This is an optimization exercise on Yosys and OpenROAD, whose aim is small area, not a production implementation.
In this exercise RTL edits were held to simulation tests only and were not proved equivalent to the original.
The series may have gaps, and a smaller design here may also do less where the tests do not look.
In runs 7 to 12 the design's own scripts or RTL, not TritonCTS, make the clock network.
The clock port is modelled as an ideal driver, which makes a skipped or thinned clock tree look cheaper than it is; a real chip needs a root buffer or a tree.

**Run 1: M1 wires**

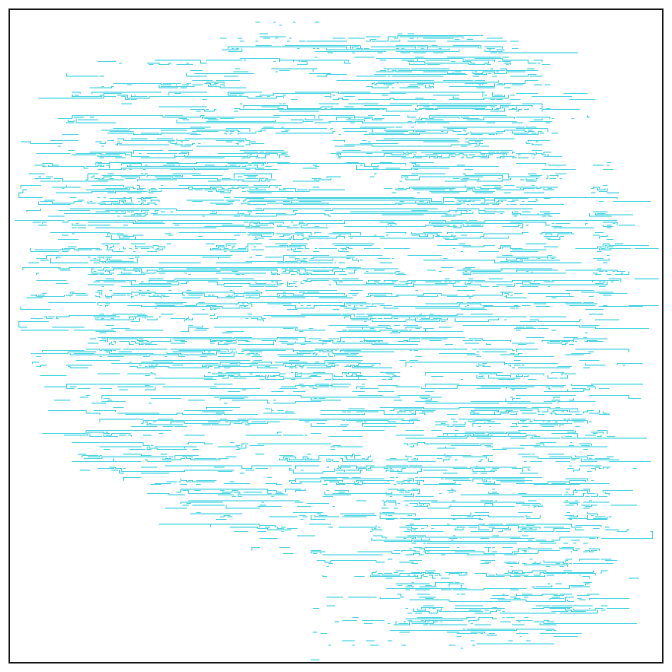
**Run 1: met2 routing**

Cells faint in the background.
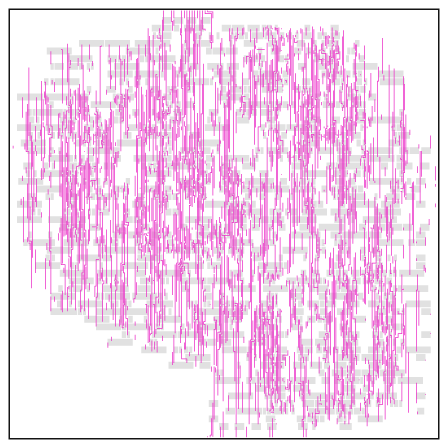
**Run 1: metal 3**

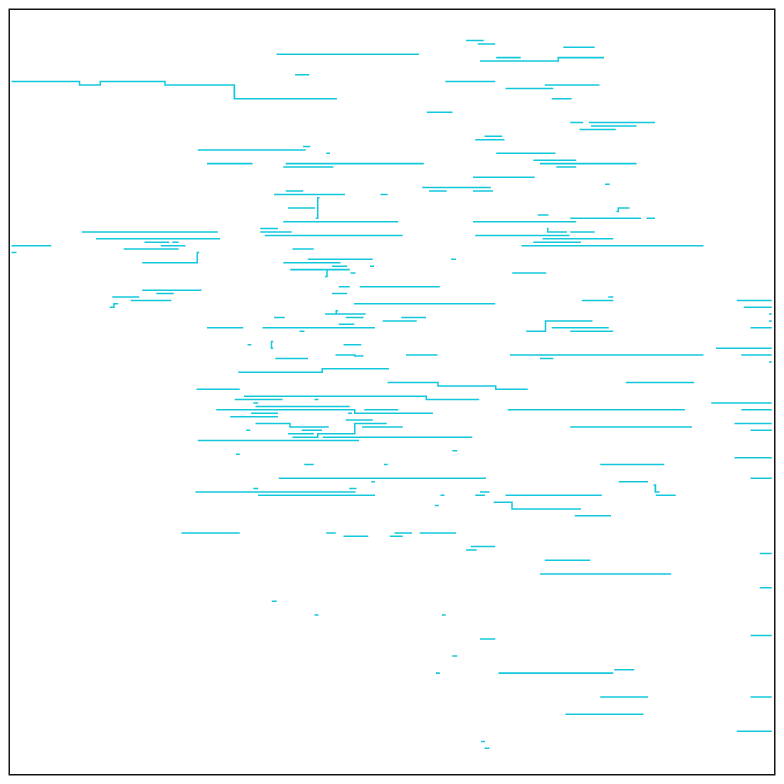
## flow/config.mk

```make
export PLATFORM = sky130hd
export DESIGN_NAME = microprocessor
export DESIGN_NICKNAME = microprocessor
export VERILOG_FILES = /design/flow/design.v
export SDC_FILE = /design/flow/constraint.sdc
export NUM_CORES = 4
export LEC_CHECK = 0
export CAP_MARGIN = 20
export CORE_MARGIN = 2
export CORE_UTILIZATION = 40
export SLEW_MARGIN = 20
```

## flow/constraint.sdc

```tcl
create_clock -name core_clock -period 10.0 [get_ports {clk}]
set_input_delay 2.0000 -clock core_clock [delete_from_list [all_inputs] [get_ports {clk}]]
set_output_delay 2.0000 -clock core_clock [all_outputs]
set_load 0.01 [all_outputs]
```

## flow/design.v

```verilog
parameter ADD     = 4'b0000;
parameter SUB     = 4'b0001;
parameter AND     = 4'b0010;
parameter OR      = 4'b0011;
parameter XOR     = 4'b0100;
parameter NOT     = 4'b0101;
parameter MOV     = 4'b0110;
parameter NOP     = 4'b0111;
parameter LOAD    = 4'b1000;
parameter STORE   = 4'b1001;
parameter LOAD_IM = 4'b1010;
parameter BRN_Z   = 4'b1011;
parameter BRN_N   = 4'b1100;
parameter BRN_O   = 4'b1101;
parameter BRN     = 4'b1110;
module ALU  #(parameter N = 8) (
    input logic clk, arstn, rst, en,
    input logic [2:0] OP, 
    input logic signed [N-1:0] A, 
    input logic signed [N-1:0] B, 
    output logic  [2:0] ONZ,
    output logic signed [N-1:0] Result 
);
logic [2:0] temp_ONZ;
logic signed [N-1:0] temp_result;
always_comb begin
    logic Overflow;
    Overflow = 1'b0;
    case (OP)
        3'b000: begin  
            {Overflow, temp_result} = A + B;
            temp_ONZ[2] = Overflow ^ temp_result[N-1];
            temp_ONZ[1] = temp_result[N-1];
            temp_ONZ[0] = &(~temp_result);
        end
        3'b001: begin  
            {Overflow, temp_result} = A - B;
            temp_ONZ[2] = Overflow ^ temp_result[N-1];
            temp_ONZ[1] = temp_result[N-1];
            temp_ONZ[0] = &(~temp_result);
        end
        3'b010: begin  
            temp_result = A & B;
            temp_ONZ[2] = 0;
            temp_ONZ[1] = temp_result[N-1];
            temp_ONZ[0] = &(~temp_result);
        end
        3'b011: begin  
            temp_result = A | B;
            temp_ONZ[2] = 0;
            temp_ONZ[1] = temp_result[N-1];
            temp_ONZ[0] = &(~temp_result);
        end
        3'b100 : begin  
            temp_result = A ^ B;
            temp_ONZ[2] = 0;
            temp_ONZ[1] = temp_result[N-1];
            temp_ONZ[0] = &(~temp_result);
            end
        3'b101 : begin  
            {Overflow, temp_result} = A + 1;
            temp_ONZ[2] = Overflow ^ temp_result[N-1];
            temp_ONZ[1] = temp_result[N-1];
            temp_ONZ[0] = &(~temp_result);
            end
        3'b110 : begin  
            temp_result = A;
            temp_ONZ[2] = 0;
            temp_ONZ[1] = temp_result[N-1];
            temp_ONZ[0] = &(~temp_result);      
            end
        3'b111 : begin  
            temp_result = B;
            temp_ONZ[2] = 0;
            temp_ONZ[1] = temp_result[N-1];
            temp_ONZ[0] = &(~temp_result);
            end
        default: begin
            temp_ONZ = 3'h0;
            temp_result = 0;
        end
    endcase
end
always_ff @(posedge clk or negedge arstn) begin
    if (!arstn) begin
        Result <= 0;
    end
    else begin
        Result <= temp_result;
    end
end
always_ff @(posedge clk or negedge arstn) begin
    if (!arstn) begin
        ONZ <= 0;
    end 
    else if (rst) begin
        ONZ <= 0;
    end 
    else if (en) begin
        ONZ <= temp_ONZ;
    end
end
endmodule
module RF  #(parameter N = 8, parameter addressBits = 2) ( 
    input logic clk,
    input logic rst_n,
    input logic selectDestinationA,
    input logic selectDestinationB,
    input logic [1:0] selectSource,
    input logic [addressBits-1:0] writeAddress,
    input logic write_en,
    input logic [addressBits-1:0] readAddressA,
    input logic [addressBits-1:0] readAddressB,
    input logic [N-1:0] A, 
    input logic [N-1:0] B, 
    input logic [N-1:0] C, 
    output logic [N-1:0] destination1A,
    output logic [N-1:0] destination2A,
    output logic [N-1:0] destination1B,
    output logic [N-1:0] destination2B
);
    logic [N-1:0] mem [(2**addressBits)-1:0];
    logic [N-1:0] sourceData;
    logic [N-1:0] readA, readB;
    always_ff @(posedge clk, negedge rst_n) begin
        if(!rst_n) begin
            for(int i = 0; i < 2**addressBits; i++) begin
                if (i == 1) begin
                    mem[i] <= -1;
                end else begin
                    mem[i] <= 0;
                end
            end
        end else begin
            for(int i = 0; i < 2**addressBits; i++) begin
                if(write_en && writeAddress == i) begin
                    mem[i] <= sourceData;
                end
            end
        end
    end
    always_comb begin
        case (selectSource)
            2'b00: sourceData = A;
            2'b01: sourceData = B;
            2'b10: sourceData = C;
            default: sourceData = 0;
        endcase
        readA = 0;
        readB = 0;
        for(int i = 0; i < 2**addressBits; i++) begin
            if(readAddressA == i) begin
                readA = mem[i];
            end
            if(readAddressB == i) begin
                readB = mem[i];
            end
        end
        if(selectDestinationA) begin
            destination1A = 0;
            destination2A = readA;
        end else begin
            destination1A = readA;
            destination2A = 0;
        end
        if(selectDestinationB) begin
            destination1B = 0;
            destination2B = readB;
        end else begin
            destination1B = readB;
            destination2B = 0;
        end
    end
endmodule
module FSM #(
  parameter M = 4,  
  parameter N = 4,  
  parameter P = 6   
) (
  input  logic clk,
  input  logic rst_n,
  output logic ov_warning,
  output logic [  1:0] select_source,
  output logic [M-1:0] write_address,
  output logic             write_en,
  output logic [M-1:0] read_address_A, read_address_B,
  output logic select_destination_A, select_destination_B,
  output logic [N-1:0] immediate_value,
  output logic [2:0] OP,
  output logic       s_rst,
  input  logic [2:0] ONZ,
  output logic enable,
  input  logic [4+2*M-1:0] instruction_in,
  output logic              en_read_instr,
  output logic [P-1:0] read_address_instr,
  output logic SRAM_readEnable,
  output logic SRAM_writeEnable
);
parameter ADD     = 4'b0000;
parameter SUB     = 4'b0001;
parameter AND     = 4'b0010;
parameter OR      = 4'b0011;
parameter XOR     = 4'b0100;
parameter NOT     = 4'b0101;
parameter MOV     = 4'b0110;
parameter NOP     = 4'b0111;
parameter LOAD    = 4'b1000;
parameter STORE   = 4'b1001;
parameter LOAD_IM = 4'b1010;
parameter BRN_Z   = 4'b1011;
parameter BRN_N   = 4'b1100;
parameter BRN_O   = 4'b1101;
parameter BRN     = 4'b1110;
enum logic [1:0] { idle = 2'b11, fetch = 2'b00, decode = 2'b01, execute= 2'b10} state, next;
logic [  P-1:0] PC     ;
logic [  P-1:0] PC_next;
logic           ov     ;
logic           ov_reg ;
logic [2*M-1:0] offset ;
logic [3:0]       instruction_code;
logic [M-1:0]     ra, rb;
logic [2:0]       ONZ_next, ONZ_reg;
logic [4+2*M-1:0] instruction_next, instruction_reg;
assign ov_warning = ov_reg;
always @(posedge clk, negedge rst_n) begin
  if (!rst_n) begin
    state <= idle;
  end else begin
    state <= next;
  end
end
always_comb begin
  case (state)
    idle:    next = ov_reg ? idle : fetch;
    fetch:   next = decode;
    decode:  next = execute;
    execute: next = ov ? idle : fetch;
    default: next = idle;
  endcase
end
always_comb begin
  instruction_code     = 0;
  read_address_instr   = PC;
  en_read_instr        = 0;
  enable               = 0;
  read_address_A       = 0;
  read_address_B       = 0;
  OP                   = 0;
  select_destination_A = 0;
  select_destination_B = 0;
  SRAM_readEnable      = 0;
  SRAM_writeEnable     = 0;
  select_source        = 0;
  immediate_value      = 0;
  write_address        = 0;
  write_en             = 0;
  s_rst                = 0;
  PC_next              = PC;
  ONZ_next             = 0;
  ov                   = ov_reg;
  offset               = 1;
  ra                   = 0;
  rb                   = 0;
  instruction_next     = instruction_reg;
  case (state)
    idle: begin
      select_source        = 2'b00;
      write_address        = 0;
      write_en             = 1'b0;
      read_address_A       = 0;    
      read_address_B       = 0;
      select_destination_A = 1'b0;
      select_destination_B = 1'b0;
      immediate_value      = 0;
      OP                   = 3'b000;
      s_rst                = 1'b0;
      enable               = 1'b0;
      en_read_instr        = 1'b0;
      read_address_instr   = PC;
      offset               = 1;
      SRAM_readEnable      = 1'b0;
      SRAM_writeEnable     = 1'b0;
    end
    fetch: begin
      select_source        = 2'b00;
      write_address        = 0;
      write_en             = 1'b0;
      read_address_A       = 0;    
      read_address_B       = 0;
      select_destination_A = 1'b0;
      select_destination_B = 1'b0;
      immediate_value      = 0;
      OP                   = 3'b000;
      s_rst                = 1'b0;
      enable               = 1'b0;
      en_read_instr        = 1'b1;
      read_address_instr   = PC;
    end
    decode: begin 
      ONZ_next         = ONZ;
      instruction_next = instruction_in;
      instruction_code = instruction_in[4+2*M-1:2*M];
      ra               = instruction_in[2*M-1 : M];
      rb               = instruction_in[M-1:0];
      case (instruction_code)
        ADD, SUB, AND, OR, XOR     : begin
          read_address_A       = ra;    
          read_address_B       = rb;
          OP                   = instruction_code[2:0];
          enable               = 1'b1;
        end
        NOT     : begin
          read_address_A       = 1;    
          read_address_B       = rb;
          OP                   = 3'b100;
          enable               = 1'b1;
        end
        MOV     : begin
          read_address_A       = ra;    
          read_address_B       = rb;
          OP                   = 3'b111;
          enable               = 1'b1;
        end
        NOP     : begin
        end
        LOAD    : begin
          read_address_A       = ra;    
          read_address_B       = rb;
          select_destination_A = 1'b1;
          select_destination_B = 1'b1;
          SRAM_readEnable      = 1'b1;
        end
        STORE   : begin
          read_address_A       = rb;    
          read_address_B       = ra;
          select_destination_A = 1'b1;
          select_destination_B = 1'b1;
          SRAM_writeEnable     = 1'b1;
        end
        LOAD_IM : begin
          select_source        = 2'b10;
          write_address        = ra;
          write_en             = 1'b1;
          immediate_value      = $signed(rb);
        end
        BRN_Z, BRN_N, BRN_O, BRN : begin
          s_rst                = 1'b1;
        end
      endcase
    end
    execute: begin
      instruction_code = instruction_reg[4+2*M-1:2*M];
      ra               = instruction_reg[2*M-1 : M];
      rb               = instruction_reg[M-1:0];
      case (instruction_code)
        ADD, SUB, AND, OR, XOR, NOT, MOV: begin
          select_source        = 2'b00;
          write_address        = ra;
          write_en             = 1'b1;
          enable               = 1'b0;
          {ov,PC_next}         = PC+1;          
        end
        NOP     : begin
          {ov,PC_next}         = PC+1; 
        end
        LOAD    : begin
          select_source        = 2'b01;
          write_address        = ra;
          write_en             = 1'b1;
          {ov,PC_next}         = PC+1;
        end
        STORE   : begin
          {ov,PC_next}         = PC+1;
        end
        LOAD_IM : begin
          {ov,PC_next}         = PC+1;
        end
        BRN_Z   : begin
          s_rst = 0;
          if(ONZ_reg[0] == 1) 
            offset  = {ra, rb};
          else 
            offset = 1;
          if (offset[2*M-1]==1) begin
            {ov,PC_next} = PC - offset[2*M-2:0];
          end else begin
            {ov,PC_next} = PC + offset[2*M-2:0];
          end
        end
        BRN_N : begin
          s_rst = 0;
          if(ONZ_reg[1] == 1) 
            offset  = {ra, rb};
          else 
            offset = 1;
          if (offset[2*M-1]==1) begin
            {ov,PC_next} = PC - offset[2*M-2:0];
          end else begin
            {ov,PC_next} = PC + offset[2*M-2:0];
          end
        end
        BRN_O   : begin
          s_rst = 0;
          if(ONZ_reg[2] == 1) 
            offset  = {ra, rb};
          else 
            offset = 1;
          if (offset[2*M-1]==1) begin
            {ov,PC_next} = PC - offset[2*M-2:0];
          end else begin
            {ov,PC_next} = PC + offset[2*M-2:0];
          end
        end
        BRN     : begin
          s_rst  = 0;
          offset = {ra, rb};
          if (offset[2*M-1]==1) begin
            {ov,PC_next} = PC - offset[2*M-2:0];
          end else begin
            {ov,PC_next} = PC + offset[2*M-2:0];
          end
        end
      endcase
    end
  endcase
end
always_ff @(posedge clk, negedge rst_n) begin
  if (!rst_n) begin
    instruction_reg <= 0;
    ONZ_reg         <= 0;
    ov_reg          <= 0;
    PC              <= 0;
  end else begin
    instruction_reg <= instruction_next;
    ONZ_reg         <= ONZ_next;
    ov_reg          <= ov;
    PC              <= PC_next;
  end
end
endmodule
module microprocessor #(parameter N = 8, ROM_addressBits = 6, RF_addressBits = 3) (
  input  logic                           clk             ,
  input  logic                           rst_n           ,
  input  logic [ 3+2*(RF_addressBits):0] ROM_data        ,
  input  logic [                  N-1:0] SRAM_data       ,
  output logic                           overflowPC      ,
  output logic                           ROM_readEnable  ,
  output logic                           SRAM_readEnable ,
  output logic                           SRAM_writeEnable,
  output logic [    ROM_addressBits-1:0] ROM_address     ,
  output logic [(2**RF_addressBits)-1:0] SRAM_address    ,
  output logic [                  N-1:0] SRAM_data_in
);
  logic RF_selectDestA, RF_selectDestB, RF_writeEnable;
  logic [1:0] RF_selectSource;
  logic [RF_addressBits-1:0] RF_writeAddress, RF_readAddressA, RF_readAddressB;
  logic [N-1:0] RF_AluRes, RF_Im, RF_destAluA, RF_destAluB;
  RF #(.N(N), .addressBits(RF_addressBits)) rf (
    clk,
    rst_n,
    RF_selectDestA,
    RF_selectDestB,
    RF_selectSource,
    RF_writeAddress,
    RF_writeEnable,
    RF_readAddressA,
    RF_readAddressB,
    RF_AluRes, SRAM_data, RF_Im,
    RF_destAluA, SRAM_data_in, RF_destAluB, SRAM_address);
  logic ALU_rst, ALU_en;
  logic [2:0] ALU_OP, ALU_ONZ;
  ALU #(N) alu (
    clk,
    rst_n,
    ALU_rst,
    ALU_en,
    ALU_OP,
    RF_destAluA,
    RF_destAluB,
    ALU_ONZ,
    RF_AluRes
  );
  FSM #(.N(N), .M(RF_addressBits), .P(ROM_addressBits)) fsm (
    clk,
    rst_n,
    overflowPC,
    RF_selectSource,
    RF_writeAddress,
    RF_writeEnable,
    RF_readAddressA,
    RF_readAddressB,
    RF_selectDestA,
    RF_selectDestB,
    RF_Im,
    ALU_OP,
    ALU_rst,
    ALU_ONZ,
    ALU_en,
    ROM_data,
    ROM_readEnable,
    ROM_address,
    SRAM_readEnable,
    SRAM_writeEnable
  );
endmodule
```

## flow/run.sh

```bash
#!/bin/bash
# synth_recipe.tcl (not shown) runs the flow's synth.tcl, then flattens the netlist and writes it again
# the make line also repeats each setting of config.mk as NAME=value (left out here)
make -C /OpenROAD-flow-scripts/flow DESIGN_CONFIG=/design/flow/config.mk WORK_HOME=/design/flow/orfs CLKGATE_MAP_FILE= SYNTH_SCRIPT=/design/flow/synth_recipe.tcl finish
```

==> flow_summary.ini, run 1 <==
[logic_synthesis]
synth_top_family_by_area = compound AO/OA/AOI/OAI gates
synth-edff-count = 0
yosys.area.top_type_share_pct = 24.9
synth-xor-area-share_pct = 2.79
yosys-top-cells-area = dfrtp_1 (25%), ha_1 (8.0%), nand2_1 (7.2%)
synth_async_sr_flop_share_pct = 100
synth-compound-area-share_pct = 28.8
synth_fp_nets = 1216
yosysTopAreaCell = dfrtp_1
synth_commonest_cells = nand2_1 (168), o21ai_0 (123), dfrtp_1 (87)
syn_area_mm2 = 0.00875
synthSimpleGateAreaFrac_pct = 22.4
ys_ff_latch = 97
synth_adder_area_share_pct = 9.38
synth_mux_area_share_pct = 3.07
yosysUniqueCellTypes = 85
synth_ff_type = dfrtp_1

[clocking]
cts-buffers-inserted = 9
cts_root_buf = clkbuf_16
post_cts_buffers = 0
ctsHtreeMaxLevel = 3
cts-hold-fix-buffers = 0
cts_buffer_depth = 2
insertion_delay_ns = 0.37
clkSinkCount = 97

[global_route]
grt_overflow = 0
grt_antenna_before_repair = 0
grt_pass1_wl_um = 45700
grt.busiest_layer = met2
grt_max_degree = 69
grt_use_total_pct = 24.8

[critical_path]
cp.depth = 10
cp_max_fo = 24
worstPathRequired_ns = 8.00
slowest_delay_ns = 0.86
reg2reg_from = fsm.state[1]$_DFF_PN1_
slowest_stage = clkdlybuf4s50_1
crit_top_cell = clkdlybuf4s50_1
crit_end = SRAM_data_in[3]
start_kind = input port
path_class = in2out
crit_path_end_kind = output pin
critPathLaunch = ROM_data[8]
r2r_setup_slack_ns = 3.88
cp_num_buf_inv = 2
r2r_cells = 21
crit_family = simple AND/OR/NAND/NOR gates
rr_endpoint = alu.ONZ[0]$_DFFE_PN0P_

[finish]
n_all_inverters = 58
layout_common_cells = nand2_1 (168), o21ai_0 (123), dfrtp_1 (87)
layout-drive-gt1-share_pct = 7.08
regArea_mm2 = 0.00244
buffer_area_share_pct = 5.55
multi_input_area_share_pct = 60.1
final_util_pct = 44.8
seq_share_pct = 25.2
multi_input_area_mm2 = 0.00583
num_antenna_cells = 0
design_area_mm2 = 0.00970
final_cells = 1424
largestClassByArea = multi-input gates
largest_reg_flops = 64
n_clock_buffer = 10
fillerInstances = 2192

[die]
core_mm2 = 0.0216
die_x_um = 152
fp.dieH_um = 152
dieArea_mm2 = 0.0231
taps = 280
start_util_pct = 40.5
rows = 54
io_pins = 46

[route]
routedWlPerCell_um = 20.4
avgViaCountPerCell = 6.00
dr.pass1.iters = 5
drc = 0
wl_met1_um = 13100
dr.max_layer_used = met4
drtIter0Drc = 955
ant_nets = 0

[sta]
slew_headroom_pct = 25.5
worst_slew_pin_slew_ns = 1.11
tns_ns = 0
fin_ws_ns = 1.84
finalSetupViolCount = 0
holdWs_ns = 0.497
period_share_pct = 81.6
rsz0062_at_grt = no
fmax_mhz = 122
hold_violations = 0

[place]
post-dp-hpwl_um = 21800
io_buffers = 45
placed_area_mm2 = 0.00937
preCtsSetupSlack_ns = 1.83
place_congestion = 0.993

[worst_hold_path]
hold_depth = 2
hold_path_end = rf.mem[1][4]$_DFFE_PN1P_
hold_class = reg2reg

[outcome]
outcome = complete, no violations

[job]
max_cap_violations = 0
About 'M1 wires':
longest straight run: 52.9 µm
main direction: horizontal
routing usage on met1: 34.7%
via count: 8544

About 'met2 routing':
share of all routed wire: 46%
nets with wire on the layer: 963
wire length on this layer: 13200 µm
GR Util met2: 39.8%
drt total wl: 29000 µm

About 'metal 3':
longest straight run: 40.9 µm
nets with wire on the layer: 136
main direction: horizontal
wire length on this layer: 1750 µm
share of all routed wire: 6.0%
GR Util met3: 3.05%

**Run 1: routing congestion**

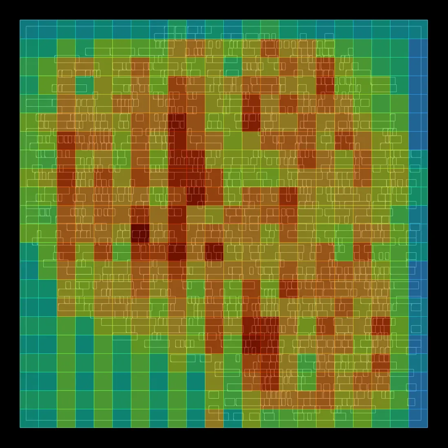

## Run 2: files that changed since run 1, shown whole
==> flow/design.v <==
parameter ADD     = 4'b0000;
parameter SUB     = 4'b0001;
parameter AND     = 4'b0010;
parameter OR      = 4'b0011;
parameter XOR     = 4'b0100;
parameter NOT     = 4'b0101;
parameter MOV     = 4'b0110;
parameter NOP     = 4'b0111;
parameter LOAD    = 4'b1000;
parameter STORE   = 4'b1001;
parameter LOAD_IM = 4'b1010;
parameter BRN_Z   = 4'b1011;
parameter BRN_N   = 4'b1100;
parameter BRN_O   = 4'b1101;
parameter BRN     = 4'b1110;
module microprocessor #(parameter N = 8, ROM_addressBits = 6, RF_addressBits = 3) (
  input  logic                           clk             ,
  input  logic                           rst_n           ,
  input  logic [ 3+2*(RF_addressBits):0] ROM_data        ,
  input  logic [                  N-1:0] SRAM_data       ,
  output logic                           overflowPC      ,
  output logic                           ROM_readEnable  ,
  output logic                           SRAM_readEnable ,
  output logic                           SRAM_writeEnable,
  output logic [    ROM_addressBits-1:0] ROM_address     ,
  output logic [(2**RF_addressBits)-1:0] SRAM_address    ,
  output logic [                  N-1:0] SRAM_data_in
);
  localparam logic [1:0] S_INIT = 2'd0, S_RUN = 2'd1, S_LD2 = 2'd2, S_HALT = 2'd3;
  logic [1:0] state;
  logic [2:0] ph;
  wire st_init = (state == S_INIT);
  wire st_run  = (state == S_RUN);
  wire st_ld2  = (state == S_LD2);
  wire ph0 = (ph == 3'd0);
  wire ph7 = (ph == 3'd7);
  wire [3:0] op = ROM_data[9:6];
  wire [2:0] fa = ROM_data[5:3];
  wire [2:0] fb = ROM_data[2:0];
  wire is_alu    = !op[3] && !(op[2] && op[1] && op[0]);
  wire is_sub    = (op[2:0] == 3'b001);         
  wire is_addsub = (op[2:1] == 2'b00);          
  wire is_not    = (op[2:0] == 3'b101);         
  wire is_load   = (op == 4'b1000);
  wire is_store  = (op == 4'b1001);
  wire is_ldi    = (op == 4'b1010);
  wire is_undef  = (op == 4'b1111);
  wire is_branch = op[3] && (op[2] ? !(op[1] && op[0]) : (op[1] && op[0]));
  logic [7:0] pc;
  wire ov = pc[7];
  always_ff @(posedge clk or negedge rst_n) begin
    if (!rst_n) begin
      state <= S_INIT;
      ph    <= 3'd0;
    end else begin
      ph <= ph + 3'd1;
      if (ph7) begin
        case (state)
          S_INIT: state <= S_RUN;
          S_RUN:  state <= is_load ? S_LD2 : (ov ? S_HALT : S_RUN);
          S_LD2:  state <= ov ? S_HALT : S_RUN;
          default: state <= S_HALT;
        endcase
      end
    end
  end
  assign overflowPC     = (state == S_HALT);
  assign ROM_readEnable = ph7 && !(st_run && is_load);
  assign ROM_address    = pc[6:1];
  logic [7:0] R [0:7];
  wire [2:0] sel_a = is_not ? 3'd1 : fa;
  wire port_a = R[sel_a][0];
  wire port_b = R[fb][0];
  logic alu_c;
  wire bb   = port_b ^ is_sub;
  wire cin  = ph0 ? is_sub : alu_c;
  wire sum  = port_a ^ bb ^ cin;
  wire cout = (port_a & bb) | (port_a & cin) | (bb & cin);
  logic alu_r;
  always_comb begin
    case (op[2:0])
      3'b000, 3'b001: alu_r = sum;
      3'b010:         alu_r = port_a & port_b;
      3'b011:         alu_r = port_a | port_b;
      3'b110:         alu_r = port_b;
      default:        alu_r = port_a ^ port_b;
    endcase
  end
  logic flag_o, flag_n, flag_z;
  wire flag_clr = ph7 && (st_init || (st_run && is_branch));
  wire flag_upd = st_run && is_alu;
  always_ff @(posedge clk) begin
    alu_c <= cout;
    if (flag_clr) begin
      flag_o <= 1'b0;
      flag_n <= 1'b0;
      flag_z <= 1'b0;
    end else if (flag_upd) begin
      flag_o <= is_addsub & (cin ^ cout);
      flag_n <= alu_r;
      flag_z <= ~alu_r & (flag_z | ph0);
    end
  end
  logic [7:1] addr, dreg;
  wire addr_in = is_load ? port_b : port_a;
  assign SRAM_address     = {addr_in, addr[7:1]};
  assign SRAM_data_in     = {port_b, dreg[7:1]};
  assign SRAM_readEnable  = st_run && is_load && ph7;
  assign SRAM_writeEnable = st_run && is_store && ph7;
  always_ff @(posedge clk) begin
    addr <= {addr_in, addr[7:2]};
    dreg <= {(port_b & is_store), dreg[7:2]} | SRAM_data[7:1];
  end
  wire imm   = ph[1] | ph[2] ? fb[2] : (ph[0] ? fb[1] : fb[0]);
  wire ldbit = SRAM_data[0] | dreg[1];
  wire wbit  = op[3] ? (st_ld2 ? ldbit : imm) : alu_r;
  wire wen   = st_ld2 || (st_run && (is_alu || is_ldi));
  always_ff @(posedge clk) begin
    for (int i = 0; i < 8; i++) begin
      if (st_init || (wen && fa == i))
        R[i] <= {(i == 1) ? (wbit | st_init) : (wbit & !st_init), R[i][7:1]};
      else
        R[i] <= {R[i][0], R[i][7:1]};
    end
  end
  logic pc_c;
  logic cond;
  always_comb begin
    case (op[2:0])
      3'b011:  cond = flag_z;    
      3'b100:  cond = flag_n;    
      3'b101:  cond = flag_o;    
      default: cond = 1'b1;      
    endcase
  end
  wire taken  = st_run && is_branch && cond;
  wire pc_sub = ROM_data[5];
  wire mag    = ph[2] ? (!ph[1] && !ph[0] && ROM_data[4]) : ROM_data[ph[1:0]];
  wire px     = taken & (pc_sub ^ mag);
  wire pcin   = ph0 ? (st_run & (taken ? pc_sub : !is_undef)) : pc_c;
  wire psum   = pc[0] ^ px ^ pcin;
  always_ff @(posedge clk) begin
    pc_c <= (pc[0] & px) | (pc[0] & pcin) | (px & pcin);
    pc   <= {psum & !st_init, pc[7:1]};
  end
endmodule
==> flow/config.mk <==
export PLATFORM = sky130hd
export DESIGN_NAME = microprocessor
export DESIGN_NICKNAME = microprocessor
export VERILOG_FILES = /design/flow/design.v
export SDC_FILE = /design/flow/constraint.sdc
export NUM_CORES = 4
export LEC_CHECK = 0
export ABC_AREA = 1
export CAP_MARGIN = 20
export CORE_MARGIN = 2
export CORE_UTILIZATION = 40
export SLEW_MARGIN = 20
**Run 2: routing congestion**

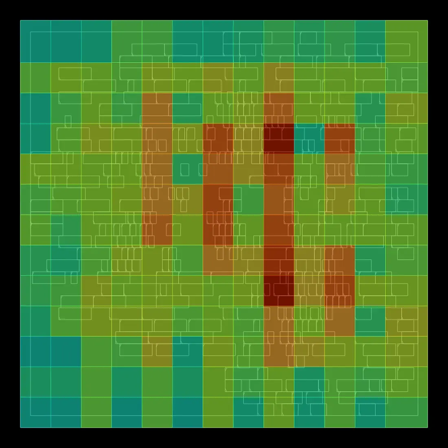
GR Util met2: 23.5%
gr busiest metal: met2
Util after Layout: 50.0%
global-route usage over all layers: 14.7%
routing usage on met1: 17.9%

**Run 2: placement view**

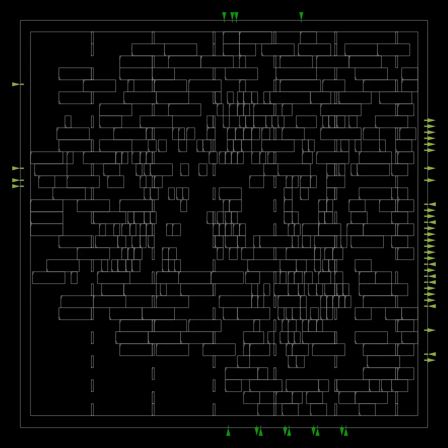
seq_cells: 96
Tapcells: 102
Seq area share: 50.9%
filler cell count: 729
core area: 0.00765 mm²

==> flow_summary.ini, run 2 <==
[critical_path]
r2r_setup_slack_ns = 7.36
reg2reg_from = ph[0]$_DFF_PN0_
cp_num_buf_inv = 4
slowest_delay_ns = 0.53
arrival_ns = 4.01
crit_top_cell = nand2_1
cp_max_fo = 6
slowest_stage = clkdlybuf4s50_1
crit_chain = clkdlybuf4s50_1 > inv_1 > nand3_1 > nand2_1 > inv_1 > nand2_1 > o211ai_1 > nand2_1 > nand3_1 > nand3_1 > nand2_1 > clkdlybuf4s50_1
critPathLaunch = ROM_data[7]
start_kind = input port
rr_endpoint = R[2][7]$_DFF_P_
crit_path_end_kind = output pin
crit_end = SRAM_address[7]
crit_family = buffers and inverters
cp.depth = 12
r2r_cells = 16
path_class = in2out
worstPathRequired_ns = 8.00

[sta]
holdWs_ns = 0.326
fin_ws_ns = 3.99
fmax_mhz = 166
slew_headroom_pct = 69.5
finClkSkew_ns = 0.00731
min_period_ns = 6.01
finalSetupViolCount = 0
period_share_pct = 60.1
worst_slew_pin_slew_ns = 0.458
tns_ns = 0
rsz0062_at_grt = no
hold_violations = 0

[logic_synthesis]
synth_top_family_by_area = simple AND/OR/NAND/NOR gates
synth_mux_area_share_pct = 0
synth_async_sr_flop_share_pct = 5.21
yosysUniqueCellTypes = 27
yosys.area.top_type_share_pct = 58.3
yosys-top-cells-area = dfxtp_1 (58%), nand2_1 (6.6%), inv_1 (5.8%)
yosysTopAreaCell = dfxtp_1
synthSimpleGateAreaFrac_pct = 19.8
synth-xor-area-share_pct = 0.841
synth_adder_area_share_pct = 3.69
synth_ff_type = dfxtp_1
synth.most_common_cell = dfxtp_1
synth-edff-count = 0
ys_ff_latch = 96
yosysSeqAreaShare_pct = 62.3
syn_area_mm2 = 0.00312
synth_fp_nets = 353
synth-compound-area-share_pct = 5.21
synth_commonest_cells = dfxtp_1 (91), nand2_1 (55), inv_1 (48)
ys_warn_count = 2

[finish]
multi_input_gates = 169
layout-drive-gt1-share_pct = 9.79
num_antenna_cells = 0
final_cells = 480
design_area_mm2 = 0.00382
layout_common_cells = dfxtp_1 (91), nand2_1 (55), inv_1 (48)
multi_input_area_um2 = 921
largestClassByArea = registers
largest_reg_flops = 64
clk_share_pct = 4.75
num-nets-final = 401
num-nonclk-buffers = 45
buffer_area_share_pct = 11.8
n_clock_buffer = 13
regArea_mm2 = 0.00195
multi_input_area_share_pct = 24.1
n_all_inverters = 52

[clocking]
clkSinkCount = 96
cts_buffer_depth = 2
cts_tree = done
ctsHtreeMaxLevel = 3
cts-hold-fix-buffers = 0
cts_root_buf = clkbuf_8
cts-buffers-inserted = 9
clkTransAtPathRegs_ns = 0.08
insertion_delay_ns = 0.35
post_cts_buffers = 0

[die]
start_util_pct = 40.8
die_x_um = 92.4
dieArea_mm2 = 0.00853
fp.dieH_um = 92.4
rows = 32
io_pins = 46

[job]
max_cap_violations = 0

[global_route]
grt_antenna_before_repair = 0
grt_max_degree = 16
grtUsageMet3_pct = 6.10
grt_overflow = 0
grt_pass1_vias = 2090
grt_pass1_wl_um = 9660

[route]
dr.pass1.iters = 5
ant_nets = 0
drtIter0Drc = 73
dr.max_layer_used = met4
drc = 0
avgViaCountPerCell = 4.46
wl_met1_um = 2610
wl_met3_um = 421

[outcome]
outcome = complete, no violations

[place]
io_buffers = 45
preCtsSetupSlack_ns = 4.03
post-place-cells = 464
placed_area_mm2 = 0.00364
post-dp-hpwl_um = 4290
place_congestion = 0.857

[worst_hold_path]
hold_path_end = R[6][3]$_DFF_P_
min_from = R[6][4]$_DFF_P_
hold_depth = 0
hold_class = reg2reg
**Run 2: wiring by layer**

Bar = 20 µm.
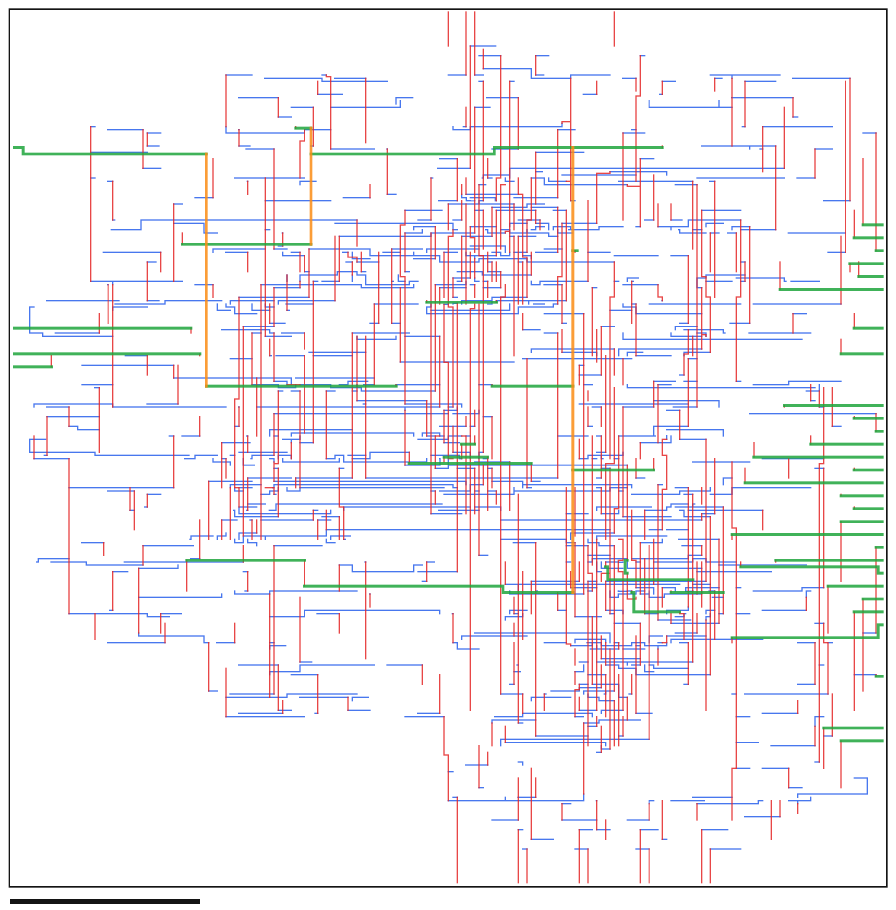
| layer | colour | wire length |
|---|---|---|
| met3 | green | 422 µm |
| met1 | blue | 2610 µm |
| met4 | orange | 83.6 µm |
| met2 | red | 2560 µm |
via count: 2143
drt total wl: 5680 µm
Routed WL per cell: 11.8 µm

**Run 2: met2 routing**

Cells faint in the background.
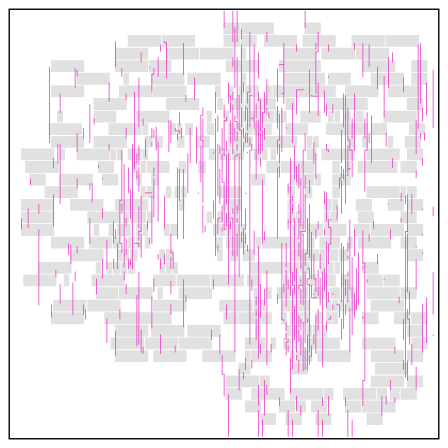

==> inputs of run 3 (changes only) <==
==> flow/flow/run.sh (new file) <==
#!/bin/bash
# Standard ORFS layout, with the port buffers made from the smallest buffer
# cell and clock tree synthesis without dummy loads.
set -euo pipefail
export BUFFER_PORTS_ARGS="-buffer_cell sky130_fd_sc_hd__buf_1"
export CTS_ARGS="-sink_clustering_enable -repair_clock_nets -dont_use_dummy_load"
bash standard.sh > standard.log 2>&1
==> flow/standard.sh (new file) <==
#!/bin/bash
# synth_recipe.tcl (not shown) runs the flow's synth.tcl, then flattens the netlist and writes it again
# the make line also repeats each setting of config.mk as NAME=value (left out here)
make -C /OpenROAD-flow-scripts/flow DESIGN_CONFIG=/design/flow/config.mk WORK_HOME=/design/flow/orfs CLKGATE_MAP_FILE= SYNTH_SCRIPT=/design/flow/synth_recipe.tcl "${@:-finish}"
removed: flow/run.sh
**Run 3: met2 routing**

Cells faint in the background.
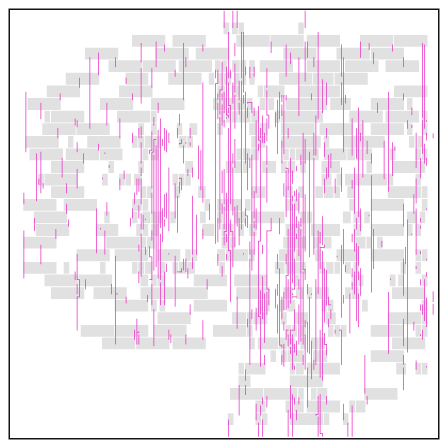
main direction: vertical
longest straight run: 34.5 µm
share of all routed wire: 46%
nets with wire on the layer: 332
via count: 2134
GR Util met2: 23.5%

**Run 3: placement view**

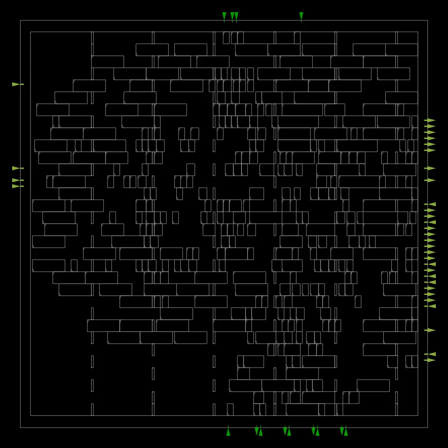
Post-Layout Cell Count: 473
Util after Layout: 45.5%

**Run 3: routing congestion**

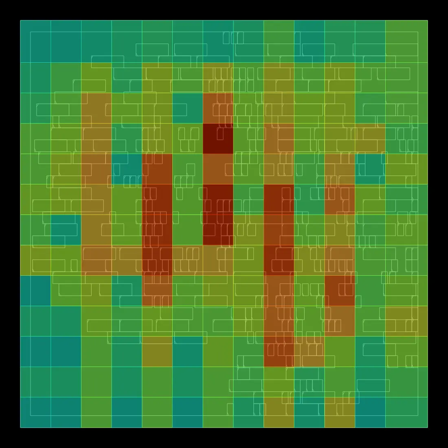
GR Util met3: 4.56%
routing usage on met1: 16.8%
global-route usage over all layers: 14.2%
Routed WL per cell: 11.9 µm

==> flow_summary.ini, run 3 <==
[clocking]
ctsHtreeMaxLevel = 3
clkTransAtPathRegs_ns = 0.08
clkSinkCount = 96
cts_tree = done
cts_root_buf = clkbuf_8
cts-buffers-inserted = 9
post_cts_buffers = 0
insertion_delay_ns = 0.34
cts_resized = 0
cts_buffer_depth = 2
cts-hold-fix-buffers = 0

[critical_path]
r2r_cells = 16
path_class = in2out
worstPathRequired_ns = 8.00
reg2reg_from = ph[0]$_DFF_PN0_
cp.depth = 10
crit_end = SRAM_address[7]
crit_path_end_kind = output pin
slowest_delay_ns = 0.27
start_kind = input port
arrival_ns = 3.32
cp_num_buf_inv = 2
slowest_stage = nand3_1
critPathLaunch = ROM_data[8]
rr_endpoint = R[2][7]$_DFF_P_
crit_family = simple AND/OR/NAND/NOR gates
cp_max_fo = 6
crit_chain = buf_1 > nand3_1 > nand2_1 > nand2_1 > o21ai_0 > o21bai_1 > nand3_1 > nand3_1 > nand2_1 > buf_1
r2r_setup_slack_ns = 7.35

[finish]
num-nonclk-buffers = 45
multi_input_area_share_pct = 26.4
buffer_area_share_pct = 4.85
nFlopsAndLatches = 96
seq_share_pct = 55.9
regArea_mm2 = 0.00195
largest_reg_flops = 64
top_register = R
design_area_mm2 = 0.00348
n_clock_buffer = 9
layout-drive-gt1-share_pct = 8.63
largestClassByArea = registers
clk_share_pct = 3.56
multi_input_area_um2 = 921
synthToLayoutAreaGrowth_pct = 11.5
n_all_inverters = 52
num-nets-final = 401
multi_input_gates = 169
num_antenna_cells = 0
final_common_cell = dfxtp_1
fillerInstances = 768
layout_common_cells = dfxtp_1 (91), nand2_1 (55), inv_1 (48)

[die]
fp.dieH_um = 92.4
core_mm2 = 0.00765
start_util_pct = 40.8
dieArea_mm2 = 0.00853
die_x_um = 92.4
io_pins = 46
taps = 102
rows = 32

[route]
wl_met3_um = 285
dr.pass1.iters = 4
drtIter0Drc = 74
drt-total-wl_um = 5630
avgViaCountPerCell = 4.51
drc = 0
dr.max_layer_used = met4
met2_length_um = 2580
ant_nets = 0
wl_met1_um = 2660

[global_route]
grt_pass1_wl_um = 9280
grt_max_degree = 17
grt_pass1_vias = 2028
grt_antenna_before_repair = 0
grt_overflow = 0
grt.busiest_layer = met2

[sta]
fin_ws_ns = 4.68
finalSetupViolCount = 0
tns_ns = 0
rsz0062_at_grt = no
slew_headroom_pct = 68.1
worst_slew_pin_slew_ns = 0.478
slew_viol_final = 0
holdWs_ns = 0.314
fmax_mhz = 188
period_share_pct = 53.2
min_period_ns = 5.32
hold_violations = 0
finClkSkew_ns = 0.0196

[logic_synthesis]
yosys.area.top_type_share_pct = 58.3
ys_ff_latch = 96
synth-compound-area-share_pct = 5.21
ys_warn_count = 2
synth_async_sr_flop_share_pct = 5.21
yosysTopAreaCell = dfxtp_1
synth.most_common_cell = dfxtp_1
synth_commonest_cells = dfxtp_1 (91), nand2_1 (55), inv_1 (48)
synth.avg_cell_area_um2 = 9.61
yosys-top-cells-area = dfxtp_1 (58%), nand2_1 (6.6%), inv_1 (5.8%)
synthCells = 325
synthSimpleGateAreaFrac_pct = 19.8
synth_fp_nets = 353
synth_mux_area_share_pct = 0
syn_area_mm2 = 0.00312
synth-edff-count = 0
yosysSeqAreaShare_pct = 62.3
synth_ff_type = dfxtp_1
synth_top_family_by_area = simple AND/OR/NAND/NOR gates
synth-xor-area-share_pct = 0.841
yosysUniqueCellTypes = 27
synth_adder_area_share_pct = 3.69

[worst_hold_path]
hold_depth = 0
hold_path_end = R[6][4]$_DFF_P_
hold_class = reg2reg
min_from = R[6][5]$_DFF_P_

[place]
post-place-cells = 464
preCtsSetupSlack_ns = 4.70
post-dp-hpwl_um = 4360
place_congestion = 0.899
io_buffers = 45
placed_area_mm2 = 0.00336

[job]
max_cap_violations = 0

[outcome]
outcome = complete, no violations
**Run 3: M1 wires**

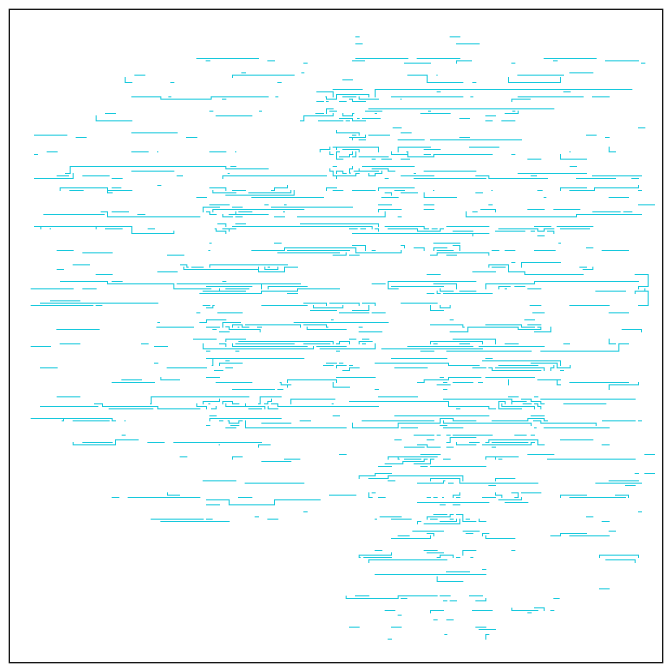

==> inputs of run 4 (changes only) <==
==> flow/flow/run.sh (replaced) <==
#!/bin/bash
# Own layout flow: the standard flow (standard.sh) with three changes:
#  - synthesis is the standard flow's synthesis script, with ABC run with an area-oriented
#    script (flow/abc_area.script) instead of ORFS's;
#  - the port buffers are the smallest buffer cell (buf_1);
#  - clock tree synthesis uses the options in flow/cts_args.txt.
# Each tool's output goes to a log file in this folder (make's output to
# standard.log; ORFS keeps its per-step logs under orfs/logs/).
set -euo pipefail
W=$PWD
{
  echo "proc abc {args} { set i [lsearch \$args -script]; if {\$i >= 0} { lset args [expr {\$i+1}] $W/flow/abc_area.script }; yosys abc {*}\$args }"
  cat "$W/synth_recipe.tcl"
} > "$W/own_synth.tcl"
sed "s#SYNTH_SCRIPT=[^ ]*#SYNTH_SCRIPT=$W/own_synth.tcl#" "$W/standard.sh" > "$W/own_standard.sh"
grep -q "SYNTH_SCRIPT=$W/own_synth.tcl" "$W/own_standard.sh"
export BUFFER_PORTS_ARGS="-buffer_cell sky130_fd_sc_hd__buf_1"
export CTS_ARGS="$(cat "$W/flow/cts_args.txt")"
bash "$W/own_standard.sh" > "$W/standard.log" 2>&1
==> flow/flow/abc_area.script (new file) <==
strash
 &get -n
 &fraig -x
 &put
 scorr
 dc2
 dretime
 strash
 dc2
 strash
 &get -n
 &dch -f
 &nf -p
 &put
==> flow/flow/cts_args.txt (new file) <==
-sink_clustering_enable -repair_clock_nets -dont_use_dummy_load
--- a/flow/config.mk
+++ b/flow/config.mk
@@ -7,3 +7,2 @@
 export LEC_CHECK = 0
-export ABC_AREA = 1
 export CAP_MARGIN = 20
**Run 4: M1 wires**

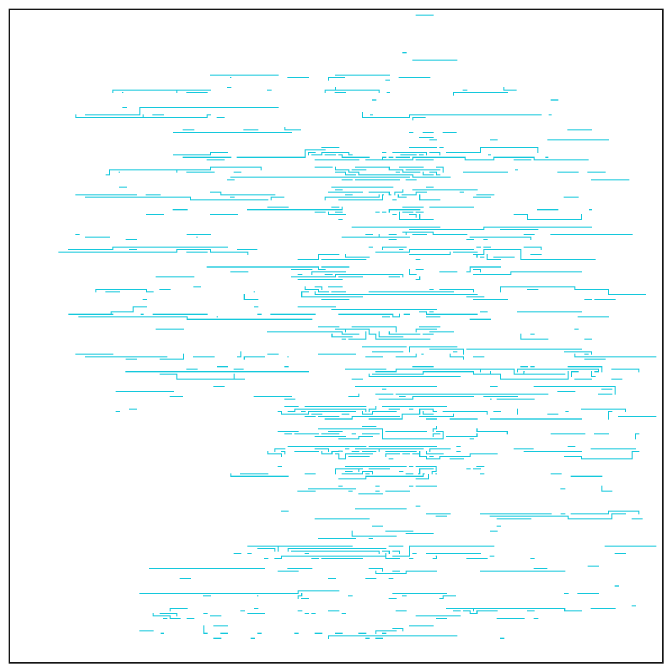
longest straight run: 24.9 µm
share of all routed wire: 51%
wire length on this layer: 2370 µm
main direction: horizontal
nets with wire on the layer: 282
routing usage on met1: 17.1%
via count: 1747
drt total wl: 4690 µm

**Run 4: met2 routing**

Cells faint in the background.
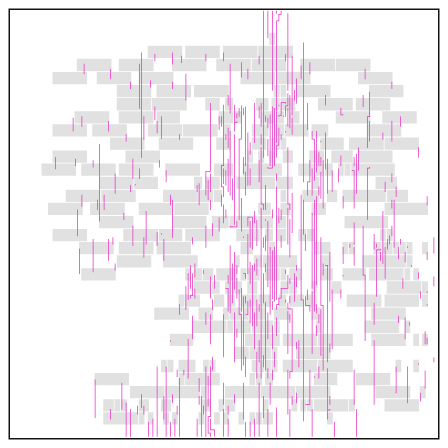
longest straight run: 35.4 µm
share of all routed wire: 43%
nets with wire on the layer: 263
GR Util met2: 19.8%

==> flow_summary.ini, run 4 <==
[outcome]
outcome = complete, no violations

[global_route]
grt_pass1_vias = 1626
grt_antenna_before_repair = 0
grt.busiest_layer = met2
grt_pass1_wl_um = 7690

[place]
placed_area_mm2 = 0.00312
io_buffers = 45
post-place-cells = 363
place_congestion = 0.818
post-dp-hpwl_um = 3390

[sta]
fmax_mhz = 177
hold_violations = 0
period_share_pct = 56.5
slew_viol_final = 0
fin_ws_ns = 4.35
slew_headroom_pct = 39.3
tns_ns = 0
min_period_ns = 5.65
holdWs_ns = 0.305

[finish]
layout-drive-gt1-share_pct = 3.99
multi_input_area_um2 = 842
final_util_pct = 46.9
num-nonclk-buffers = 45
largestClassByArea = registers
largest_reg_flops = 64
num_antenna_cells = 0
regArea_mm2 = 0.00195
synthToLayoutAreaGrowth_pct = 12.2
clk_share_pct = 3.82
fillerInstances = 649
final_cells = 372
num-nets-final = 306

[critical_path]
slowest_stage = mux4_2
path_class = in2out
cp.depth = 7
crit_family = multiplexers
crit_chain = buf_1 > mux4_2 > mux2i_1 > clkinv_1 > nand2_1 > o21ai_0 > buf_1
crit_path_end_kind = output pin

[logic_synthesis]
ys_ff_latch = 96
synth-compound-area-share_pct = 11.0
synth_ff_type = dfxtp_1
synth_top_family_by_area = compound AO/OA/AOI/OAI gates
ys_warn_count = 2
synth-xor-area-share_pct = 0.910
synthCells = 230
yosys.area.top_type_share_pct = 63.1
synth_mux_area_share_pct = 3.68

[die]
rows = 30
core_mm2 = 0.00691
die_x_um = 89.0

[clocking]
clkTransAtPathRegs_ns = 0.11
cts-hold-fix-buffers = 0
cts_buffer_depth = 2
cts-buffers-inserted = 9
insertion_delay_ns = 0.37
ctsHtreeMaxLevel = 3
cts_resized = 0

[route]
dr.max_layer_used = met4
drtIter0Drc = 104
dr.pass1.iters = 4
wl_met1_um = 2370
avgViaCountPerCell = 4.70
drc = 0

[worst_hold_path]
min_from = R[4][2]$_DFF_P_
**Run 4: wiring by layer**

Bar = 20 µm.
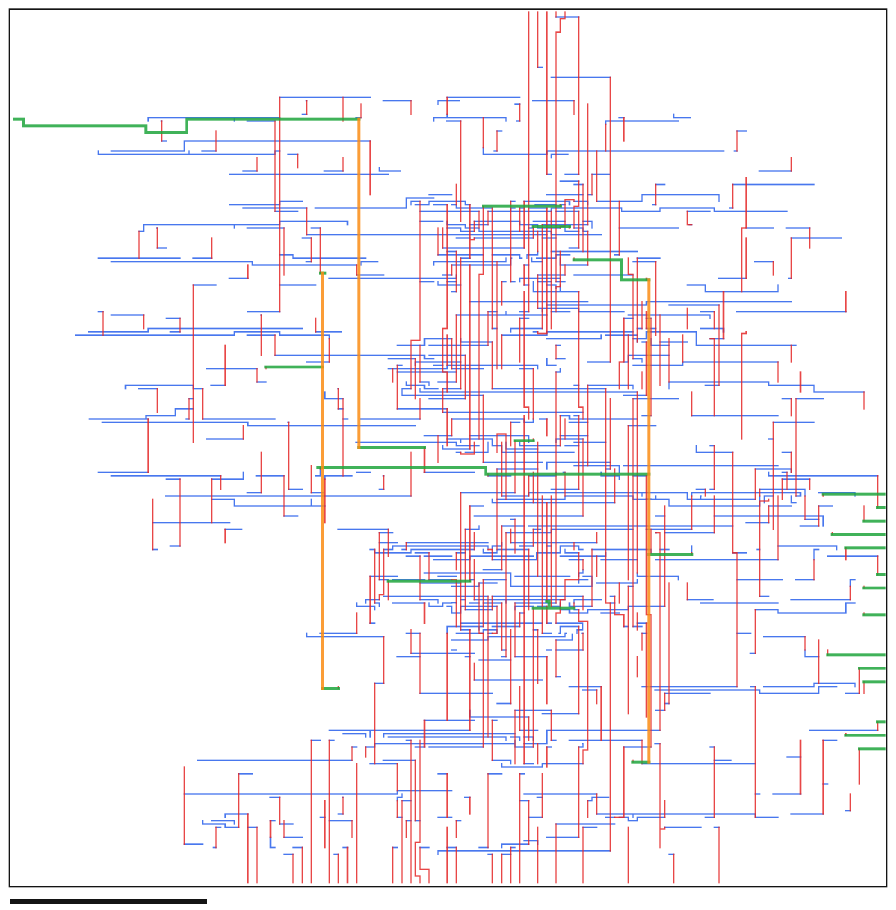
| layer | colour | wire length |
|---|---|---|
| met3 | green | 169 µm |
| met1 | blue | 2370 µm |
| met4 | orange | 124 µm |
| met2 | red | 2020 µm |
Routed WL per cell: 12.6 µm
global-route usage over all layers: 13.4%

==> inputs of run 5 (changes only) <==
==> flow/flow/cts_args.txt (replaced) <==
-sink_clustering_enable -repair_clock_nets -dont_use_dummy_load -buf_list sky130_fd_sc_hd__clkbuf_8 -root_buf sky130_fd_sc_hd__clkbuf_8 -sink_clustering_size 25 -sink_clustering_max_diameter 150
**Run 5: placement view**

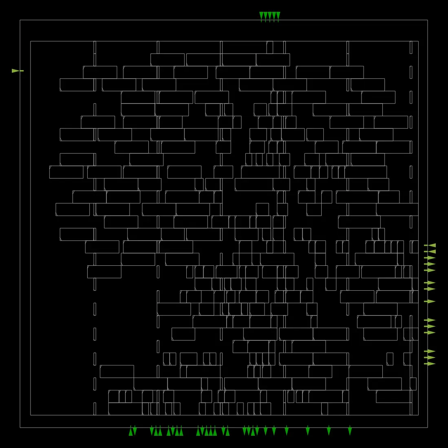
Tapcells: 96
Post-Layout Cell Count: 372
core area: 0.00691 mm²
cell row count: 30

==> flow_summary.ini, run 5 <==
[place]
io_buffers = 45
place_congestion = 0.818
placed_area_mm2 = 0.00312
post-place-cells = 363
post-dp-hpwl_um = 3390

[sta]
fin_ws_ns = 4.35
holdWs_ns = 0.305
worst_slew_pin_slew_ns = 0.901
finalSetupViolCount = 0
fmax_mhz = 177
slew_headroom_pct = 39.3
period_share_pct = 56.5
tns_ns = 0
min_period_ns = 5.65
slew_viol_final = 0
hold_violations = 0

[logic_synthesis]
synth_top_family_by_area = compound AO/OA/AOI/OAI gates
synthCells = 230
yosys-top-cells-area = dfxtp_1 (63%), dfrtp_1 (4.3%), ha_1 (2.6%)
synth_adder_area_share_pct = 3.99
synth-edff-count = 0
synth.most_common_cell = dfxtp_1
synth-xor-area-share_pct = 0.910
yosysUniqueCellTypes = 41
yosys.area.top_type_share_pct = 63.1
synth-compound-area-share_pct = 11.0
synth_ff_type = dfxtp_1
yosysSeqAreaShare_pct = 67.4
synth_fp_nets = 258
syn_area_mm2 = 0.00289
synth.avg_cell_area_um2 = 12.6
ys_ff_latch = 96
synth_mux_area_share_pct = 3.68
synthSimpleGateAreaFrac_pct = 9.58
yosysTopAreaCell = dfxtp_1
ys_warn_count = 2

[finish]
synthToLayoutAreaGrowth_pct = 12.2
multi_input_gates = 116
largest_reg_flops = 64
layout_common_cells = dfxtp_1 (91), buf_1 (45), nand2_1 (12)
fillerInstances = 649
seq_share_pct = 60.1
num-nonclk-buffers = 45
regArea_mm2 = 0.00195
buffer_area_share_pct = 5.21
final_common_cell = dfxtp_1
multi_input_area_um2 = 842
num-nets-final = 306
layout-drive-gt1-share_pct = 3.99
design_area_mm2 = 0.00324
nFlopsAndLatches = 96
n_all_inverters = 10
top_register = R
n_clock_buffer = 9
largestClassByArea = registers
clk_share_pct = 3.82
multi_input_area_share_pct = 26.0

[clocking]
ctsHtreeMaxLevel = 3
insertion_delay_ns = 0.37
cts-buffers-inserted = 9
cts_buffer_depth = 2
post_cts_buffers = 0
clkTransAtPathRegs_ns = 0.11
cts_tree = done
cts-hold-fix-buffers = 0
cts_resized = 0

[route]
wl_met1_um = 2370
drt-total-wl_um = 4690
wl_met3_um = 168
routedWlPerCell_um = 12.6
dr.max_layer_used = met4
dr.pass1.iters = 4
drc = 0
drtIter0Drc = 104
vias = 1747
avgViaCountPerCell = 4.70
met2_length_um = 2020
ant_nets = 0

[die]
start_util_pct = 41.8
fp.dieH_um = 89.0
dieArea_mm2 = 0.00791

[global_route]
grt_pass1_wl_um = 7690
grt_overflow = 0
grt_max_degree = 22
grt_pass1_vias = 1626
grt_util_met2_pct = 19.8
grt_antenna_before_repair = 0
grt_use_total_pct = 13.4
grt_use_met1_pct = 17.1
grt.busiest_layer = met2

[critical_path]
crit_path_end_kind = output pin
rr_endpoint = R[1][7]$_DFF_P_
r2r_setup_slack_ns = 6.45
slowest_delay_ns = 0.51
crit_end = SRAM_address[7]
critPathLaunch = ROM_data[0]
r2r_cells = 8
start_kind = input port
cp_max_fo = 4
crit_family = multiplexers
crit_top_cell = buf_1
reg2reg_from = R[6][0]$_DFF_P_
arrival_ns = 3.65
slowest_stage = mux4_2
path_class = in2out
worstPathRequired_ns = 8.00

[job]
max_cap_violations = 0

[worst_hold_path]
hold_path_end = R[4][1]$_DFF_P_
min_from = R[4][2]$_DFF_P_
hold_depth = 0
hold_class = reg2reg

[outcome]
outcome = complete, no violations
**Run 5: routing congestion**

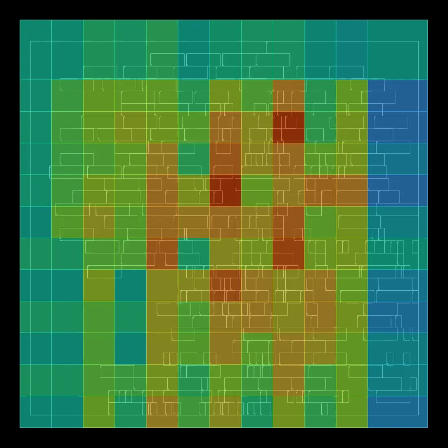
GR Util met3: 3.88%
Util after Layout: 46.9%

==> inputs of run 6 (changes only) <==
==> flow/flow/cts_args.txt (replaced) <==
-sink_clustering_enable -repair_clock_nets -dont_use_dummy_load -buf_list {sky130_fd_sc_hd__clkbuf_4 sky130_fd_sc_hd__clkbuf_8} -sink_clustering_size 12 -sink_clustering_max_diameter 40
==> flow_summary.ini, run 6 <==
[clocking]
post_cts_buffers = 0
cts_tree = done
cts_resized = 0
ctsHtreeMaxLevel = 3
cts-buffers-inserted = 9
insertion_delay_ns = 0.37
cts_buffer_depth = 2

[route]
wl_met3_um = 168
drtIter0Drc = 104
ant_nets = 0
routedWlPerCell_um = 12.6
drt-total-wl_um = 4690
wl_met1_um = 2370
dr.max_layer_used = met4
drc = 0
met2_length_um = 2020
dr.pass1.iters = 4

[finish]
n_clock_buffer = 9
multi_input_gates = 116
multi_input_area_share_pct = 26.0
top_register = R
num_antenna_cells = 0
num-nets-final = 306
num-nonclk-buffers = 45
final_cells = 372
nFlopsAndLatches = 96
layout_common_cells = dfxtp_1 (91), buf_1 (45), nand2_1 (12)
n_all_inverters = 10
seq_share_pct = 60.1
layout-drive-gt1-share_pct = 3.99
clk_share_pct = 3.82
largest_reg_flops = 64
largestClassByArea = registers
design_area_mm2 = 0.00324
final_common_cell = dfxtp_1
multi_input_area_um2 = 842

[critical_path]
rr_endpoint = R[1][7]$_DFF_P_
crit_family = multiplexers
start_kind = input port
crit_path_end_kind = output pin
critPathLaunch = ROM_data[0]
slowest_stage = mux4_2
path_class = in2out
crit_chain = buf_1 > mux4_2 > mux2i_1 > clkinv_1 > nand2_1 > o21ai_0 > buf_1
cp.depth = 7
crit_top_cell = buf_1
arrival_ns = 3.65
worstPathRequired_ns = 8.00
cp_num_buf_inv = 3
cp_max_fo = 4
slowest_delay_ns = 0.51
crit_end = SRAM_address[7]
reg2reg_from = R[6][0]$_DFF_P_

[logic_synthesis]
synth_ff_type = dfxtp_1
yosysUniqueCellTypes = 41
synth_top_family_by_area = compound AO/OA/AOI/OAI gates
synth-edff-count = 0
synth_async_sr_flop_share_pct = 5.21
synthCells = 230
yosys.area.top_type_share_pct = 63.1
yosysTopAreaCell = dfxtp_1
synth.most_common_cell = dfxtp_1
synth_fp_nets = 258
ys_ff_latch = 96
synthSimpleGateAreaFrac_pct = 9.58
synth_mux_area_share_pct = 3.68
synth-compound-area-share_pct = 11.0
syn_area_mm2 = 0.00289
synth_commonest_cells = dfxtp_1 (91), nand2_1 (12), clkinv_1 (10), nor2_1 (10), a21oi_1 (9)
synth_adder_area_share_pct = 3.99
synth.avg_cell_area_um2 = 12.6
synth-xor-area-share_pct = 0.910
ys_warn_count = 2

[place]
place_congestion = 0.818
post-dp-hpwl_um = 3390
preCtsSetupSlack_ns = 4.31
io_buffers = 45
placed_area_mm2 = 0.00312

[sta]
finalSetupViolCount = 0
fmax_mhz = 177
tns_ns = 0
rsz0062_at_grt = no
slew_viol_final = 0
period_share_pct = 56.5
holdWs_ns = 0.305
finClkSkew_ns = 0.0447
fin_ws_ns = 4.35
slew_headroom_pct = 39.3
min_period_ns = 5.65

[job]
max_cap_violations = 0

[die]
dieArea_mm2 = 0.00791
fp.dieH_um = 89.0
rows = 30
die_x_um = 89.0
start_util_pct = 41.8
core_mm2 = 0.00691
taps = 96

[outcome]
outcome = complete, no violations

[global_route]
grt_antenna_before_repair = 0
grt_util_met2_pct = 19.8
grtUsageMet3_pct = 3.88
grt_pass1_wl_um = 7690
grt_overflow = 0
grt.busiest_layer = met2
grt_max_degree = 22
grt_pass1_vias = 1626

[worst_hold_path]
min_from = R[4][2]$_DFF_P_
hold_depth = 0
hold_path_end = R[4][1]$_DFF_P_
hold_class = reg2reg
==> inputs of run 7 (changes only) <==
--- a/flow/flow/run.sh
+++ b/flow/flow/run.sh
@@ -5,3 +5,5 @@
 #  - the port buffers are the smallest buffer cell (buf_1);
-#  - clock tree synthesis uses the options in flow/cts_args.txt.
+#  - the clock tree is made by hand (flow/cts_manual.tcl): four clock
+#    buffers of the cell named in flow/cts_buf.txt, one per quarter of the
+#    registers, driven by the clock port.
 # Each tool's output goes to a log file in this folder (make's output to
@@ -17,3 +19,4 @@
 export BUFFER_PORTS_ARGS="-buffer_cell sky130_fd_sc_hd__buf_1"
-export CTS_ARGS="$(cat "$W/flow/cts_args.txt")"
+export PRE_CTS_TCL="$W/flow/cts_manual.tcl"
+export OWN_CTS_BUF="$(cat "$W/flow/cts_buf.txt")"
 bash "$W/own_standard.sh" > "$W/standard.log" 2>&1
==> flow/flow/cts_buf.txt (new file) <==
sky130_fd_sc_hd__clkbuf_16
==> flow/flow/cts_manual.tcl (new file) <==
# Clock tree made by hand, run by ORFS's CTS step as its PRE_CTS_TCL hook. The
# design is small: the registers are split into four groups by position
# (halves by x, then each half by y), and each group's clock pins are driven
# by one clock buffer placed at the group's centre; the clock port drives the
# four buffers. TritonCTS is then skipped.
set cts_buf_cell $::env(OWN_CTS_BUF)
set block [ord::get_db_block]
set db [ord::get_db]
set clknet [$block findNet clk]
set master [$db findMaster $cts_buf_cell]
set sinks {}
foreach iterm [$clknet getITerms] {
  set box [[$iterm getInst] getBBox]
  lappend sinks [list $iterm [expr {([$box xMin] + [$box xMax]) / 2}] [expr {([$box yMin] + [$box yMax]) / 2}]]
}
proc halves {items idx} {
  set s [lsort -integer -index $idx $items]
  set h [expr {[llength $s] / 2}]
  return [list [lrange $s 0 [expr {$h - 1}]] [lrange $s $h end]]
}
set groups {}
foreach half [halves $sinks 1] {
  foreach q [halves $half 2] { lappend groups $q }
}
set k 0
foreach g $groups {
  set sx 0
  set sy 0
  foreach s $g {
    set sx [expr {$sx + [lindex $s 1]}]
    set sy [expr {$sy + [lindex $s 2]}]
  }
  set n [llength $g]
  set buf [odb::dbInst_create $block $master clkbuf_leaf_$k]
  set net [odb::dbNet_create $block clk_leaf_$k]
  $net setSigType CLOCK
  foreach s $g {
    set iterm [lindex $s 0]
    $iterm disconnect
    $iterm connect $net
  }
  [$buf findITerm A] connect $clknet
  [$buf findITerm X] connect $net
  $buf setLocation [expr {$sx / $n}] [expr {$sy / $n}]
  $buf setPlacementStatus PLACED
  puts "manual CTS: clkbuf_leaf_$k ($cts_buf_cell) drives $n clock pins"
  incr k
}
set_propagated_clock [all_clocks]
proc clock_tree_synthesis {args} { puts "clock_tree_synthesis skipped: clock tree made by hand" }
removed: flow/flow/cts_args.txt
**Run 7: wiring by layer**

Bar = 20 µm.
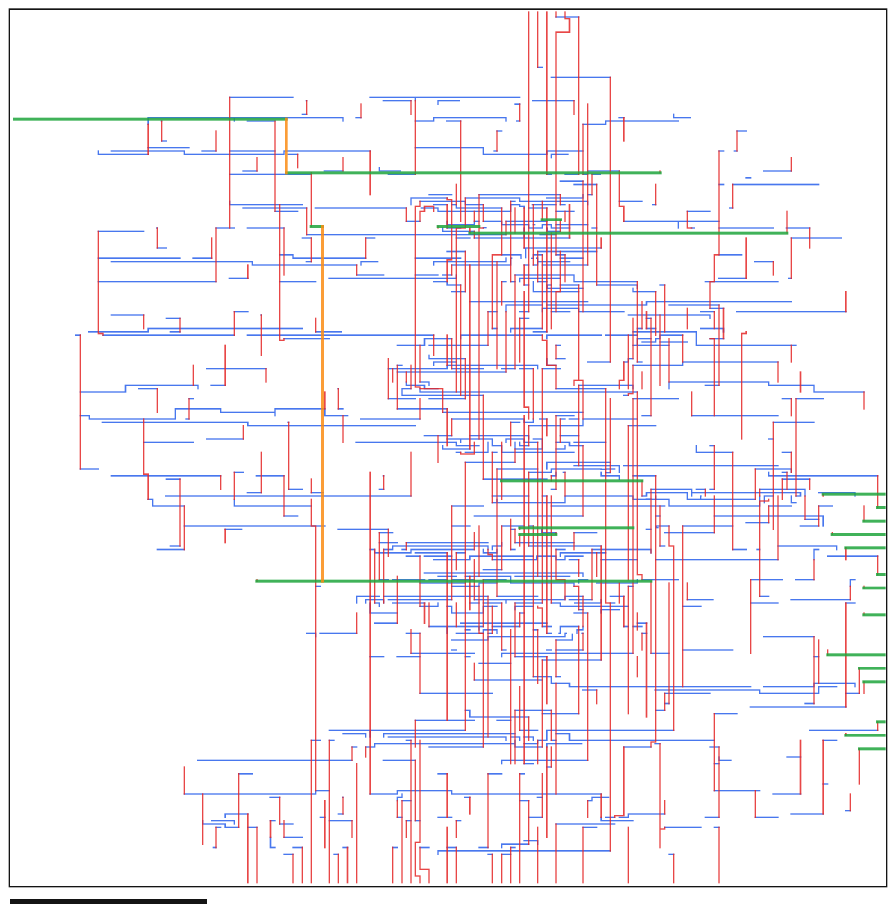
| layer | colour | wire length |
|---|---|---|
| met2 | red | 2120 µm |
| met3 | green | 215 µm |
| met1 | blue | 2320 µm |
| met4 | orange | 41.5 µm |
via count: 1736
Routed WL per cell: 12.8 µm
drt total wl: 4700 µm

**Run 7: placement view**

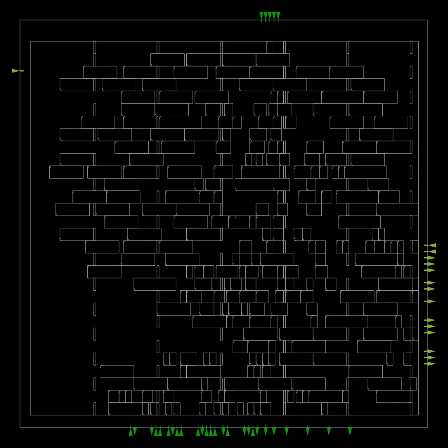
Post-Layout Cell Count: 367
Util after Layout: 46.6%
Seq area share: 60.5%
filler cell count: 649

==> flow_summary.ini, run 7 <==
[outcome]
outcome = complete, no violations

[clocking]
post_cts_buffers = 0
clkTransAtPathRegs_ns = 0.09
cts-hold-fix-buffers = 0
cts_resized = 0
insertion_delay_ns = 0.15

[sta]
slew_headroom_pct = 35.5
rsz0062_at_grt = no
finalSetupViolCount = 0
fmax_mhz = 176
tns_ns = 0
fin_ws_ns = 4.33
hold_violations = 0
holdWs_ns = 0.325

[critical_path]
cp_max_fo = 4
r2r_cells = 8
slowest_delay_ns = 0.51
critPathLaunch = ROM_data[0]
cp.depth = 7
rr_endpoint = R[7][7]$_DFF_P_
crit_end = SRAM_address[7]
crit_path_end_kind = output pin
worstPathRequired_ns = 8.00
crit_family = multiplexers
r2r_setup_slack_ns = 6.41
crit_chain = buf_1 > mux4_2 > mux2i_1 > clkinv_1 > nand2_1 > o21ai_0 > buf_1
start_kind = input port
slowest_stage = mux4_2

[logic_synthesis]
yosysUniqueCellTypes = 41
synth_commonest_cells = dfxtp_1 (91), nand2_1 (12), clkinv_1 (10), nor2_1 (10), a21oi_1 (9)
synth-edff-count = 0
synthSimpleGateAreaFrac_pct = 9.58
ys_ff_latch = 96
yosys.area.top_type_share_pct = 63.1
synth.avg_cell_area_um2 = 12.6
synth_async_sr_flop_share_pct = 5.21
synth_adder_area_share_pct = 3.99
ys_warn_count = 2
yosys-top-cells-area = dfxtp_1 (63%), dfrtp_1 (4.3%), ha_1 (2.6%)
synth-compound-area-share_pct = 11.0
synthCells = 230
synth_fp_nets = 258

[finish]
largestClassByArea = registers
design_area_mm2 = 0.00322
multi_input_area_share_pct = 26.2
multi_input_gates = 116
nFlopsAndLatches = 96
num_antenna_cells = 0
regArea_mm2 = 0.00195
layout-drive-gt1-share_pct = 2.21
top_register = R
synthToLayoutAreaGrowth_pct = 11.4
final_common_cell = dfxtp_1
layout_common_cells = dfxtp_1 (91), buf_1 (45), nand2_1 (12)
num-nets-final = 301

[place]
post-place-cells = 363
io_buffers = 45
post-dp-hpwl_um = 3390
place_congestion = 0.818
placed_area_mm2 = 0.00312

[route]
wl_met3_um = 214
met2_length_um = 2120
avgViaCountPerCell = 4.73
wl_met1_um = 2320
drtIter0Drc = 91
drc = 0
dr.pass1.iters = 4

[die]
io_pins = 46
fp.dieH_um = 89.0
core_mm2 = 0.00691
dieArea_mm2 = 0.00791
die_x_um = 89.0
rows = 30

[worst_hold_path]
hold_path_end = R[1][0]$_DFF_P_
hold_depth = 0
hold_class = reg2reg

[global_route]
grt_use_met1_pct = 16.6
grt.busiest_layer = met2
grt_util_met2_pct = 20.5
grt_pass1_wl_um = 7500
grt_pass1_vias = 1573
**Run 7: routing congestion**

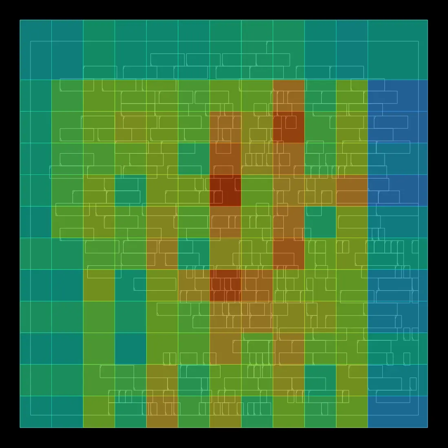
GR Util met3: 1.39%
global-route usage over all layers: 11.8%

**Run 7: met2 routing**

Cells faint in the background.
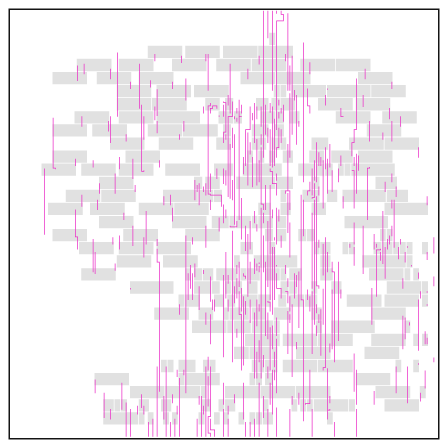

==> inputs of run 8 (changes only) <==
--- a/flow/flow/run.sh
+++ b/flow/flow/run.sh
@@ -5,5 +5,6 @@
 #  - the port buffers are the smallest buffer cell (buf_1);
-#  - the clock tree is made by hand (flow/cts_manual.tcl): four clock
-#    buffers of the cell named in flow/cts_buf.txt, one per quarter of the
-#    registers, driven by the clock port.
+#  - the clock tree is made by hand (flow/cts_manual.tcl): the registers
+#    are split into groups by position, each driven by one buffer, and the
+#    clock port drives the buffers; flow/cts_buf.txt names the buffer cell
+#    and the number of groups.
 # Each tool's output goes to a log file in this folder (make's output to
@@ -20,3 +21,4 @@
 export PRE_CTS_TCL="$W/flow/cts_manual.tcl"
-export OWN_CTS_BUF="$(cat "$W/flow/cts_buf.txt")"
+read -r OWN_CTS_BUF OWN_CTS_GROUPS < "$W/flow/cts_buf.txt"
+export OWN_CTS_BUF OWN_CTS_GROUPS
 bash "$W/own_standard.sh" > "$W/standard.log" 2>&1
==> flow/flow/cts_buf.txt (replaced) <==
sky130_fd_sc_hd__clkbuf_16 3
==> flow/flow/cts_manual.tcl (replaced) <==
# Clock tree made by hand, run by ORFS's CTS step as its PRE_CTS_TCL hook.
# The design is small: the registers are split into OWN_CTS_GROUPS groups by
# position (k-means on the placed registers) and each group's clock pins are
# driven by one buffer (cell OWN_CTS_BUF) placed at the group's centre; the
# clock port drives these buffers directly. TritonCTS is then skipped.
set cts_buf_cell $::env(OWN_CTS_BUF)
set k_groups $::env(OWN_CTS_GROUPS)
set block [ord::get_db_block]
set db [ord::get_db]
set clknet [$block findNet clk]
set master [$db findMaster $cts_buf_cell]
set sinks {}
foreach iterm [$clknet getITerms] {
  set box [[$iterm getInst] getBBox]
  lappend sinks [list $iterm [expr {([$box xMin] + [$box xMax]) / 2.0}] [expr {([$box yMin] + [$box yMax]) / 2.0}]]
}
# initial centres: spread along x
set sorted [lsort -real -index 1 $sinks]
set n [llength $sorted]
set centres {}
for {set g 0} {$g < $k_groups} {incr g} {
  set s [lindex $sorted [expr {int(($g + 0.5) * $n / $k_groups)}]]
  lappend centres [list [lindex $s 1] [lindex $s 2]]
}
# balanced k-means: each group takes at most ceil(n/k) sinks, nearest first
set cap [expr {($n + $k_groups - 1) / $k_groups}]
for {set iter 0} {$iter < 20} {incr iter} {
  set pairs {}
  set i 0
  foreach s $sinks {
    set g 0
    foreach c $centres {
      set d [expr {abs([lindex $s 1] - [lindex $c 0]) + abs([lindex $s 2] - [lindex $c 1])}]
      lappend pairs [list $d $i $g]
      incr g
    }
    incr i
  }
  set assign [lrepeat $n -1]
  set count [lrepeat $k_groups 0]
  foreach p [lsort -real -index 0 $pairs] {
    lassign $p d i g
    if {[lindex $assign $i] >= 0 || [lindex $count $g] >= $cap} continue
    lset assign $i $g
    lset count $g [expr {[lindex $count $g] + 1}]
  }
  set newc {}
  for {set g 0} {$g < $k_groups} {incr g} {
    set sx 0.0; set sy 0.0; set m 0
    set i 0
    foreach s $sinks {
      if {[lindex $assign $i] == $g} {
        set sx [expr {$sx + [lindex $s 1]}]; set sy [expr {$sy + [lindex $s 2]}]; incr m
      }
      incr i
    }
    lappend newc [list [expr {$sx / $m}] [expr {$sy / $m}]]
  }
  set centres $newc
}
for {set g 0} {$g < $k_groups} {incr g} {
  set buf [odb::dbInst_create $block $master clkbuf_leaf_$g]
  set net [odb::dbNet_create $block clk_leaf_$g]
  $net setSigType CLOCK
  set m 0
  set i 0
  foreach s $sinks {
    if {[lindex $assign $i] == $g} {
      set iterm [lindex $s 0]
      $iterm disconnect
      $iterm connect $net
      incr m
    }
    incr i
  }
  [$buf findITerm A] connect $clknet
  [$buf findITerm X] connect $net
  set c [lindex $centres $g]
  $buf setLocation [expr {int([lindex $c 0])}] [expr {int([lindex $c 1])}]
  $buf setPlacementStatus PLACED
  puts "manual CTS: clkbuf_leaf_$g ($cts_buf_cell) drives $m clock pins"
}
set_propagated_clock [all_clocks]
proc clock_tree_synthesis {args} { puts "clock_tree_synthesis skipped: clock tree made by hand" }
**Run 8: met2 routing**

Cells faint in the background.
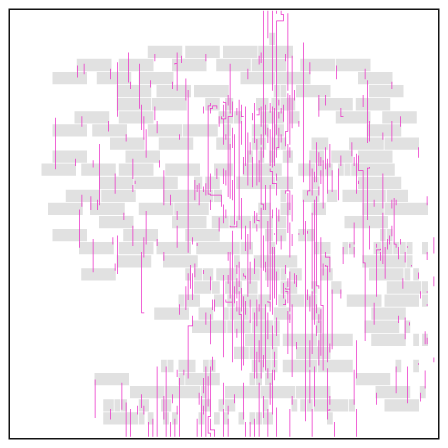
nets with wire on the layer: 259
share of all routed wire: 45%
main direction: vertical
wire length on this layer: 2090 µm
longest straight run: 41.5 µm
GR Util met2: 20.6%
via count: 1723

**Run 8: placement view**

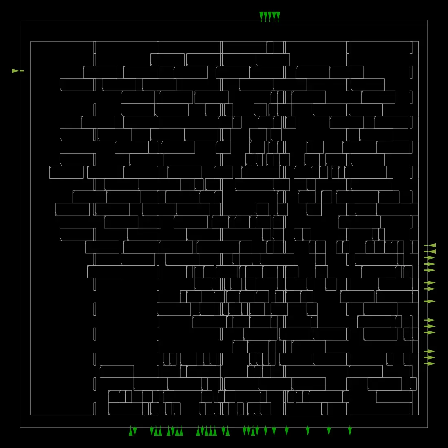
filler cell count: 652
Util after Layout: 46.2%
Post-Layout Cell Count: 366
Seq area share: 61.0%

==> flow_summary.ini, run 8 <==
[route]
dr.max_layer_used = met4
met2_length_um = 2090
wl_met3_um = 121
dr.pass1.iters = 4
avgViaCountPerCell = 4.71
drtIter0Drc = 92
drc = 0

[critical_path]
cp_num_buf_inv = 3
reg2reg_from = ph[0]$_DFF_PN0_
slowest_delay_ns = 0.51
slowest_stage = mux4_2
r2r_cells = 9
crit_top_cell = buf_1
cp_max_fo = 4
worstPathRequired_ns = 8.00
crit_path_end_kind = output pin
arrival_ns = 3.66
rr_endpoint = R[7][7]$_DFF_P_
crit_end = SRAM_address[7]
critPathLaunch = ROM_data[0]
path_class = in2out
cp.depth = 7

[logic_synthesis]
synth-xor-area-share_pct = 0.910
synth_async_sr_flop_share_pct = 5.21
ys_ff_latch = 96
synth-edff-count = 0
synth_top_family_by_area = compound AO/OA/AOI/OAI gates
yosysUniqueCellTypes = 41
yosys.area.top_type_share_pct = 63.1
synth_fp_nets = 258
ys_warn_count = 2
synth.most_common_cell = dfxtp_1
yosysTopAreaCell = dfxtp_1
syn_area_mm2 = 0.00289
synthSimpleGateAreaFrac_pct = 9.58
yosys-top-cells-area = dfxtp_1 (63%), dfrtp_1 (4.3%), ha_1 (2.6%)
synthCells = 230

[place]
post-dp-hpwl_um = 3390
preCtsSetupSlack_ns = 4.31
place_congestion = 0.818
io_buffers = 45
placed_area_mm2 = 0.00312
post-place-cells = 363

[sta]
slew_headroom_pct = 35.5
rsz0062_at_grt = no
holdWs_ns = 0.326
min_period_ns = 5.66
slew_viol_final = 0
fmax_mhz = 177
finalSetupViolCount = 0
worst_slew_pin_slew_ns = 0.957
fin_ws_ns = 4.34
period_share_pct = 56.6

[global_route]
grt_use_met1_pct = 17.1
grt_max_degree = 33
grtUsageMet3_pct = 0.923
grt_overflow = 0
grt_antenna_before_repair = 0
grt_pass1_vias = 1569
grt.busiest_layer = met2
grt_pass1_wl_um = 7560

[finish]
num_antenna_cells = 0
largest_reg_flops = 64
multi_input_gates = 116
multi_input_area_um2 = 842
layout_common_cells = dfxtp_1 (91), buf_1 (45), nand2_1 (12)
num-nets-final = 300
n_all_inverters = 10
regArea_mm2 = 0.00195
synthToLayoutAreaGrowth_pct = 10.5
largestClassByArea = registers
layout-drive-gt1-share_pct = 1.85
nFlopsAndLatches = 96
design_area_mm2 = 0.00319
multi_input_area_share_pct = 26.4
final_common_cell = dfxtp_1
top_register = R

[clocking]
post_cts_buffers = 0
insertion_delay_ns = 0.18
cts-hold-fix-buffers = 0
clkTransAtPathRegs_ns = 0.12
cts_resized = 0

[job]
max_cap_violations = 0

[die]
start_util_pct = 41.8
dieArea_mm2 = 0.00791
rows = 30
fp.dieH_um = 89.0

[worst_hold_path]
hold_path_end = R[7][5]$_DFF_P_
hold_class = reg2reg
min_from = R[7][6]$_DFF_P_

[outcome]
outcome = complete, no violations
**Run 8: wiring by layer**

Bar = 20 µm.
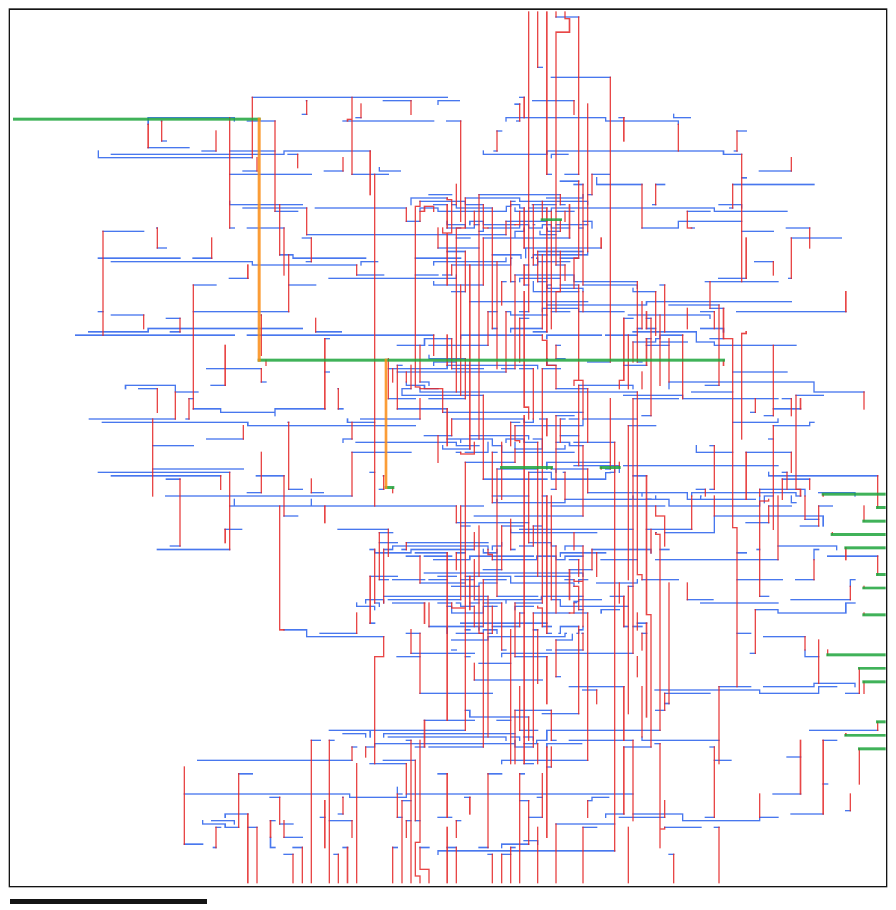
| layer | colour | wire length |
|---|---|---|
| met2 | red | 2090 µm |
| met4 | orange | 37.4 µm |
| met1 | blue | 2400 µm |
| met3 | green | 122 µm |
global-route usage over all layers: 11.9%
drt total wl: 4650 µm
Routed WL per cell: 12.7 µm

**Run 8: M1 wires**

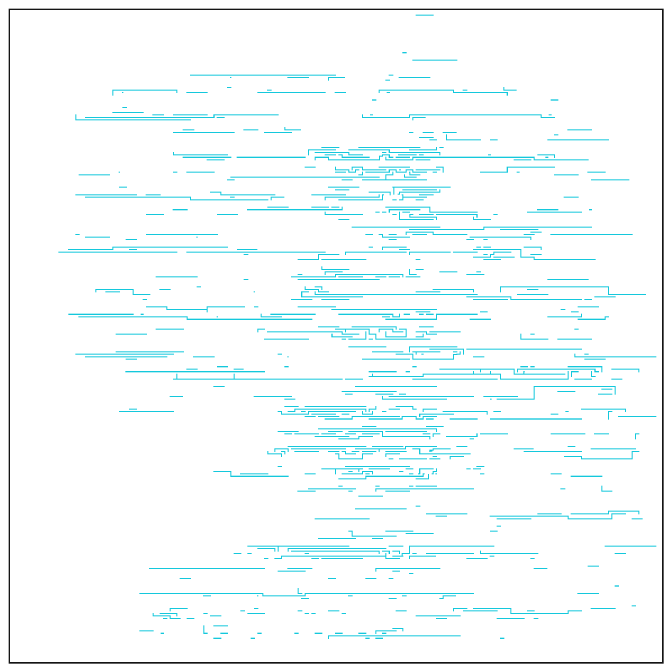

==> inputs of run 9 (changes only) <==
==> flow/flow/cts_buf.txt (replaced) <==
sky130_fd_sc_hd__buf_12 4
**Run 9: M1 wires**

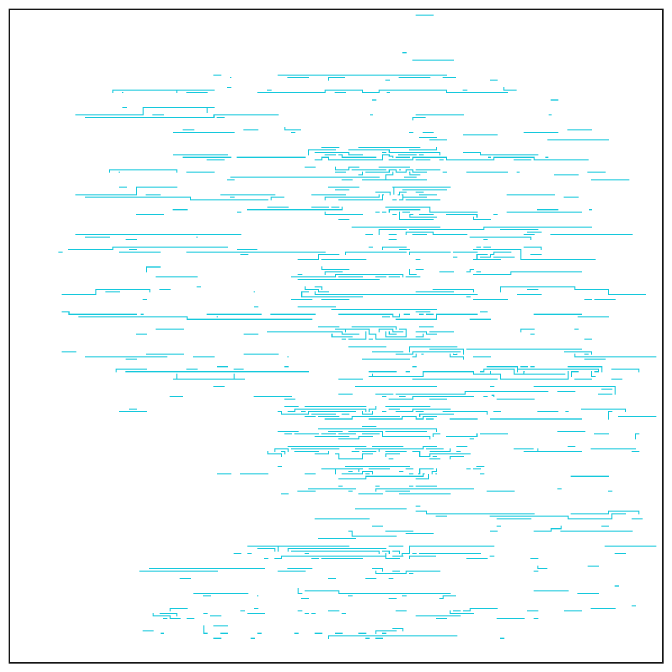
main direction: horizontal
wire length on this layer: 2380 µm
nets with wire on the layer: 277
drt total wl: 4690 µm
routing usage on met1: 16.6%

**Run 9: routing congestion**

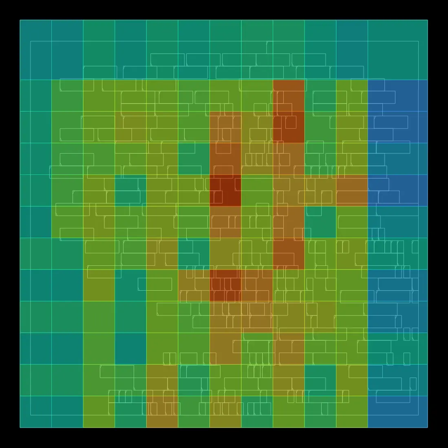
global-route usage over all layers: 11.8%
GR Util met2: 20.6%
Routed WL per cell: 12.8 µm
Util after Layout: 46.3%

==> flow_summary.ini, run 9 <==
[logic_synthesis]
yosys.area.top_type_share_pct = 63.1
synth_adder_area_share_pct = 3.99
synth-compound-area-share_pct = 11.0
synth.avg_cell_area_um2 = 12.6
yosysUniqueCellTypes = 41
yosys-top-cells-area = dfxtp_1 (63%), dfrtp_1 (4.3%), ha_1 (2.6%)
synth-xor-area-share_pct = 0.910
synth_async_sr_flop_share_pct = 5.21
synth.most_common_cell = dfxtp_1
syn_area_mm2 = 0.00289
ys_ff_latch = 96
synth_ff_type = dfxtp_1
ys_warn_count = 2
synth_fp_nets = 258
synth-edff-count = 0
synth_mux_area_share_pct = 3.68
synthSimpleGateAreaFrac_pct = 9.58

[global_route]
grt.busiest_layer = met2
grt_pass1_vias = 1577
grt_max_degree = 25
grtUsageMet3_pct = 1.39
grt_antenna_before_repair = 0

[die]
taps = 96
rows = 30
die_x_um = 89.0
fp.dieH_um = 89.0
dieArea_mm2 = 0.00791

[finish]
nFlopsAndLatches = 96
n_all_inverters = 10
design_area_mm2 = 0.00320
seq_share_pct = 60.9
final_cells = 367
layout-drive-gt1-share_pct = 2.21
regArea_mm2 = 0.00195
layout_common_cells = dfxtp_1 (91), buf_1 (45), nand2_1 (12)
final_common_cell = dfxtp_1
multi_input_area_um2 = 842
fillerInstances = 655

[sta]
finalSetupViolCount = 0
slew_viol_final = 0
tns_ns = 0
worst_slew_pin_slew_ns = 0.956
period_share_pct = 56.7
slew_headroom_pct = 35.6
fin_ws_ns = 4.33
fmax_mhz = 176

[job]
max_cap_violations = 0

[route]
met2_length_um = 2100
avgViaCountPerCell = 4.69
wl_met1_um = 2380
ant_nets = 0
drtIter0Drc = 88
dr.max_layer_used = met4

[critical_path]
crit_chain = buf_1 > mux4_2 > mux2i_1 > clkinv_1 > nand2_1 > o21ai_0 > buf_1
crit_top_cell = buf_1
start_kind = input port
arrival_ns = 3.67
cp_max_fo = 4
cp_num_buf_inv = 3
slowest_stage = mux4_2
crit_family = multiplexers
reg2reg_from = ph[0]$_DFF_PN0_
critPathLaunch = ROM_data[0]

[outcome]
outcome = complete, no violations

[worst_hold_path]
hold_depth = 0
min_from = R[2][4]$_DFF_P_

[clocking]
cts-hold-fix-buffers = 0
cts_resized = 0
insertion_delay_ns = 0.13
clkTransAtPathRegs_ns = 0.08
post_cts_buffers = 0

[place]
placed_area_mm2 = 0.00312
preCtsSetupSlack_ns = 4.31
post-dp-hpwl_um = 3390
**Run 9: wiring by layer**

Bar = 20 µm.
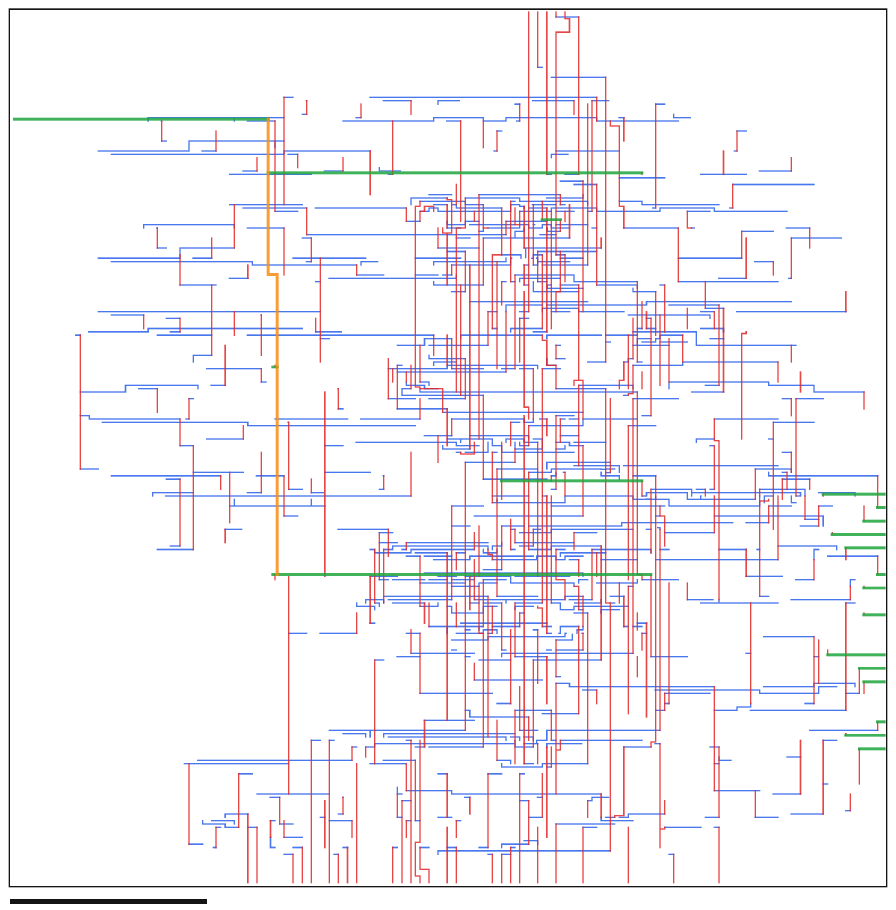
| layer | colour | wire length |
|---|---|---|
| met2 | red | 2100 µm |
| met3 | green | 159 µm |
| met1 | blue | 2380 µm |
| met4 | orange | 47.2 µm |

**Run 9: met2 routing**

Cells faint in the background.
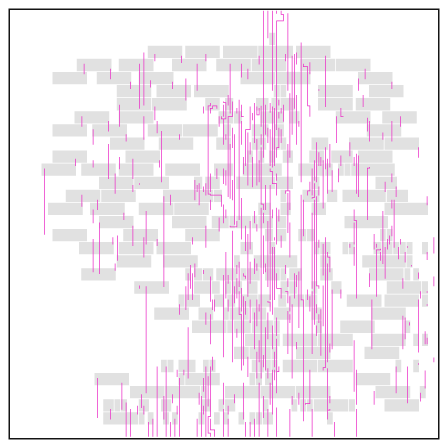

==> inputs of run 10 (changes only) <==
==> flow/flow/cts_buf.txt (replaced) <==
sky130_fd_sc_hd__buf_12 3
**Run 10: met2 routing**

Cells faint in the background.
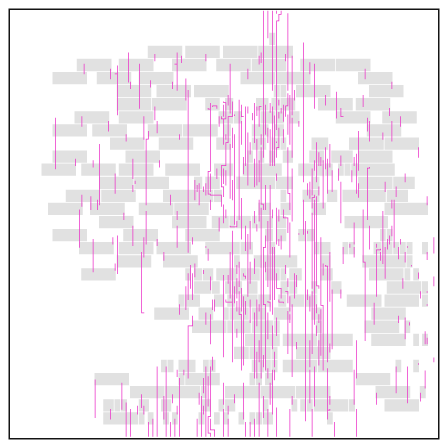
share of all routed wire: 45%
main direction: vertical
drt total wl: 4660 µm
GR Util met2: 20.4%
via count: 1725

**Run 10: wiring by layer**

Bar = 20 µm.
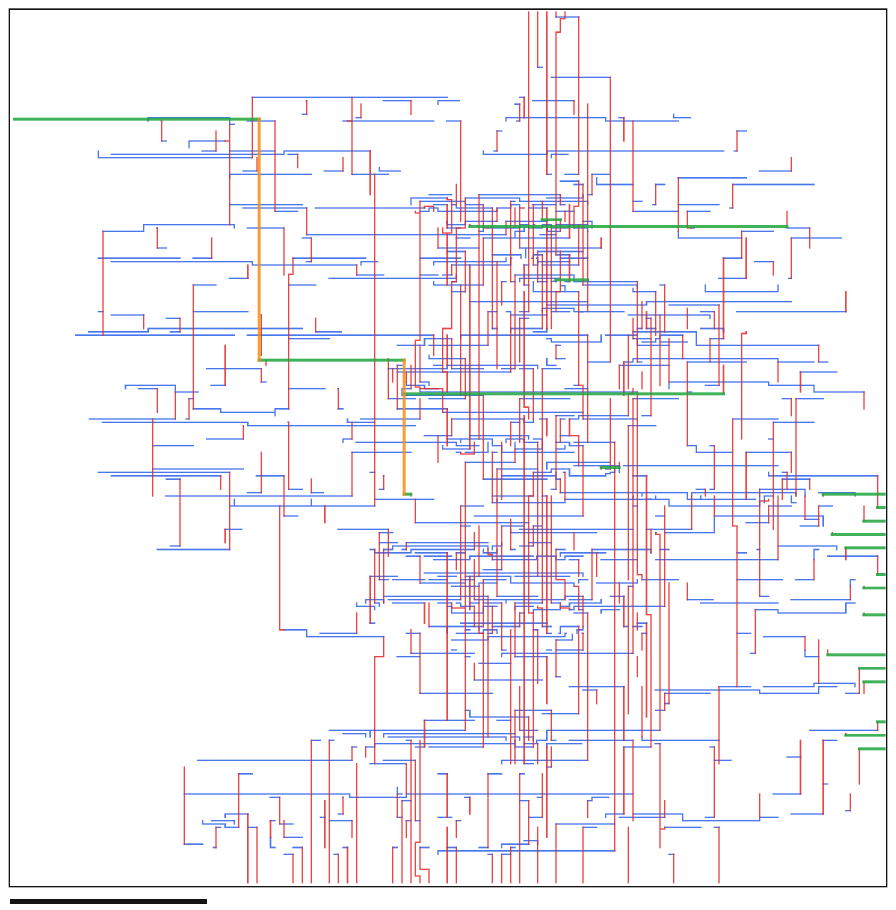
| layer | colour | wire length |
|---|---|---|
| met1 | blue | 2390 µm |
| met3 | green | 152 µm |
| met2 | red | 2080 µm |
| met4 | orange | 38.1 µm |
global-route usage over all layers: 11.8%
Routed WL per cell: 12.7 µm

**Run 10: routing congestion**

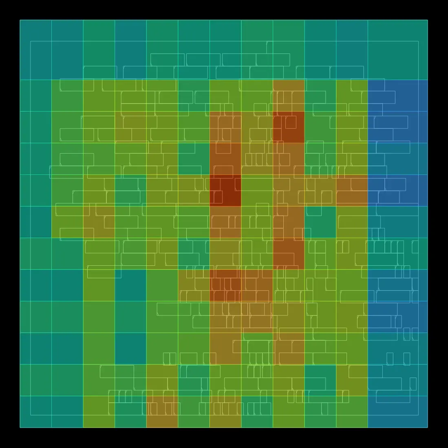
GR Util met3: 0.923%
Util after Layout: 46.0%
routing usage on met1: 17.1%

==> flow_summary.ini, run 10 <==
[finish]
num-nets-final = 300
layout-drive-gt1-share_pct = 1.85
largest_reg_flops = 64
multi_input_gates = 116
layout_common_cells = dfxtp_1 (91), buf_1 (45), nand2_1 (12)
synthToLayoutAreaGrowth_pct = 10.0
top_register = R
n_all_inverters = 10
seq_share_pct = 61.3

[sta]
rsz0062_at_grt = no
holdWs_ns = 0.327
finalSetupViolCount = 0
fmax_mhz = 176
slew_headroom_pct = 35.4
slew_viol_final = 0
tns_ns = 0
min_period_ns = 5.67
period_share_pct = 56.7

[route]
dr.max_layer_used = met4
met2_length_um = 2080
drtIter0Drc = 82
drc = 0
dr.pass1.iters = 4
avgViaCountPerCell = 4.71
wl_met1_um = 2390

[global_route]
grt.busiest_layer = met2
grt_overflow = 0
grt_max_degree = 33
grt_antenna_before_repair = 0
grt_pass1_vias = 1554

[worst_hold_path]
hold_class = reg2reg
min_from = R[1][2]$_DFF_P_
hold_path_end = R[1][1]$_DFF_P_

[place]
place_congestion = 0.818
post-dp-hpwl_um = 3390
preCtsSetupSlack_ns = 4.31

[die]
start_util_pct = 41.8
dieArea_mm2 = 0.00791
core_mm2 = 0.00691
io_pins = 46
rows = 30

[logic_synthesis]
synth_fp_nets = 258
ys_warn_count = 2
synth.avg_cell_area_um2 = 12.6
synth_ff_type = dfxtp_1
synth_adder_area_share_pct = 3.99
synthCells = 230
synth-xor-area-share_pct = 0.910
ys_ff_latch = 96
synth_mux_area_share_pct = 3.68
synth-compound-area-share_pct = 11.0
yosysSeqAreaShare_pct = 67.4
yosysTopAreaCell = dfxtp_1
yosys-top-cells-area = dfxtp_1 (63%), dfrtp_1 (4.3%), ha_1 (2.6%)
yosysUniqueCellTypes = 41

[critical_path]
arrival_ns = 3.67
slowest_delay_ns = 0.51
slowest_stage = mux4_2
crit_top_cell = buf_1
crit_chain = buf_1 > mux4_2 > mux2i_1 > clkinv_1 > nand2_1 > o21ai_0 > buf_1
critPathLaunch = ROM_data[0]
rr_endpoint = R[7][7]$_DFF_P_
r2r_cells = 8
crit_path_end_kind = output pin
reg2reg_from = R[7][0]$_DFF_P_
crit_end = SRAM_address[7]

[clocking]
cts_resized = 0
post_cts_buffers = 0
cts-hold-fix-buffers = 0

[job]
max_cap_violations = 0

[outcome]
outcome = complete, no violations
**Run 10: M1 wires**

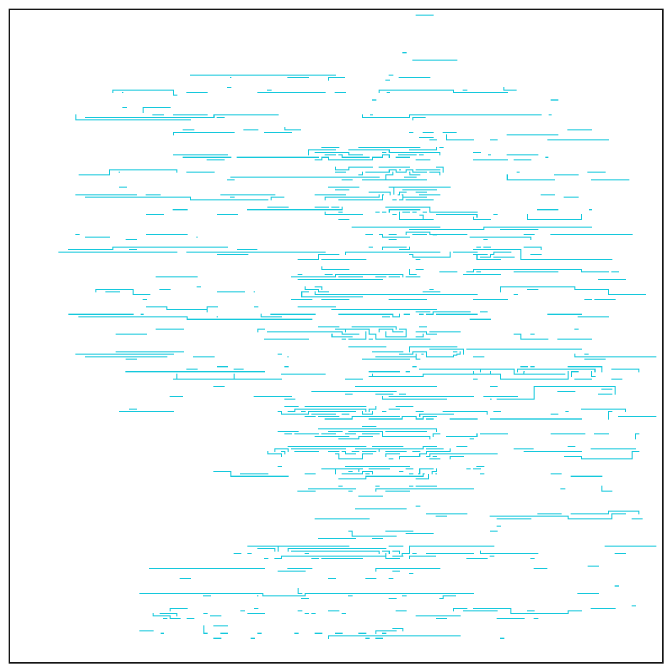

==> inputs of run 11 (changes only) <==
--- a/flow/design.v
+++ b/flow/design.v
@@ -28,3 +28,3 @@
 );
-  localparam logic [1:0] S_INIT = 2'd0, S_RUN = 2'd1, S_LD2 = 2'd2, S_HALT = 2'd3;
+  localparam logic [1:0] S_INIT = 2'd2, S_RUN = 2'd1, S_LD2 = 2'd0, S_HALT = 2'd3;
   logic [1:0] state;
@@ -39,6 +39,5 @@
   wire [2:0] fb = ROM_data[2:0];
-  wire is_alu    = !op[3] && !(op[2] && op[1] && op[0]);
+  wire is_alu    = !op[3] && !(op[2] && op[1] && op[0]);    
   wire is_sub    = (op[2:0] == 3'b001);         
   wire is_addsub = (op[2:1] == 2'b00);          
-  wire is_not    = (op[2:0] == 3'b101);         
   wire is_load   = (op == 4'b1000);
@@ -70,4 +69,3 @@
   logic [7:0] R [0:7];
-  wire [2:0] sel_a = is_not ? 3'd1 : fa;
-  wire port_a = R[sel_a][0];
+  wire port_a = R[fa][0];
   wire port_b = R[fb][0];
@@ -81,7 +79,7 @@
     case (op[2:0])
-      3'b000, 3'b001: alu_r = sum;
-      3'b010:         alu_r = port_a & port_b;
-      3'b011:         alu_r = port_a | port_b;
-      3'b110:         alu_r = port_b;
-      default:        alu_r = port_a ^ port_b;
+      3'b010:  alu_r = cout;                
+      3'b011:  alu_r = sum | cout;          
+      3'b101:  alu_r = R[1][0] ^ port_b;    
+      3'b110:  alu_r = port_b;              
+      default: alu_r = sum;                 
     endcase
@@ -92,15 +90,9 @@
   always_ff @(posedge clk) begin
-    alu_c <= cout;
-    if (flag_clr) begin
-      flag_o <= 1'b0;
-      flag_n <= 1'b0;
-      flag_z <= 1'b0;
-    end else if (flag_upd) begin
-      flag_o <= is_addsub & (cin ^ cout);
-      flag_n <= alu_r;
-      flag_z <= ~alu_r & (flag_z | ph0);
-    end
+    alu_c  <= cout & is_addsub;
+    flag_o <= !flag_clr && (flag_upd ? (is_addsub && (cin ^ cout)) : flag_o);
+    flag_n <= !flag_clr && (flag_upd ? alu_r : flag_n);
+    flag_z <= !flag_clr && !(flag_upd && alu_r) && (flag_z || (flag_upd && ph0));
   end
   logic [7:1] addr, dreg;
-  wire addr_in = is_load ? port_b : port_a;
+  wire addr_in = op[0] ? port_a : port_b;
   assign SRAM_address     = {addr_in, addr[7:1]};
@@ -111,3 +103,3 @@
     addr <= {addr_in, addr[7:2]};
-    dreg <= {(port_b & is_store), dreg[7:2]} | SRAM_data[7:1];
+    dreg <= {(port_b & op[0]), dreg[7:2]} | SRAM_data[7:1];
   end
@@ -115,3 +107,3 @@
   wire ldbit = SRAM_data[0] | dreg[1];
-  wire wbit  = op[3] ? (st_ld2 ? ldbit : imm) : alu_r;
+  wire wbit  = op[3] ? (op[1] ? imm : ldbit) : alu_r;
   wire wen   = st_ld2 || (st_run && (is_alu || is_ldi));
@@ -128,6 +120,6 @@
   always_comb begin
-    case (op[2:0])
-      3'b011:  cond = flag_z;    
-      3'b100:  cond = flag_n;    
-      3'b101:  cond = flag_o;    
+    case (op[1:0])
+      2'b11:   cond = flag_z;    
+      2'b00:   cond = flag_n;    
+      2'b01:   cond = flag_o;    
       default: cond = 1'b1;      
==> flow/flow/run.sh (replaced) <==
#!/bin/bash
# Own layout flow: the standard flow (standard.sh) with three changes:
#  - synthesis is the standard flow's synthesis script (registers and names unchanged),
#    with ABC run with area-oriented scripts (flow/abc_*.script) instead of
#    ORFS's: each is tried in a synthesis-only run and the one giving the
#    smallest cell area is used for the layout;
#  - the port buffers are the smallest buffer cell (buf_1);
#  - the clock tree is made by hand (flow/cts_manual.tcl): the registers
#    are split into groups by position, each driven by one buffer, and the
#    clock port drives the buffers; flow/cts_buf.txt names the buffer cell
#    and the number of groups.
# Each tool's output goes to a log file in this folder: make's output to
# standard.log (and synth_<script>.log for the trial syntheses); ORFS keeps
# its per-step logs under orfs/logs/ (and try_<script>/logs/).
set -euo pipefail
W=$PWD
mk_synth() {  # $1: abc script, $2: output tcl
  {
    echo "proc abc {args} { set i [lsearch \$args -script]; if {\$i >= 0} { lset args [expr {\$i+1}] $1 }; yosys abc {*}\$args }"
    cat "$W/synth_recipe.tcl"
  } > "$2"
}
best=""
best_area=""
for s in "$W"/flow/abc_*.script; do
  name=$(basename "$s" .script)
  mk_synth "$s" "$W/synth_$name.tcl"
  sed -e "s#SYNTH_SCRIPT=[^ ]*#SYNTH_SCRIPT=$W/synth_$name.tcl#" \
      -e "s#WORK_HOME=[^ ]*#WORK_HOME=$W/try_$name#" "$W/standard.sh" > "$W/try_$name.sh"
  (bash "$W/try_$name.sh" synth > "$W/synth_$name.log" 2>&1 || true) &
done
wait
for s in "$W"/flow/abc_*.script; do
  name=$(basename "$s" .script)
  a=$(grep -h "Chip area for module" "$W"/try_$name/reports/*/microprocessor/base/synth_stat.txt 2>/dev/null | awk '{print $NF}' | head -n 1)
  echo "$name ${a:-failed}" >> "$W/synth_choice.log"
  if [[ -n "$a" ]] && { [[ -z "$best_area" ]] || awk -v a="$a" -v b="$best_area" 'BEGIN{exit !(a < b)}'; }; then
    best=$s; best_area=$a
  fi
done
[[ -n "$best" ]] || best="$W/flow/abc_K.script"
echo "chosen $(basename "$best") $best_area" >> "$W/synth_choice.log"
rm -rf "$W"/try_abc_*
mk_synth "$best" "$W/own_synth.tcl"
sed "s#SYNTH_SCRIPT=[^ ]*#SYNTH_SCRIPT=$W/own_synth.tcl#" "$W/standard.sh" > "$W/own_standard.sh"
grep -q "SYNTH_SCRIPT=$W/own_synth.tcl" "$W/own_standard.sh"
export BUFFER_PORTS_ARGS="-buffer_cell sky130_fd_sc_hd__buf_1"
export PRE_CTS_TCL="$W/flow/cts_manual.tcl"
read -r OWN_CTS_BUF OWN_CTS_GROUPS < "$W/flow/cts_buf.txt"
export OWN_CTS_BUF OWN_CTS_GROUPS
bash "$W/own_standard.sh" > "$W/standard.log" 2>&1
==> flow/flow/abc_J.script (new file) <==
strash
 &get -n
 &fraig -x
 &put
 scorr
 dc2
 dretime
 strash
 dc2
 strash
 &get -n
 &dch -f
 &nf -p -R 1000
 &put
==> flow/flow/abc_K.script (new file) <==
strash
 &get -n
 &fraig -x
 &put
 scorr
 dc2
 dretime
 strash
 dc2
 strash
 dch -f
 amap
 topo
==> flow/flow/abc_N.script (new file) <==
strash
 dc2
 strash
 dch -f
 amap
 topo
==> flow/flow/abc_O.script (new file) <==
strash
 &get -n
 &fraig -x
 &put
 scorr
 dc2
 dretime
 strash
 &get -n
 &syn2
 &dch -f
 &nf -p -R 1000
 &put
==> flow/flow/abc_Q.script (new file) <==
strash
 &get -n
 &fraig -x
 &put
 scorr
 dc2
 dretime
 strash
 &get -n
 &dc2
 &dch -f
 &put
 amap
 topo
==> flow/flow/cts_buf.txt (replaced) <==
sky130_fd_sc_hd__buf_12 4
removed: flow/flow/abc_area.script
**Run 11: M1 wires**

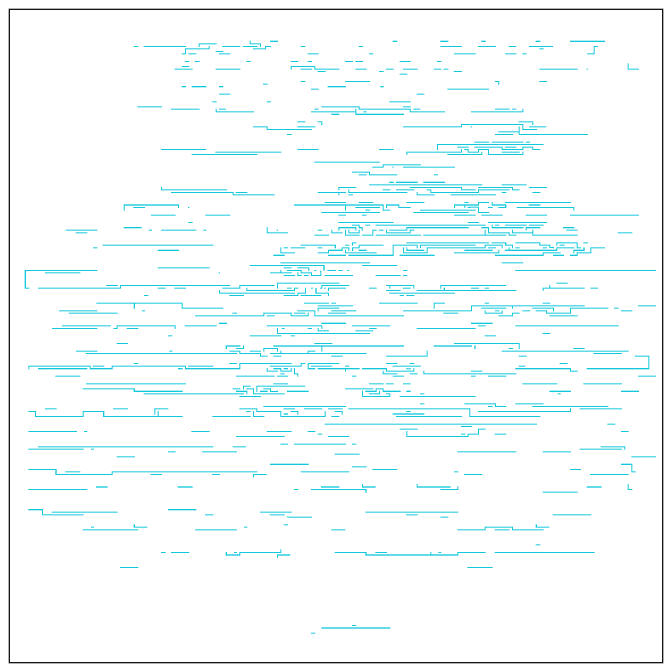
longest straight run: 28.5 µm
share of all routed wire: 47%
wire length on this layer: 2250 µm
nets with wire on the layer: 278
via count: 1743
drt total wl: 4780 µm
routing usage on met1: 17.4%

**Run 11: routing congestion**

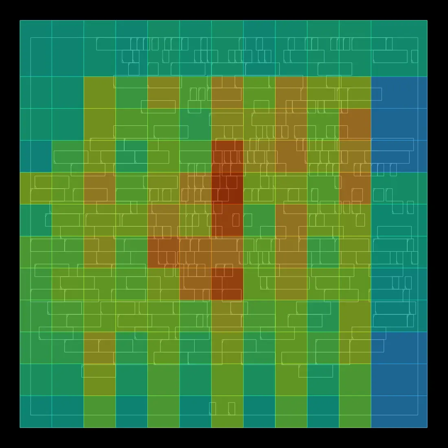
GR Util met2: 20.1%
Routed WL per cell: 12.9 µm
GR Util met3: 1.51%

**Run 11: wiring by layer**

Bar = 20 µm.
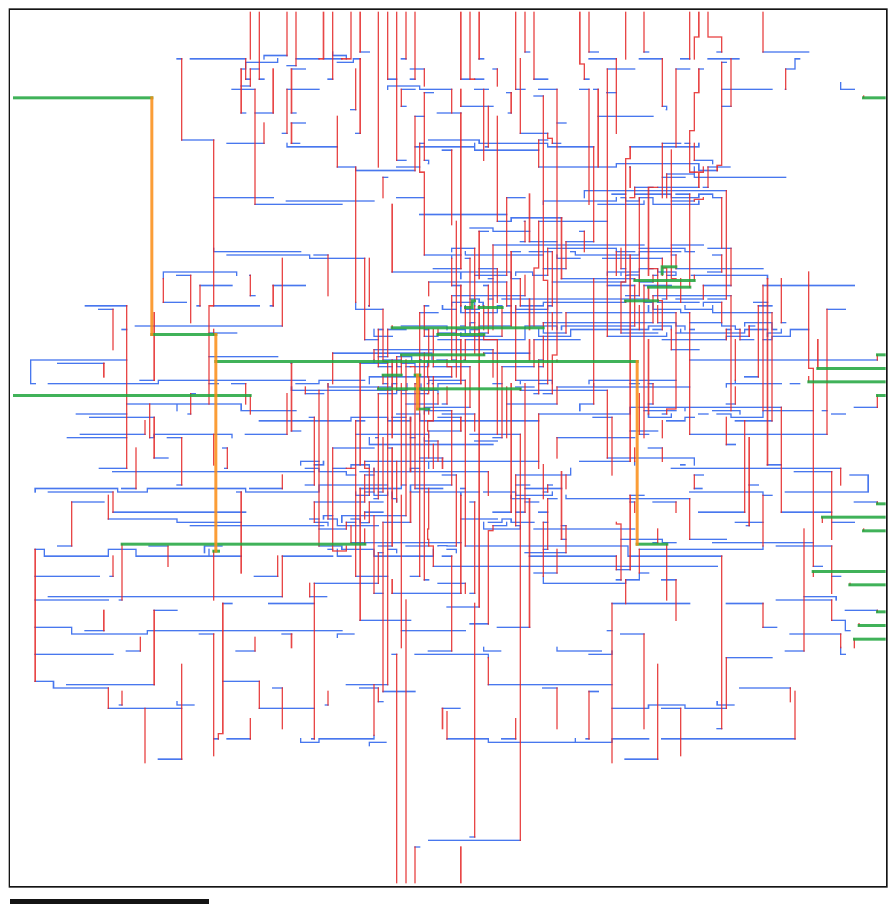
| layer | colour | wire length |
|---|---|---|
| met4 | orange | 67.3 µm |
| met1 | blue | 2250 µm |
| met2 | red | 2240 µm |
| met3 | green | 222 µm |
global-route usage over all layers: 12.1%

==> flow_summary.ini, run 11 <==
[outcome]
outcome = complete, no violations

[route]
drc = 0
drtIter0Drc = 96
dr.pass1.iters = 4
avgViaCountPerCell = 4.70
ant_nets = 0
dr.max_layer_used = met4

[die]
dieArea_mm2 = 0.00775
taps = 96
start_util_pct = 41.4
die_x_um = 88.0
core_mm2 = 0.00683
rows = 30
fp.dieH_um = 88.0

[logic_synthesis]
yosysSeqAreaShare_pct = 69.0
synth-compound-area-share_pct = 7.22
synth.avg_cell_area_um2 = 12.1
yosys.area.top_type_share_pct = 64.5
synth_async_sr_flop_share_pct = 5.21
ys_warn_count = 2
synth-edff-count = 0
synth_mux_area_share_pct = 3.45
ys_ff_latch = 96
synthSimpleGateAreaFrac_pct = 13.3
synthCells = 234
synth_adder_area_share_pct = 3.19
yosys-top-cells-area = dfxtp_1 (64%), dfrtp_1 (3.5%), nand3_1 (2.8%)
synth_commonest_cells = dfxtp_1 (91), nand3_1 (16), nor2_1 (16)
syn_area_mm2 = 0.00283
synth_ff_type = dfxtp_1
synth_top_family_by_area = simple AND/OR/NAND/NOR gates

[finish]
multi_input_area_um2 = 795
top_register = R
n_all_inverters = 6
regArea_mm2 = 0.00195
multi_input_area_share_pct = 25.3
largestClassByArea = registers
synthToLayoutAreaGrowth_pct = 10.9
final_common_cell = dfxtp_1
nFlopsAndLatches = 96
final_cells = 371
final_util_pct = 45.9
fillerInstances = 668
num_antenna_cells = 0
layout-drive-gt1-share_pct = 2.55
design_area_mm2 = 0.00313
layout_common_cells = dfxtp_1 (91), buf_1 (45), nor2_1 (16), nand3_1 (16), nand2_1 (15)
num-nets-final = 303
seq_share_pct = 62.2

[place]
placed_area_mm2 = 0.00305
post-place-cells = 367
io_buffers = 45

[sta]
fmax_mhz = 175
slew_headroom_pct = 40.2
worst_slew_pin_slew_ns = 0.884
finClkSkew_ns = 0.0208
period_share_pct = 57.1
slew_viol_final = 0
min_period_ns = 5.71
tns_ns = 0
holdWs_ns = 0.314
finalSetupViolCount = 0
fin_ws_ns = 4.29
hold_violations = 0

[critical_path]
crit_path_end_kind = output pin
arrival_ns = 3.71
crit_family = simple AND/OR/NAND/NOR gates
rr_endpoint = R[6][7]$_DFF_P_
crit_chain = buf_1 > nor2_1 > a222oi_1 > nand3_1 > and2_0 > mux2_1 > buf_1
cp.depth = 7
crit_end = SRAM_address[7]
critPathLaunch = ROM_data[5]
worstPathRequired_ns = 8.00
crit_top_cell = buf_1
cp_max_fo = 9
slowest_stage = a222oi_1
reg2reg_from = R[7][0]$_DFF_P_
path_class = in2out
r2r_cells = 12
r2r_setup_slack_ns = 6.70
slowest_delay_ns = 0.39

[worst_hold_path]
hold_path_end = R[7][0]$_DFF_P_
hold_class = reg2reg
min_from = R[7][1]$_DFF_P_
hold_depth = 0

[clocking]
clkTransAtPathRegs_ns = 0.11
post_cts_buffers = 0
cts_resized = 0
insertion_delay_ns = 0.14

[global_route]
grt_max_degree = 25
grt_overflow = 0
**Run 11: met2 routing**

Cells faint in the background.
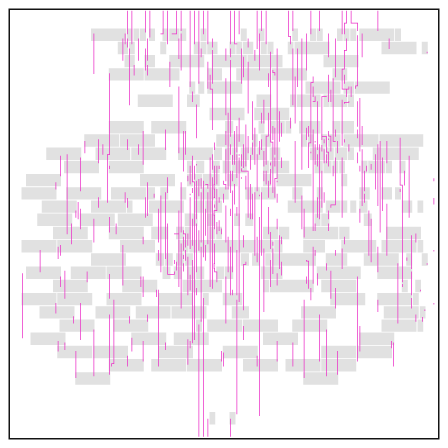

==> inputs of run 12 (changes only) <==
--- a/flow/flow/run.sh
+++ b/flow/flow/run.sh
@@ -9,4 +9,6 @@
 #    are split into groups by position, each driven by one buffer, and the
-#    clock port drives the buffers; flow/cts_buf.txt names the buffer cell
-#    and the number of groups.
+#    clock port drives the buffers; flow/cts_buf.txt holds the buffer cell,
+#    the number of groups, how many sinks over an even share a group may
+#    take, the estimated slew (ns) above which a buffer is replaced, and the
+#    stronger cell that replaces it.
 # Each tool's output goes to a log file in this folder: make's output to
@@ -48,4 +50,4 @@
 export PRE_CTS_TCL="$W/flow/cts_manual.tcl"
-read -r OWN_CTS_BUF OWN_CTS_GROUPS < "$W/flow/cts_buf.txt"
-export OWN_CTS_BUF OWN_CTS_GROUPS
+read -r OWN_CTS_BUF OWN_CTS_GROUPS OWN_CTS_SLACK OWN_CTS_SLEW_NS OWN_CTS_BIG_BUF < "$W/flow/cts_buf.txt"
+export OWN_CTS_BUF OWN_CTS_GROUPS OWN_CTS_SLACK OWN_CTS_SLEW_NS OWN_CTS_BIG_BUF
 bash "$W/own_standard.sh" > "$W/standard.log" 2>&1
==> flow/flow/cts_buf.txt (replaced) <==
sky130_fd_sc_hd__buf_12 3 4 0.118 sky130_fd_sc_hd__buf_16
--- a/flow/flow/cts_manual.tcl
+++ b/flow/flow/cts_manual.tcl
@@ -2,5 +2,8 @@
 # The design is small: the registers are split into OWN_CTS_GROUPS groups by
-# position (k-means on the placed registers) and each group's clock pins are
-# driven by one buffer (cell OWN_CTS_BUF) placed at the group's centre; the
-# clock port drives these buffers directly. TritonCTS is then skipped.
+# position (k-means on the placed registers, each group at most a few sinks
+# over an even share) and each group's clock pins are driven by one buffer
+# (cell OWN_CTS_BUF) placed at the group's centre; the clock port drives
+# these buffers directly. A buffer whose estimated slew at its sinks is over
+# OWN_CTS_SLEW_NS is replaced by the stronger cell OWN_CTS_BIG_BUF.
+# TritonCTS is then skipped.
 set cts_buf_cell $::env(OWN_CTS_BUF)
@@ -25,3 +28,3 @@
 # balanced k-means: each group takes at most ceil(n/k) sinks, nearest first
-set cap [expr {($n + $k_groups - 1) / $k_groups}]
+set cap [expr {($n + $k_groups - 1) / $k_groups + $::env(OWN_CTS_SLACK)}]
 for {set iter 0} {$iter < 20} {incr iter} {
@@ -83,2 +86,19 @@
 set_propagated_clock [all_clocks]
+estimate_parasitics -placement
+for {set g 0} {$g < $k_groups} {incr g} {
+  set worst 0.0
+  foreach pin [get_pins -of_objects [get_nets clk_leaf_$g]] {
+    if {[get_property $pin direction] ne "input"} continue
+    foreach p {slew_max_rise slew_max_fall} {
+      set v [get_property $pin $p]
+      if {$v > $worst} { set worst $v }
+    }
+  }
+  set worst_ns $worst
+  puts "manual CTS: clkbuf_leaf_$g estimated sink slew $worst_ns ns"
+  if {$worst_ns > $::env(OWN_CTS_SLEW_NS)} {
+    replace_cell [get_cells clkbuf_leaf_$g] [get_lib_cells */$::env(OWN_CTS_BIG_BUF)]
+    puts "manual CTS: clkbuf_leaf_$g replaced by $::env(OWN_CTS_BIG_BUF)"
+  }
+}
 proc clock_tree_synthesis {args} { puts "clock_tree_synthesis skipped: clock tree made by hand" }
**Run 12: met2 routing**

Cells faint in the background.
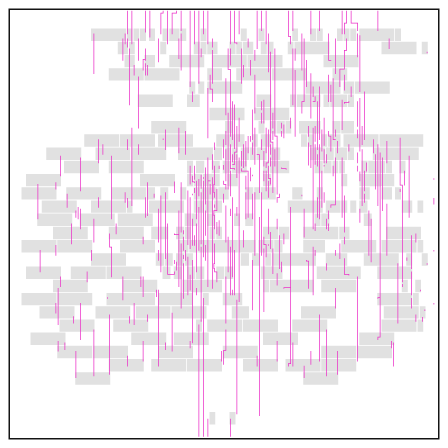
longest straight run: 40.8 µm
nets with wire on the layer: 260
main direction: vertical
wire length on this layer: 2180 µm
share of all routed wire: 47%
GR Util met2: 19.6%
drt total wl: 4650 µm
via count: 1720

**Run 12: M1 wires**

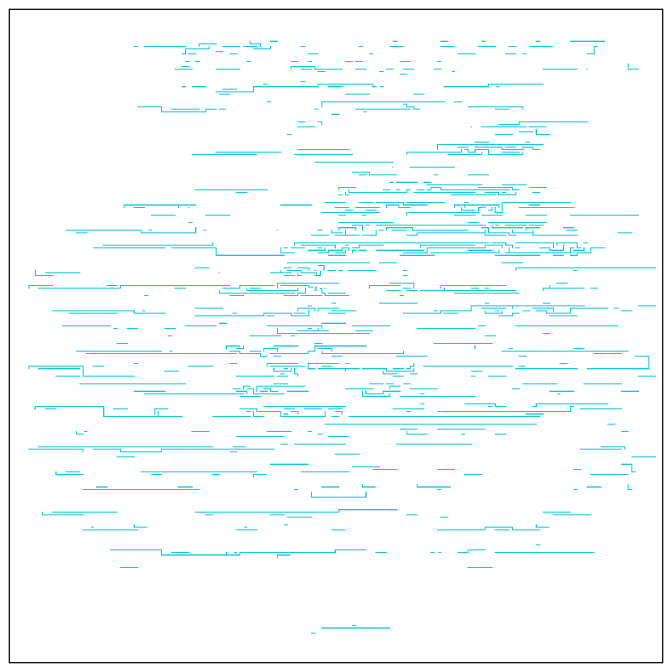
longest straight run: 28.5 µm
nets with wire on the layer: 275
wire length on this layer: 2190 µm
routing usage on met1: 17.3%

==> flow_summary.ini, run 12 <==
[outcome]
outcome = complete, no violations

[finish]
seq_share_pct = 62.4
largest_reg_flops = 64
nFlopsAndLatches = 96
top_register = R
n_all_inverters = 6
multi_input_area_share_pct = 25.5
largestClassByArea = registers
final_cells = 370
num_antenna_cells = 0
design_area_mm2 = 0.00312
fillerInstances = 667
layout_common_cells = dfxtp_1 (91), buf_1 (45), nor2_1 (16), nand3_1 (16), nand2_1 (15)
final_common_cell = dfxtp_1
layout-drive-gt1-share_pct = 2.19
synthToLayoutAreaGrowth_pct = 10.5
multi_input_gates = 124

[critical_path]
r2r_cells = 12
cp.depth = 7
arrival_ns = 3.71
crit_end = SRAM_address[7]
crit_path_end_kind = output pin
cp_max_fo = 9
crit_chain = buf_1 > nor2_1 > a222oi_1 > nand3_1 > and2_0 > mux2_1 > buf_1
slowest_stage = a222oi_1
cp_num_buf_inv = 2
reg2reg_from = R[7][0]$_DFF_P_
crit_family = simple AND/OR/NAND/NOR gates
worstPathRequired_ns = 8.00
r2r_setup_slack_ns = 6.71
critPathLaunch = ROM_data[5]
rr_endpoint = R[6][7]$_DFF_P_
path_class = in2out
slowest_delay_ns = 0.39

[logic_synthesis]
synth_ff_type = dfxtp_1
ys_warn_count = 2
synth_commonest_cells = dfxtp_1 (91), nand3_1 (16), nor2_1 (16)
synth_mux_area_share_pct = 3.45
yosys.area.top_type_share_pct = 64.5
synth_top_family_by_area = simple AND/OR/NAND/NOR gates
synth-edff-count = 0
yosys-top-cells-area = dfxtp_1 (64%), dfrtp_1 (3.5%), nand3_1 (2.8%)
synth_async_sr_flop_share_pct = 5.21
yosysTopAreaCell = dfxtp_1
yosysUniqueCellTypes = 35
synth.most_common_cell = dfxtp_1
yosysSeqAreaShare_pct = 69.0
syn_area_mm2 = 0.00283
synth.avg_cell_area_um2 = 12.1
synth-compound-area-share_pct = 7.22
synth-xor-area-share_pct = 0.930
synthCells = 234
synth_adder_area_share_pct = 3.19

[place]
io_buffers = 45
post-place-cells = 367
preCtsSetupSlack_ns = 4.34
post-dp-hpwl_um = 3460

[global_route]
grt.busiest_layer = met2
grt_pass1_wl_um = 7360
grt_pass1_vias = 1506
grt_overflow = 0
grt_max_degree = 36

[sta]
worst_slew_pin_slew_ns = 0.895
hold_violations = 0
rsz0062_at_grt = no
fmax_mhz = 175
holdWs_ns = 0.332
tns_ns = 0
finalSetupViolCount = 0
period_share_pct = 57.1
finClkSkew_ns = 0.0106
slew_viol_final = 0
min_period_ns = 5.71
slew_headroom_pct = 39.5

[job]
max_cap_violations = 0

[route]
dr.max_layer_used = met4
drtIter0Drc = 100
ant_nets = 0
drc = 0
met2_length_um = 2180
dr.pass1.iters = 4
wl_met1_um = 2190

[worst_hold_path]
hold_class = reg2reg
hold_depth = 0
hold_path_end = R[5][2]$_DFF_P_
min_from = R[5][3]$_DFF_P_

[die]
taps = 96
fp.dieH_um = 88.0
start_util_pct = 41.4
core_mm2 = 0.00683
rows = 30
dieArea_mm2 = 0.00775
io_pins = 46

[clocking]
post_cts_buffers = 0
cts-hold-fix-buffers = 0
**Run 12: routing congestion**

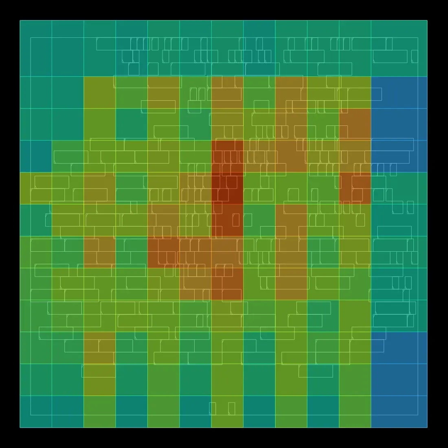
Routed WL per cell: 12.6 µm
global-route usage over all layers: 11.8%
Util after Layout: 45.7%
GR Util met3: 1.23%

==> static timing again, ports no longer ideal <==
Ports are ideal in the flow. The routed layouts listed here were re-timed in OpenROAD. Step 1 sets driving cells, clkbuf_16 on the clock port and buf_2 on the other inputs (assumed; they add their load-dependent delay and slew). Step 2 times the ports against the registers' clock, not the clock port: input delays grow and output delays shrink by t, the midpoint of the rising clock arrivals with the driver on. a / b / c = ideal / step 1 / step 2; a / b = the first two.
run	shift t [ns]	setup slack, ns	worst setup path at the end	worst data-port slew with drivers (ns)	pins driven straight from the clock port
run 1	0.403	1.836 / 1.811 / 1.614	input to register	0.04	1
run 2	0.375	3.991 / 3.959 / 3.959	input to output	0.04	1
run 3	0.359	4.685 / 4.659 / 4.659	input to output	0.04	1
run 4	0.376	4.348 / 4.308 / 4.308	input to output	0.04	1
run 5	0.376	4.348 / 4.308 / 4.308	input to output	0.04	1
run 6	0.376	4.348 / 4.308 / 4.308	input to output	0.04	1
run 7	0.224	4.328 / 4.287 / 4.287	input to output	0.04	4
run 8	0.226	4.335 / 4.294 / 4.294	input to output	0.04	3
run 9	0.204	4.332 / 4.291 / 4.291	input to output	0.04	4
run 10	0.208	4.332 / 4.291 / 4.291	input to output	0.04	3
run 11	0.209	4.286 / 4.260 / 4.260	input to output	0.04	4
run 12	0.211	4.293 / 4.267 / 4.267	input to output	0.04	3
After both steps setup and hold are still met in every run listed. For run 1, which loses most, drivers alone change the setup slack by -0.025 ns; drivers and shift together by -0.222 ns.
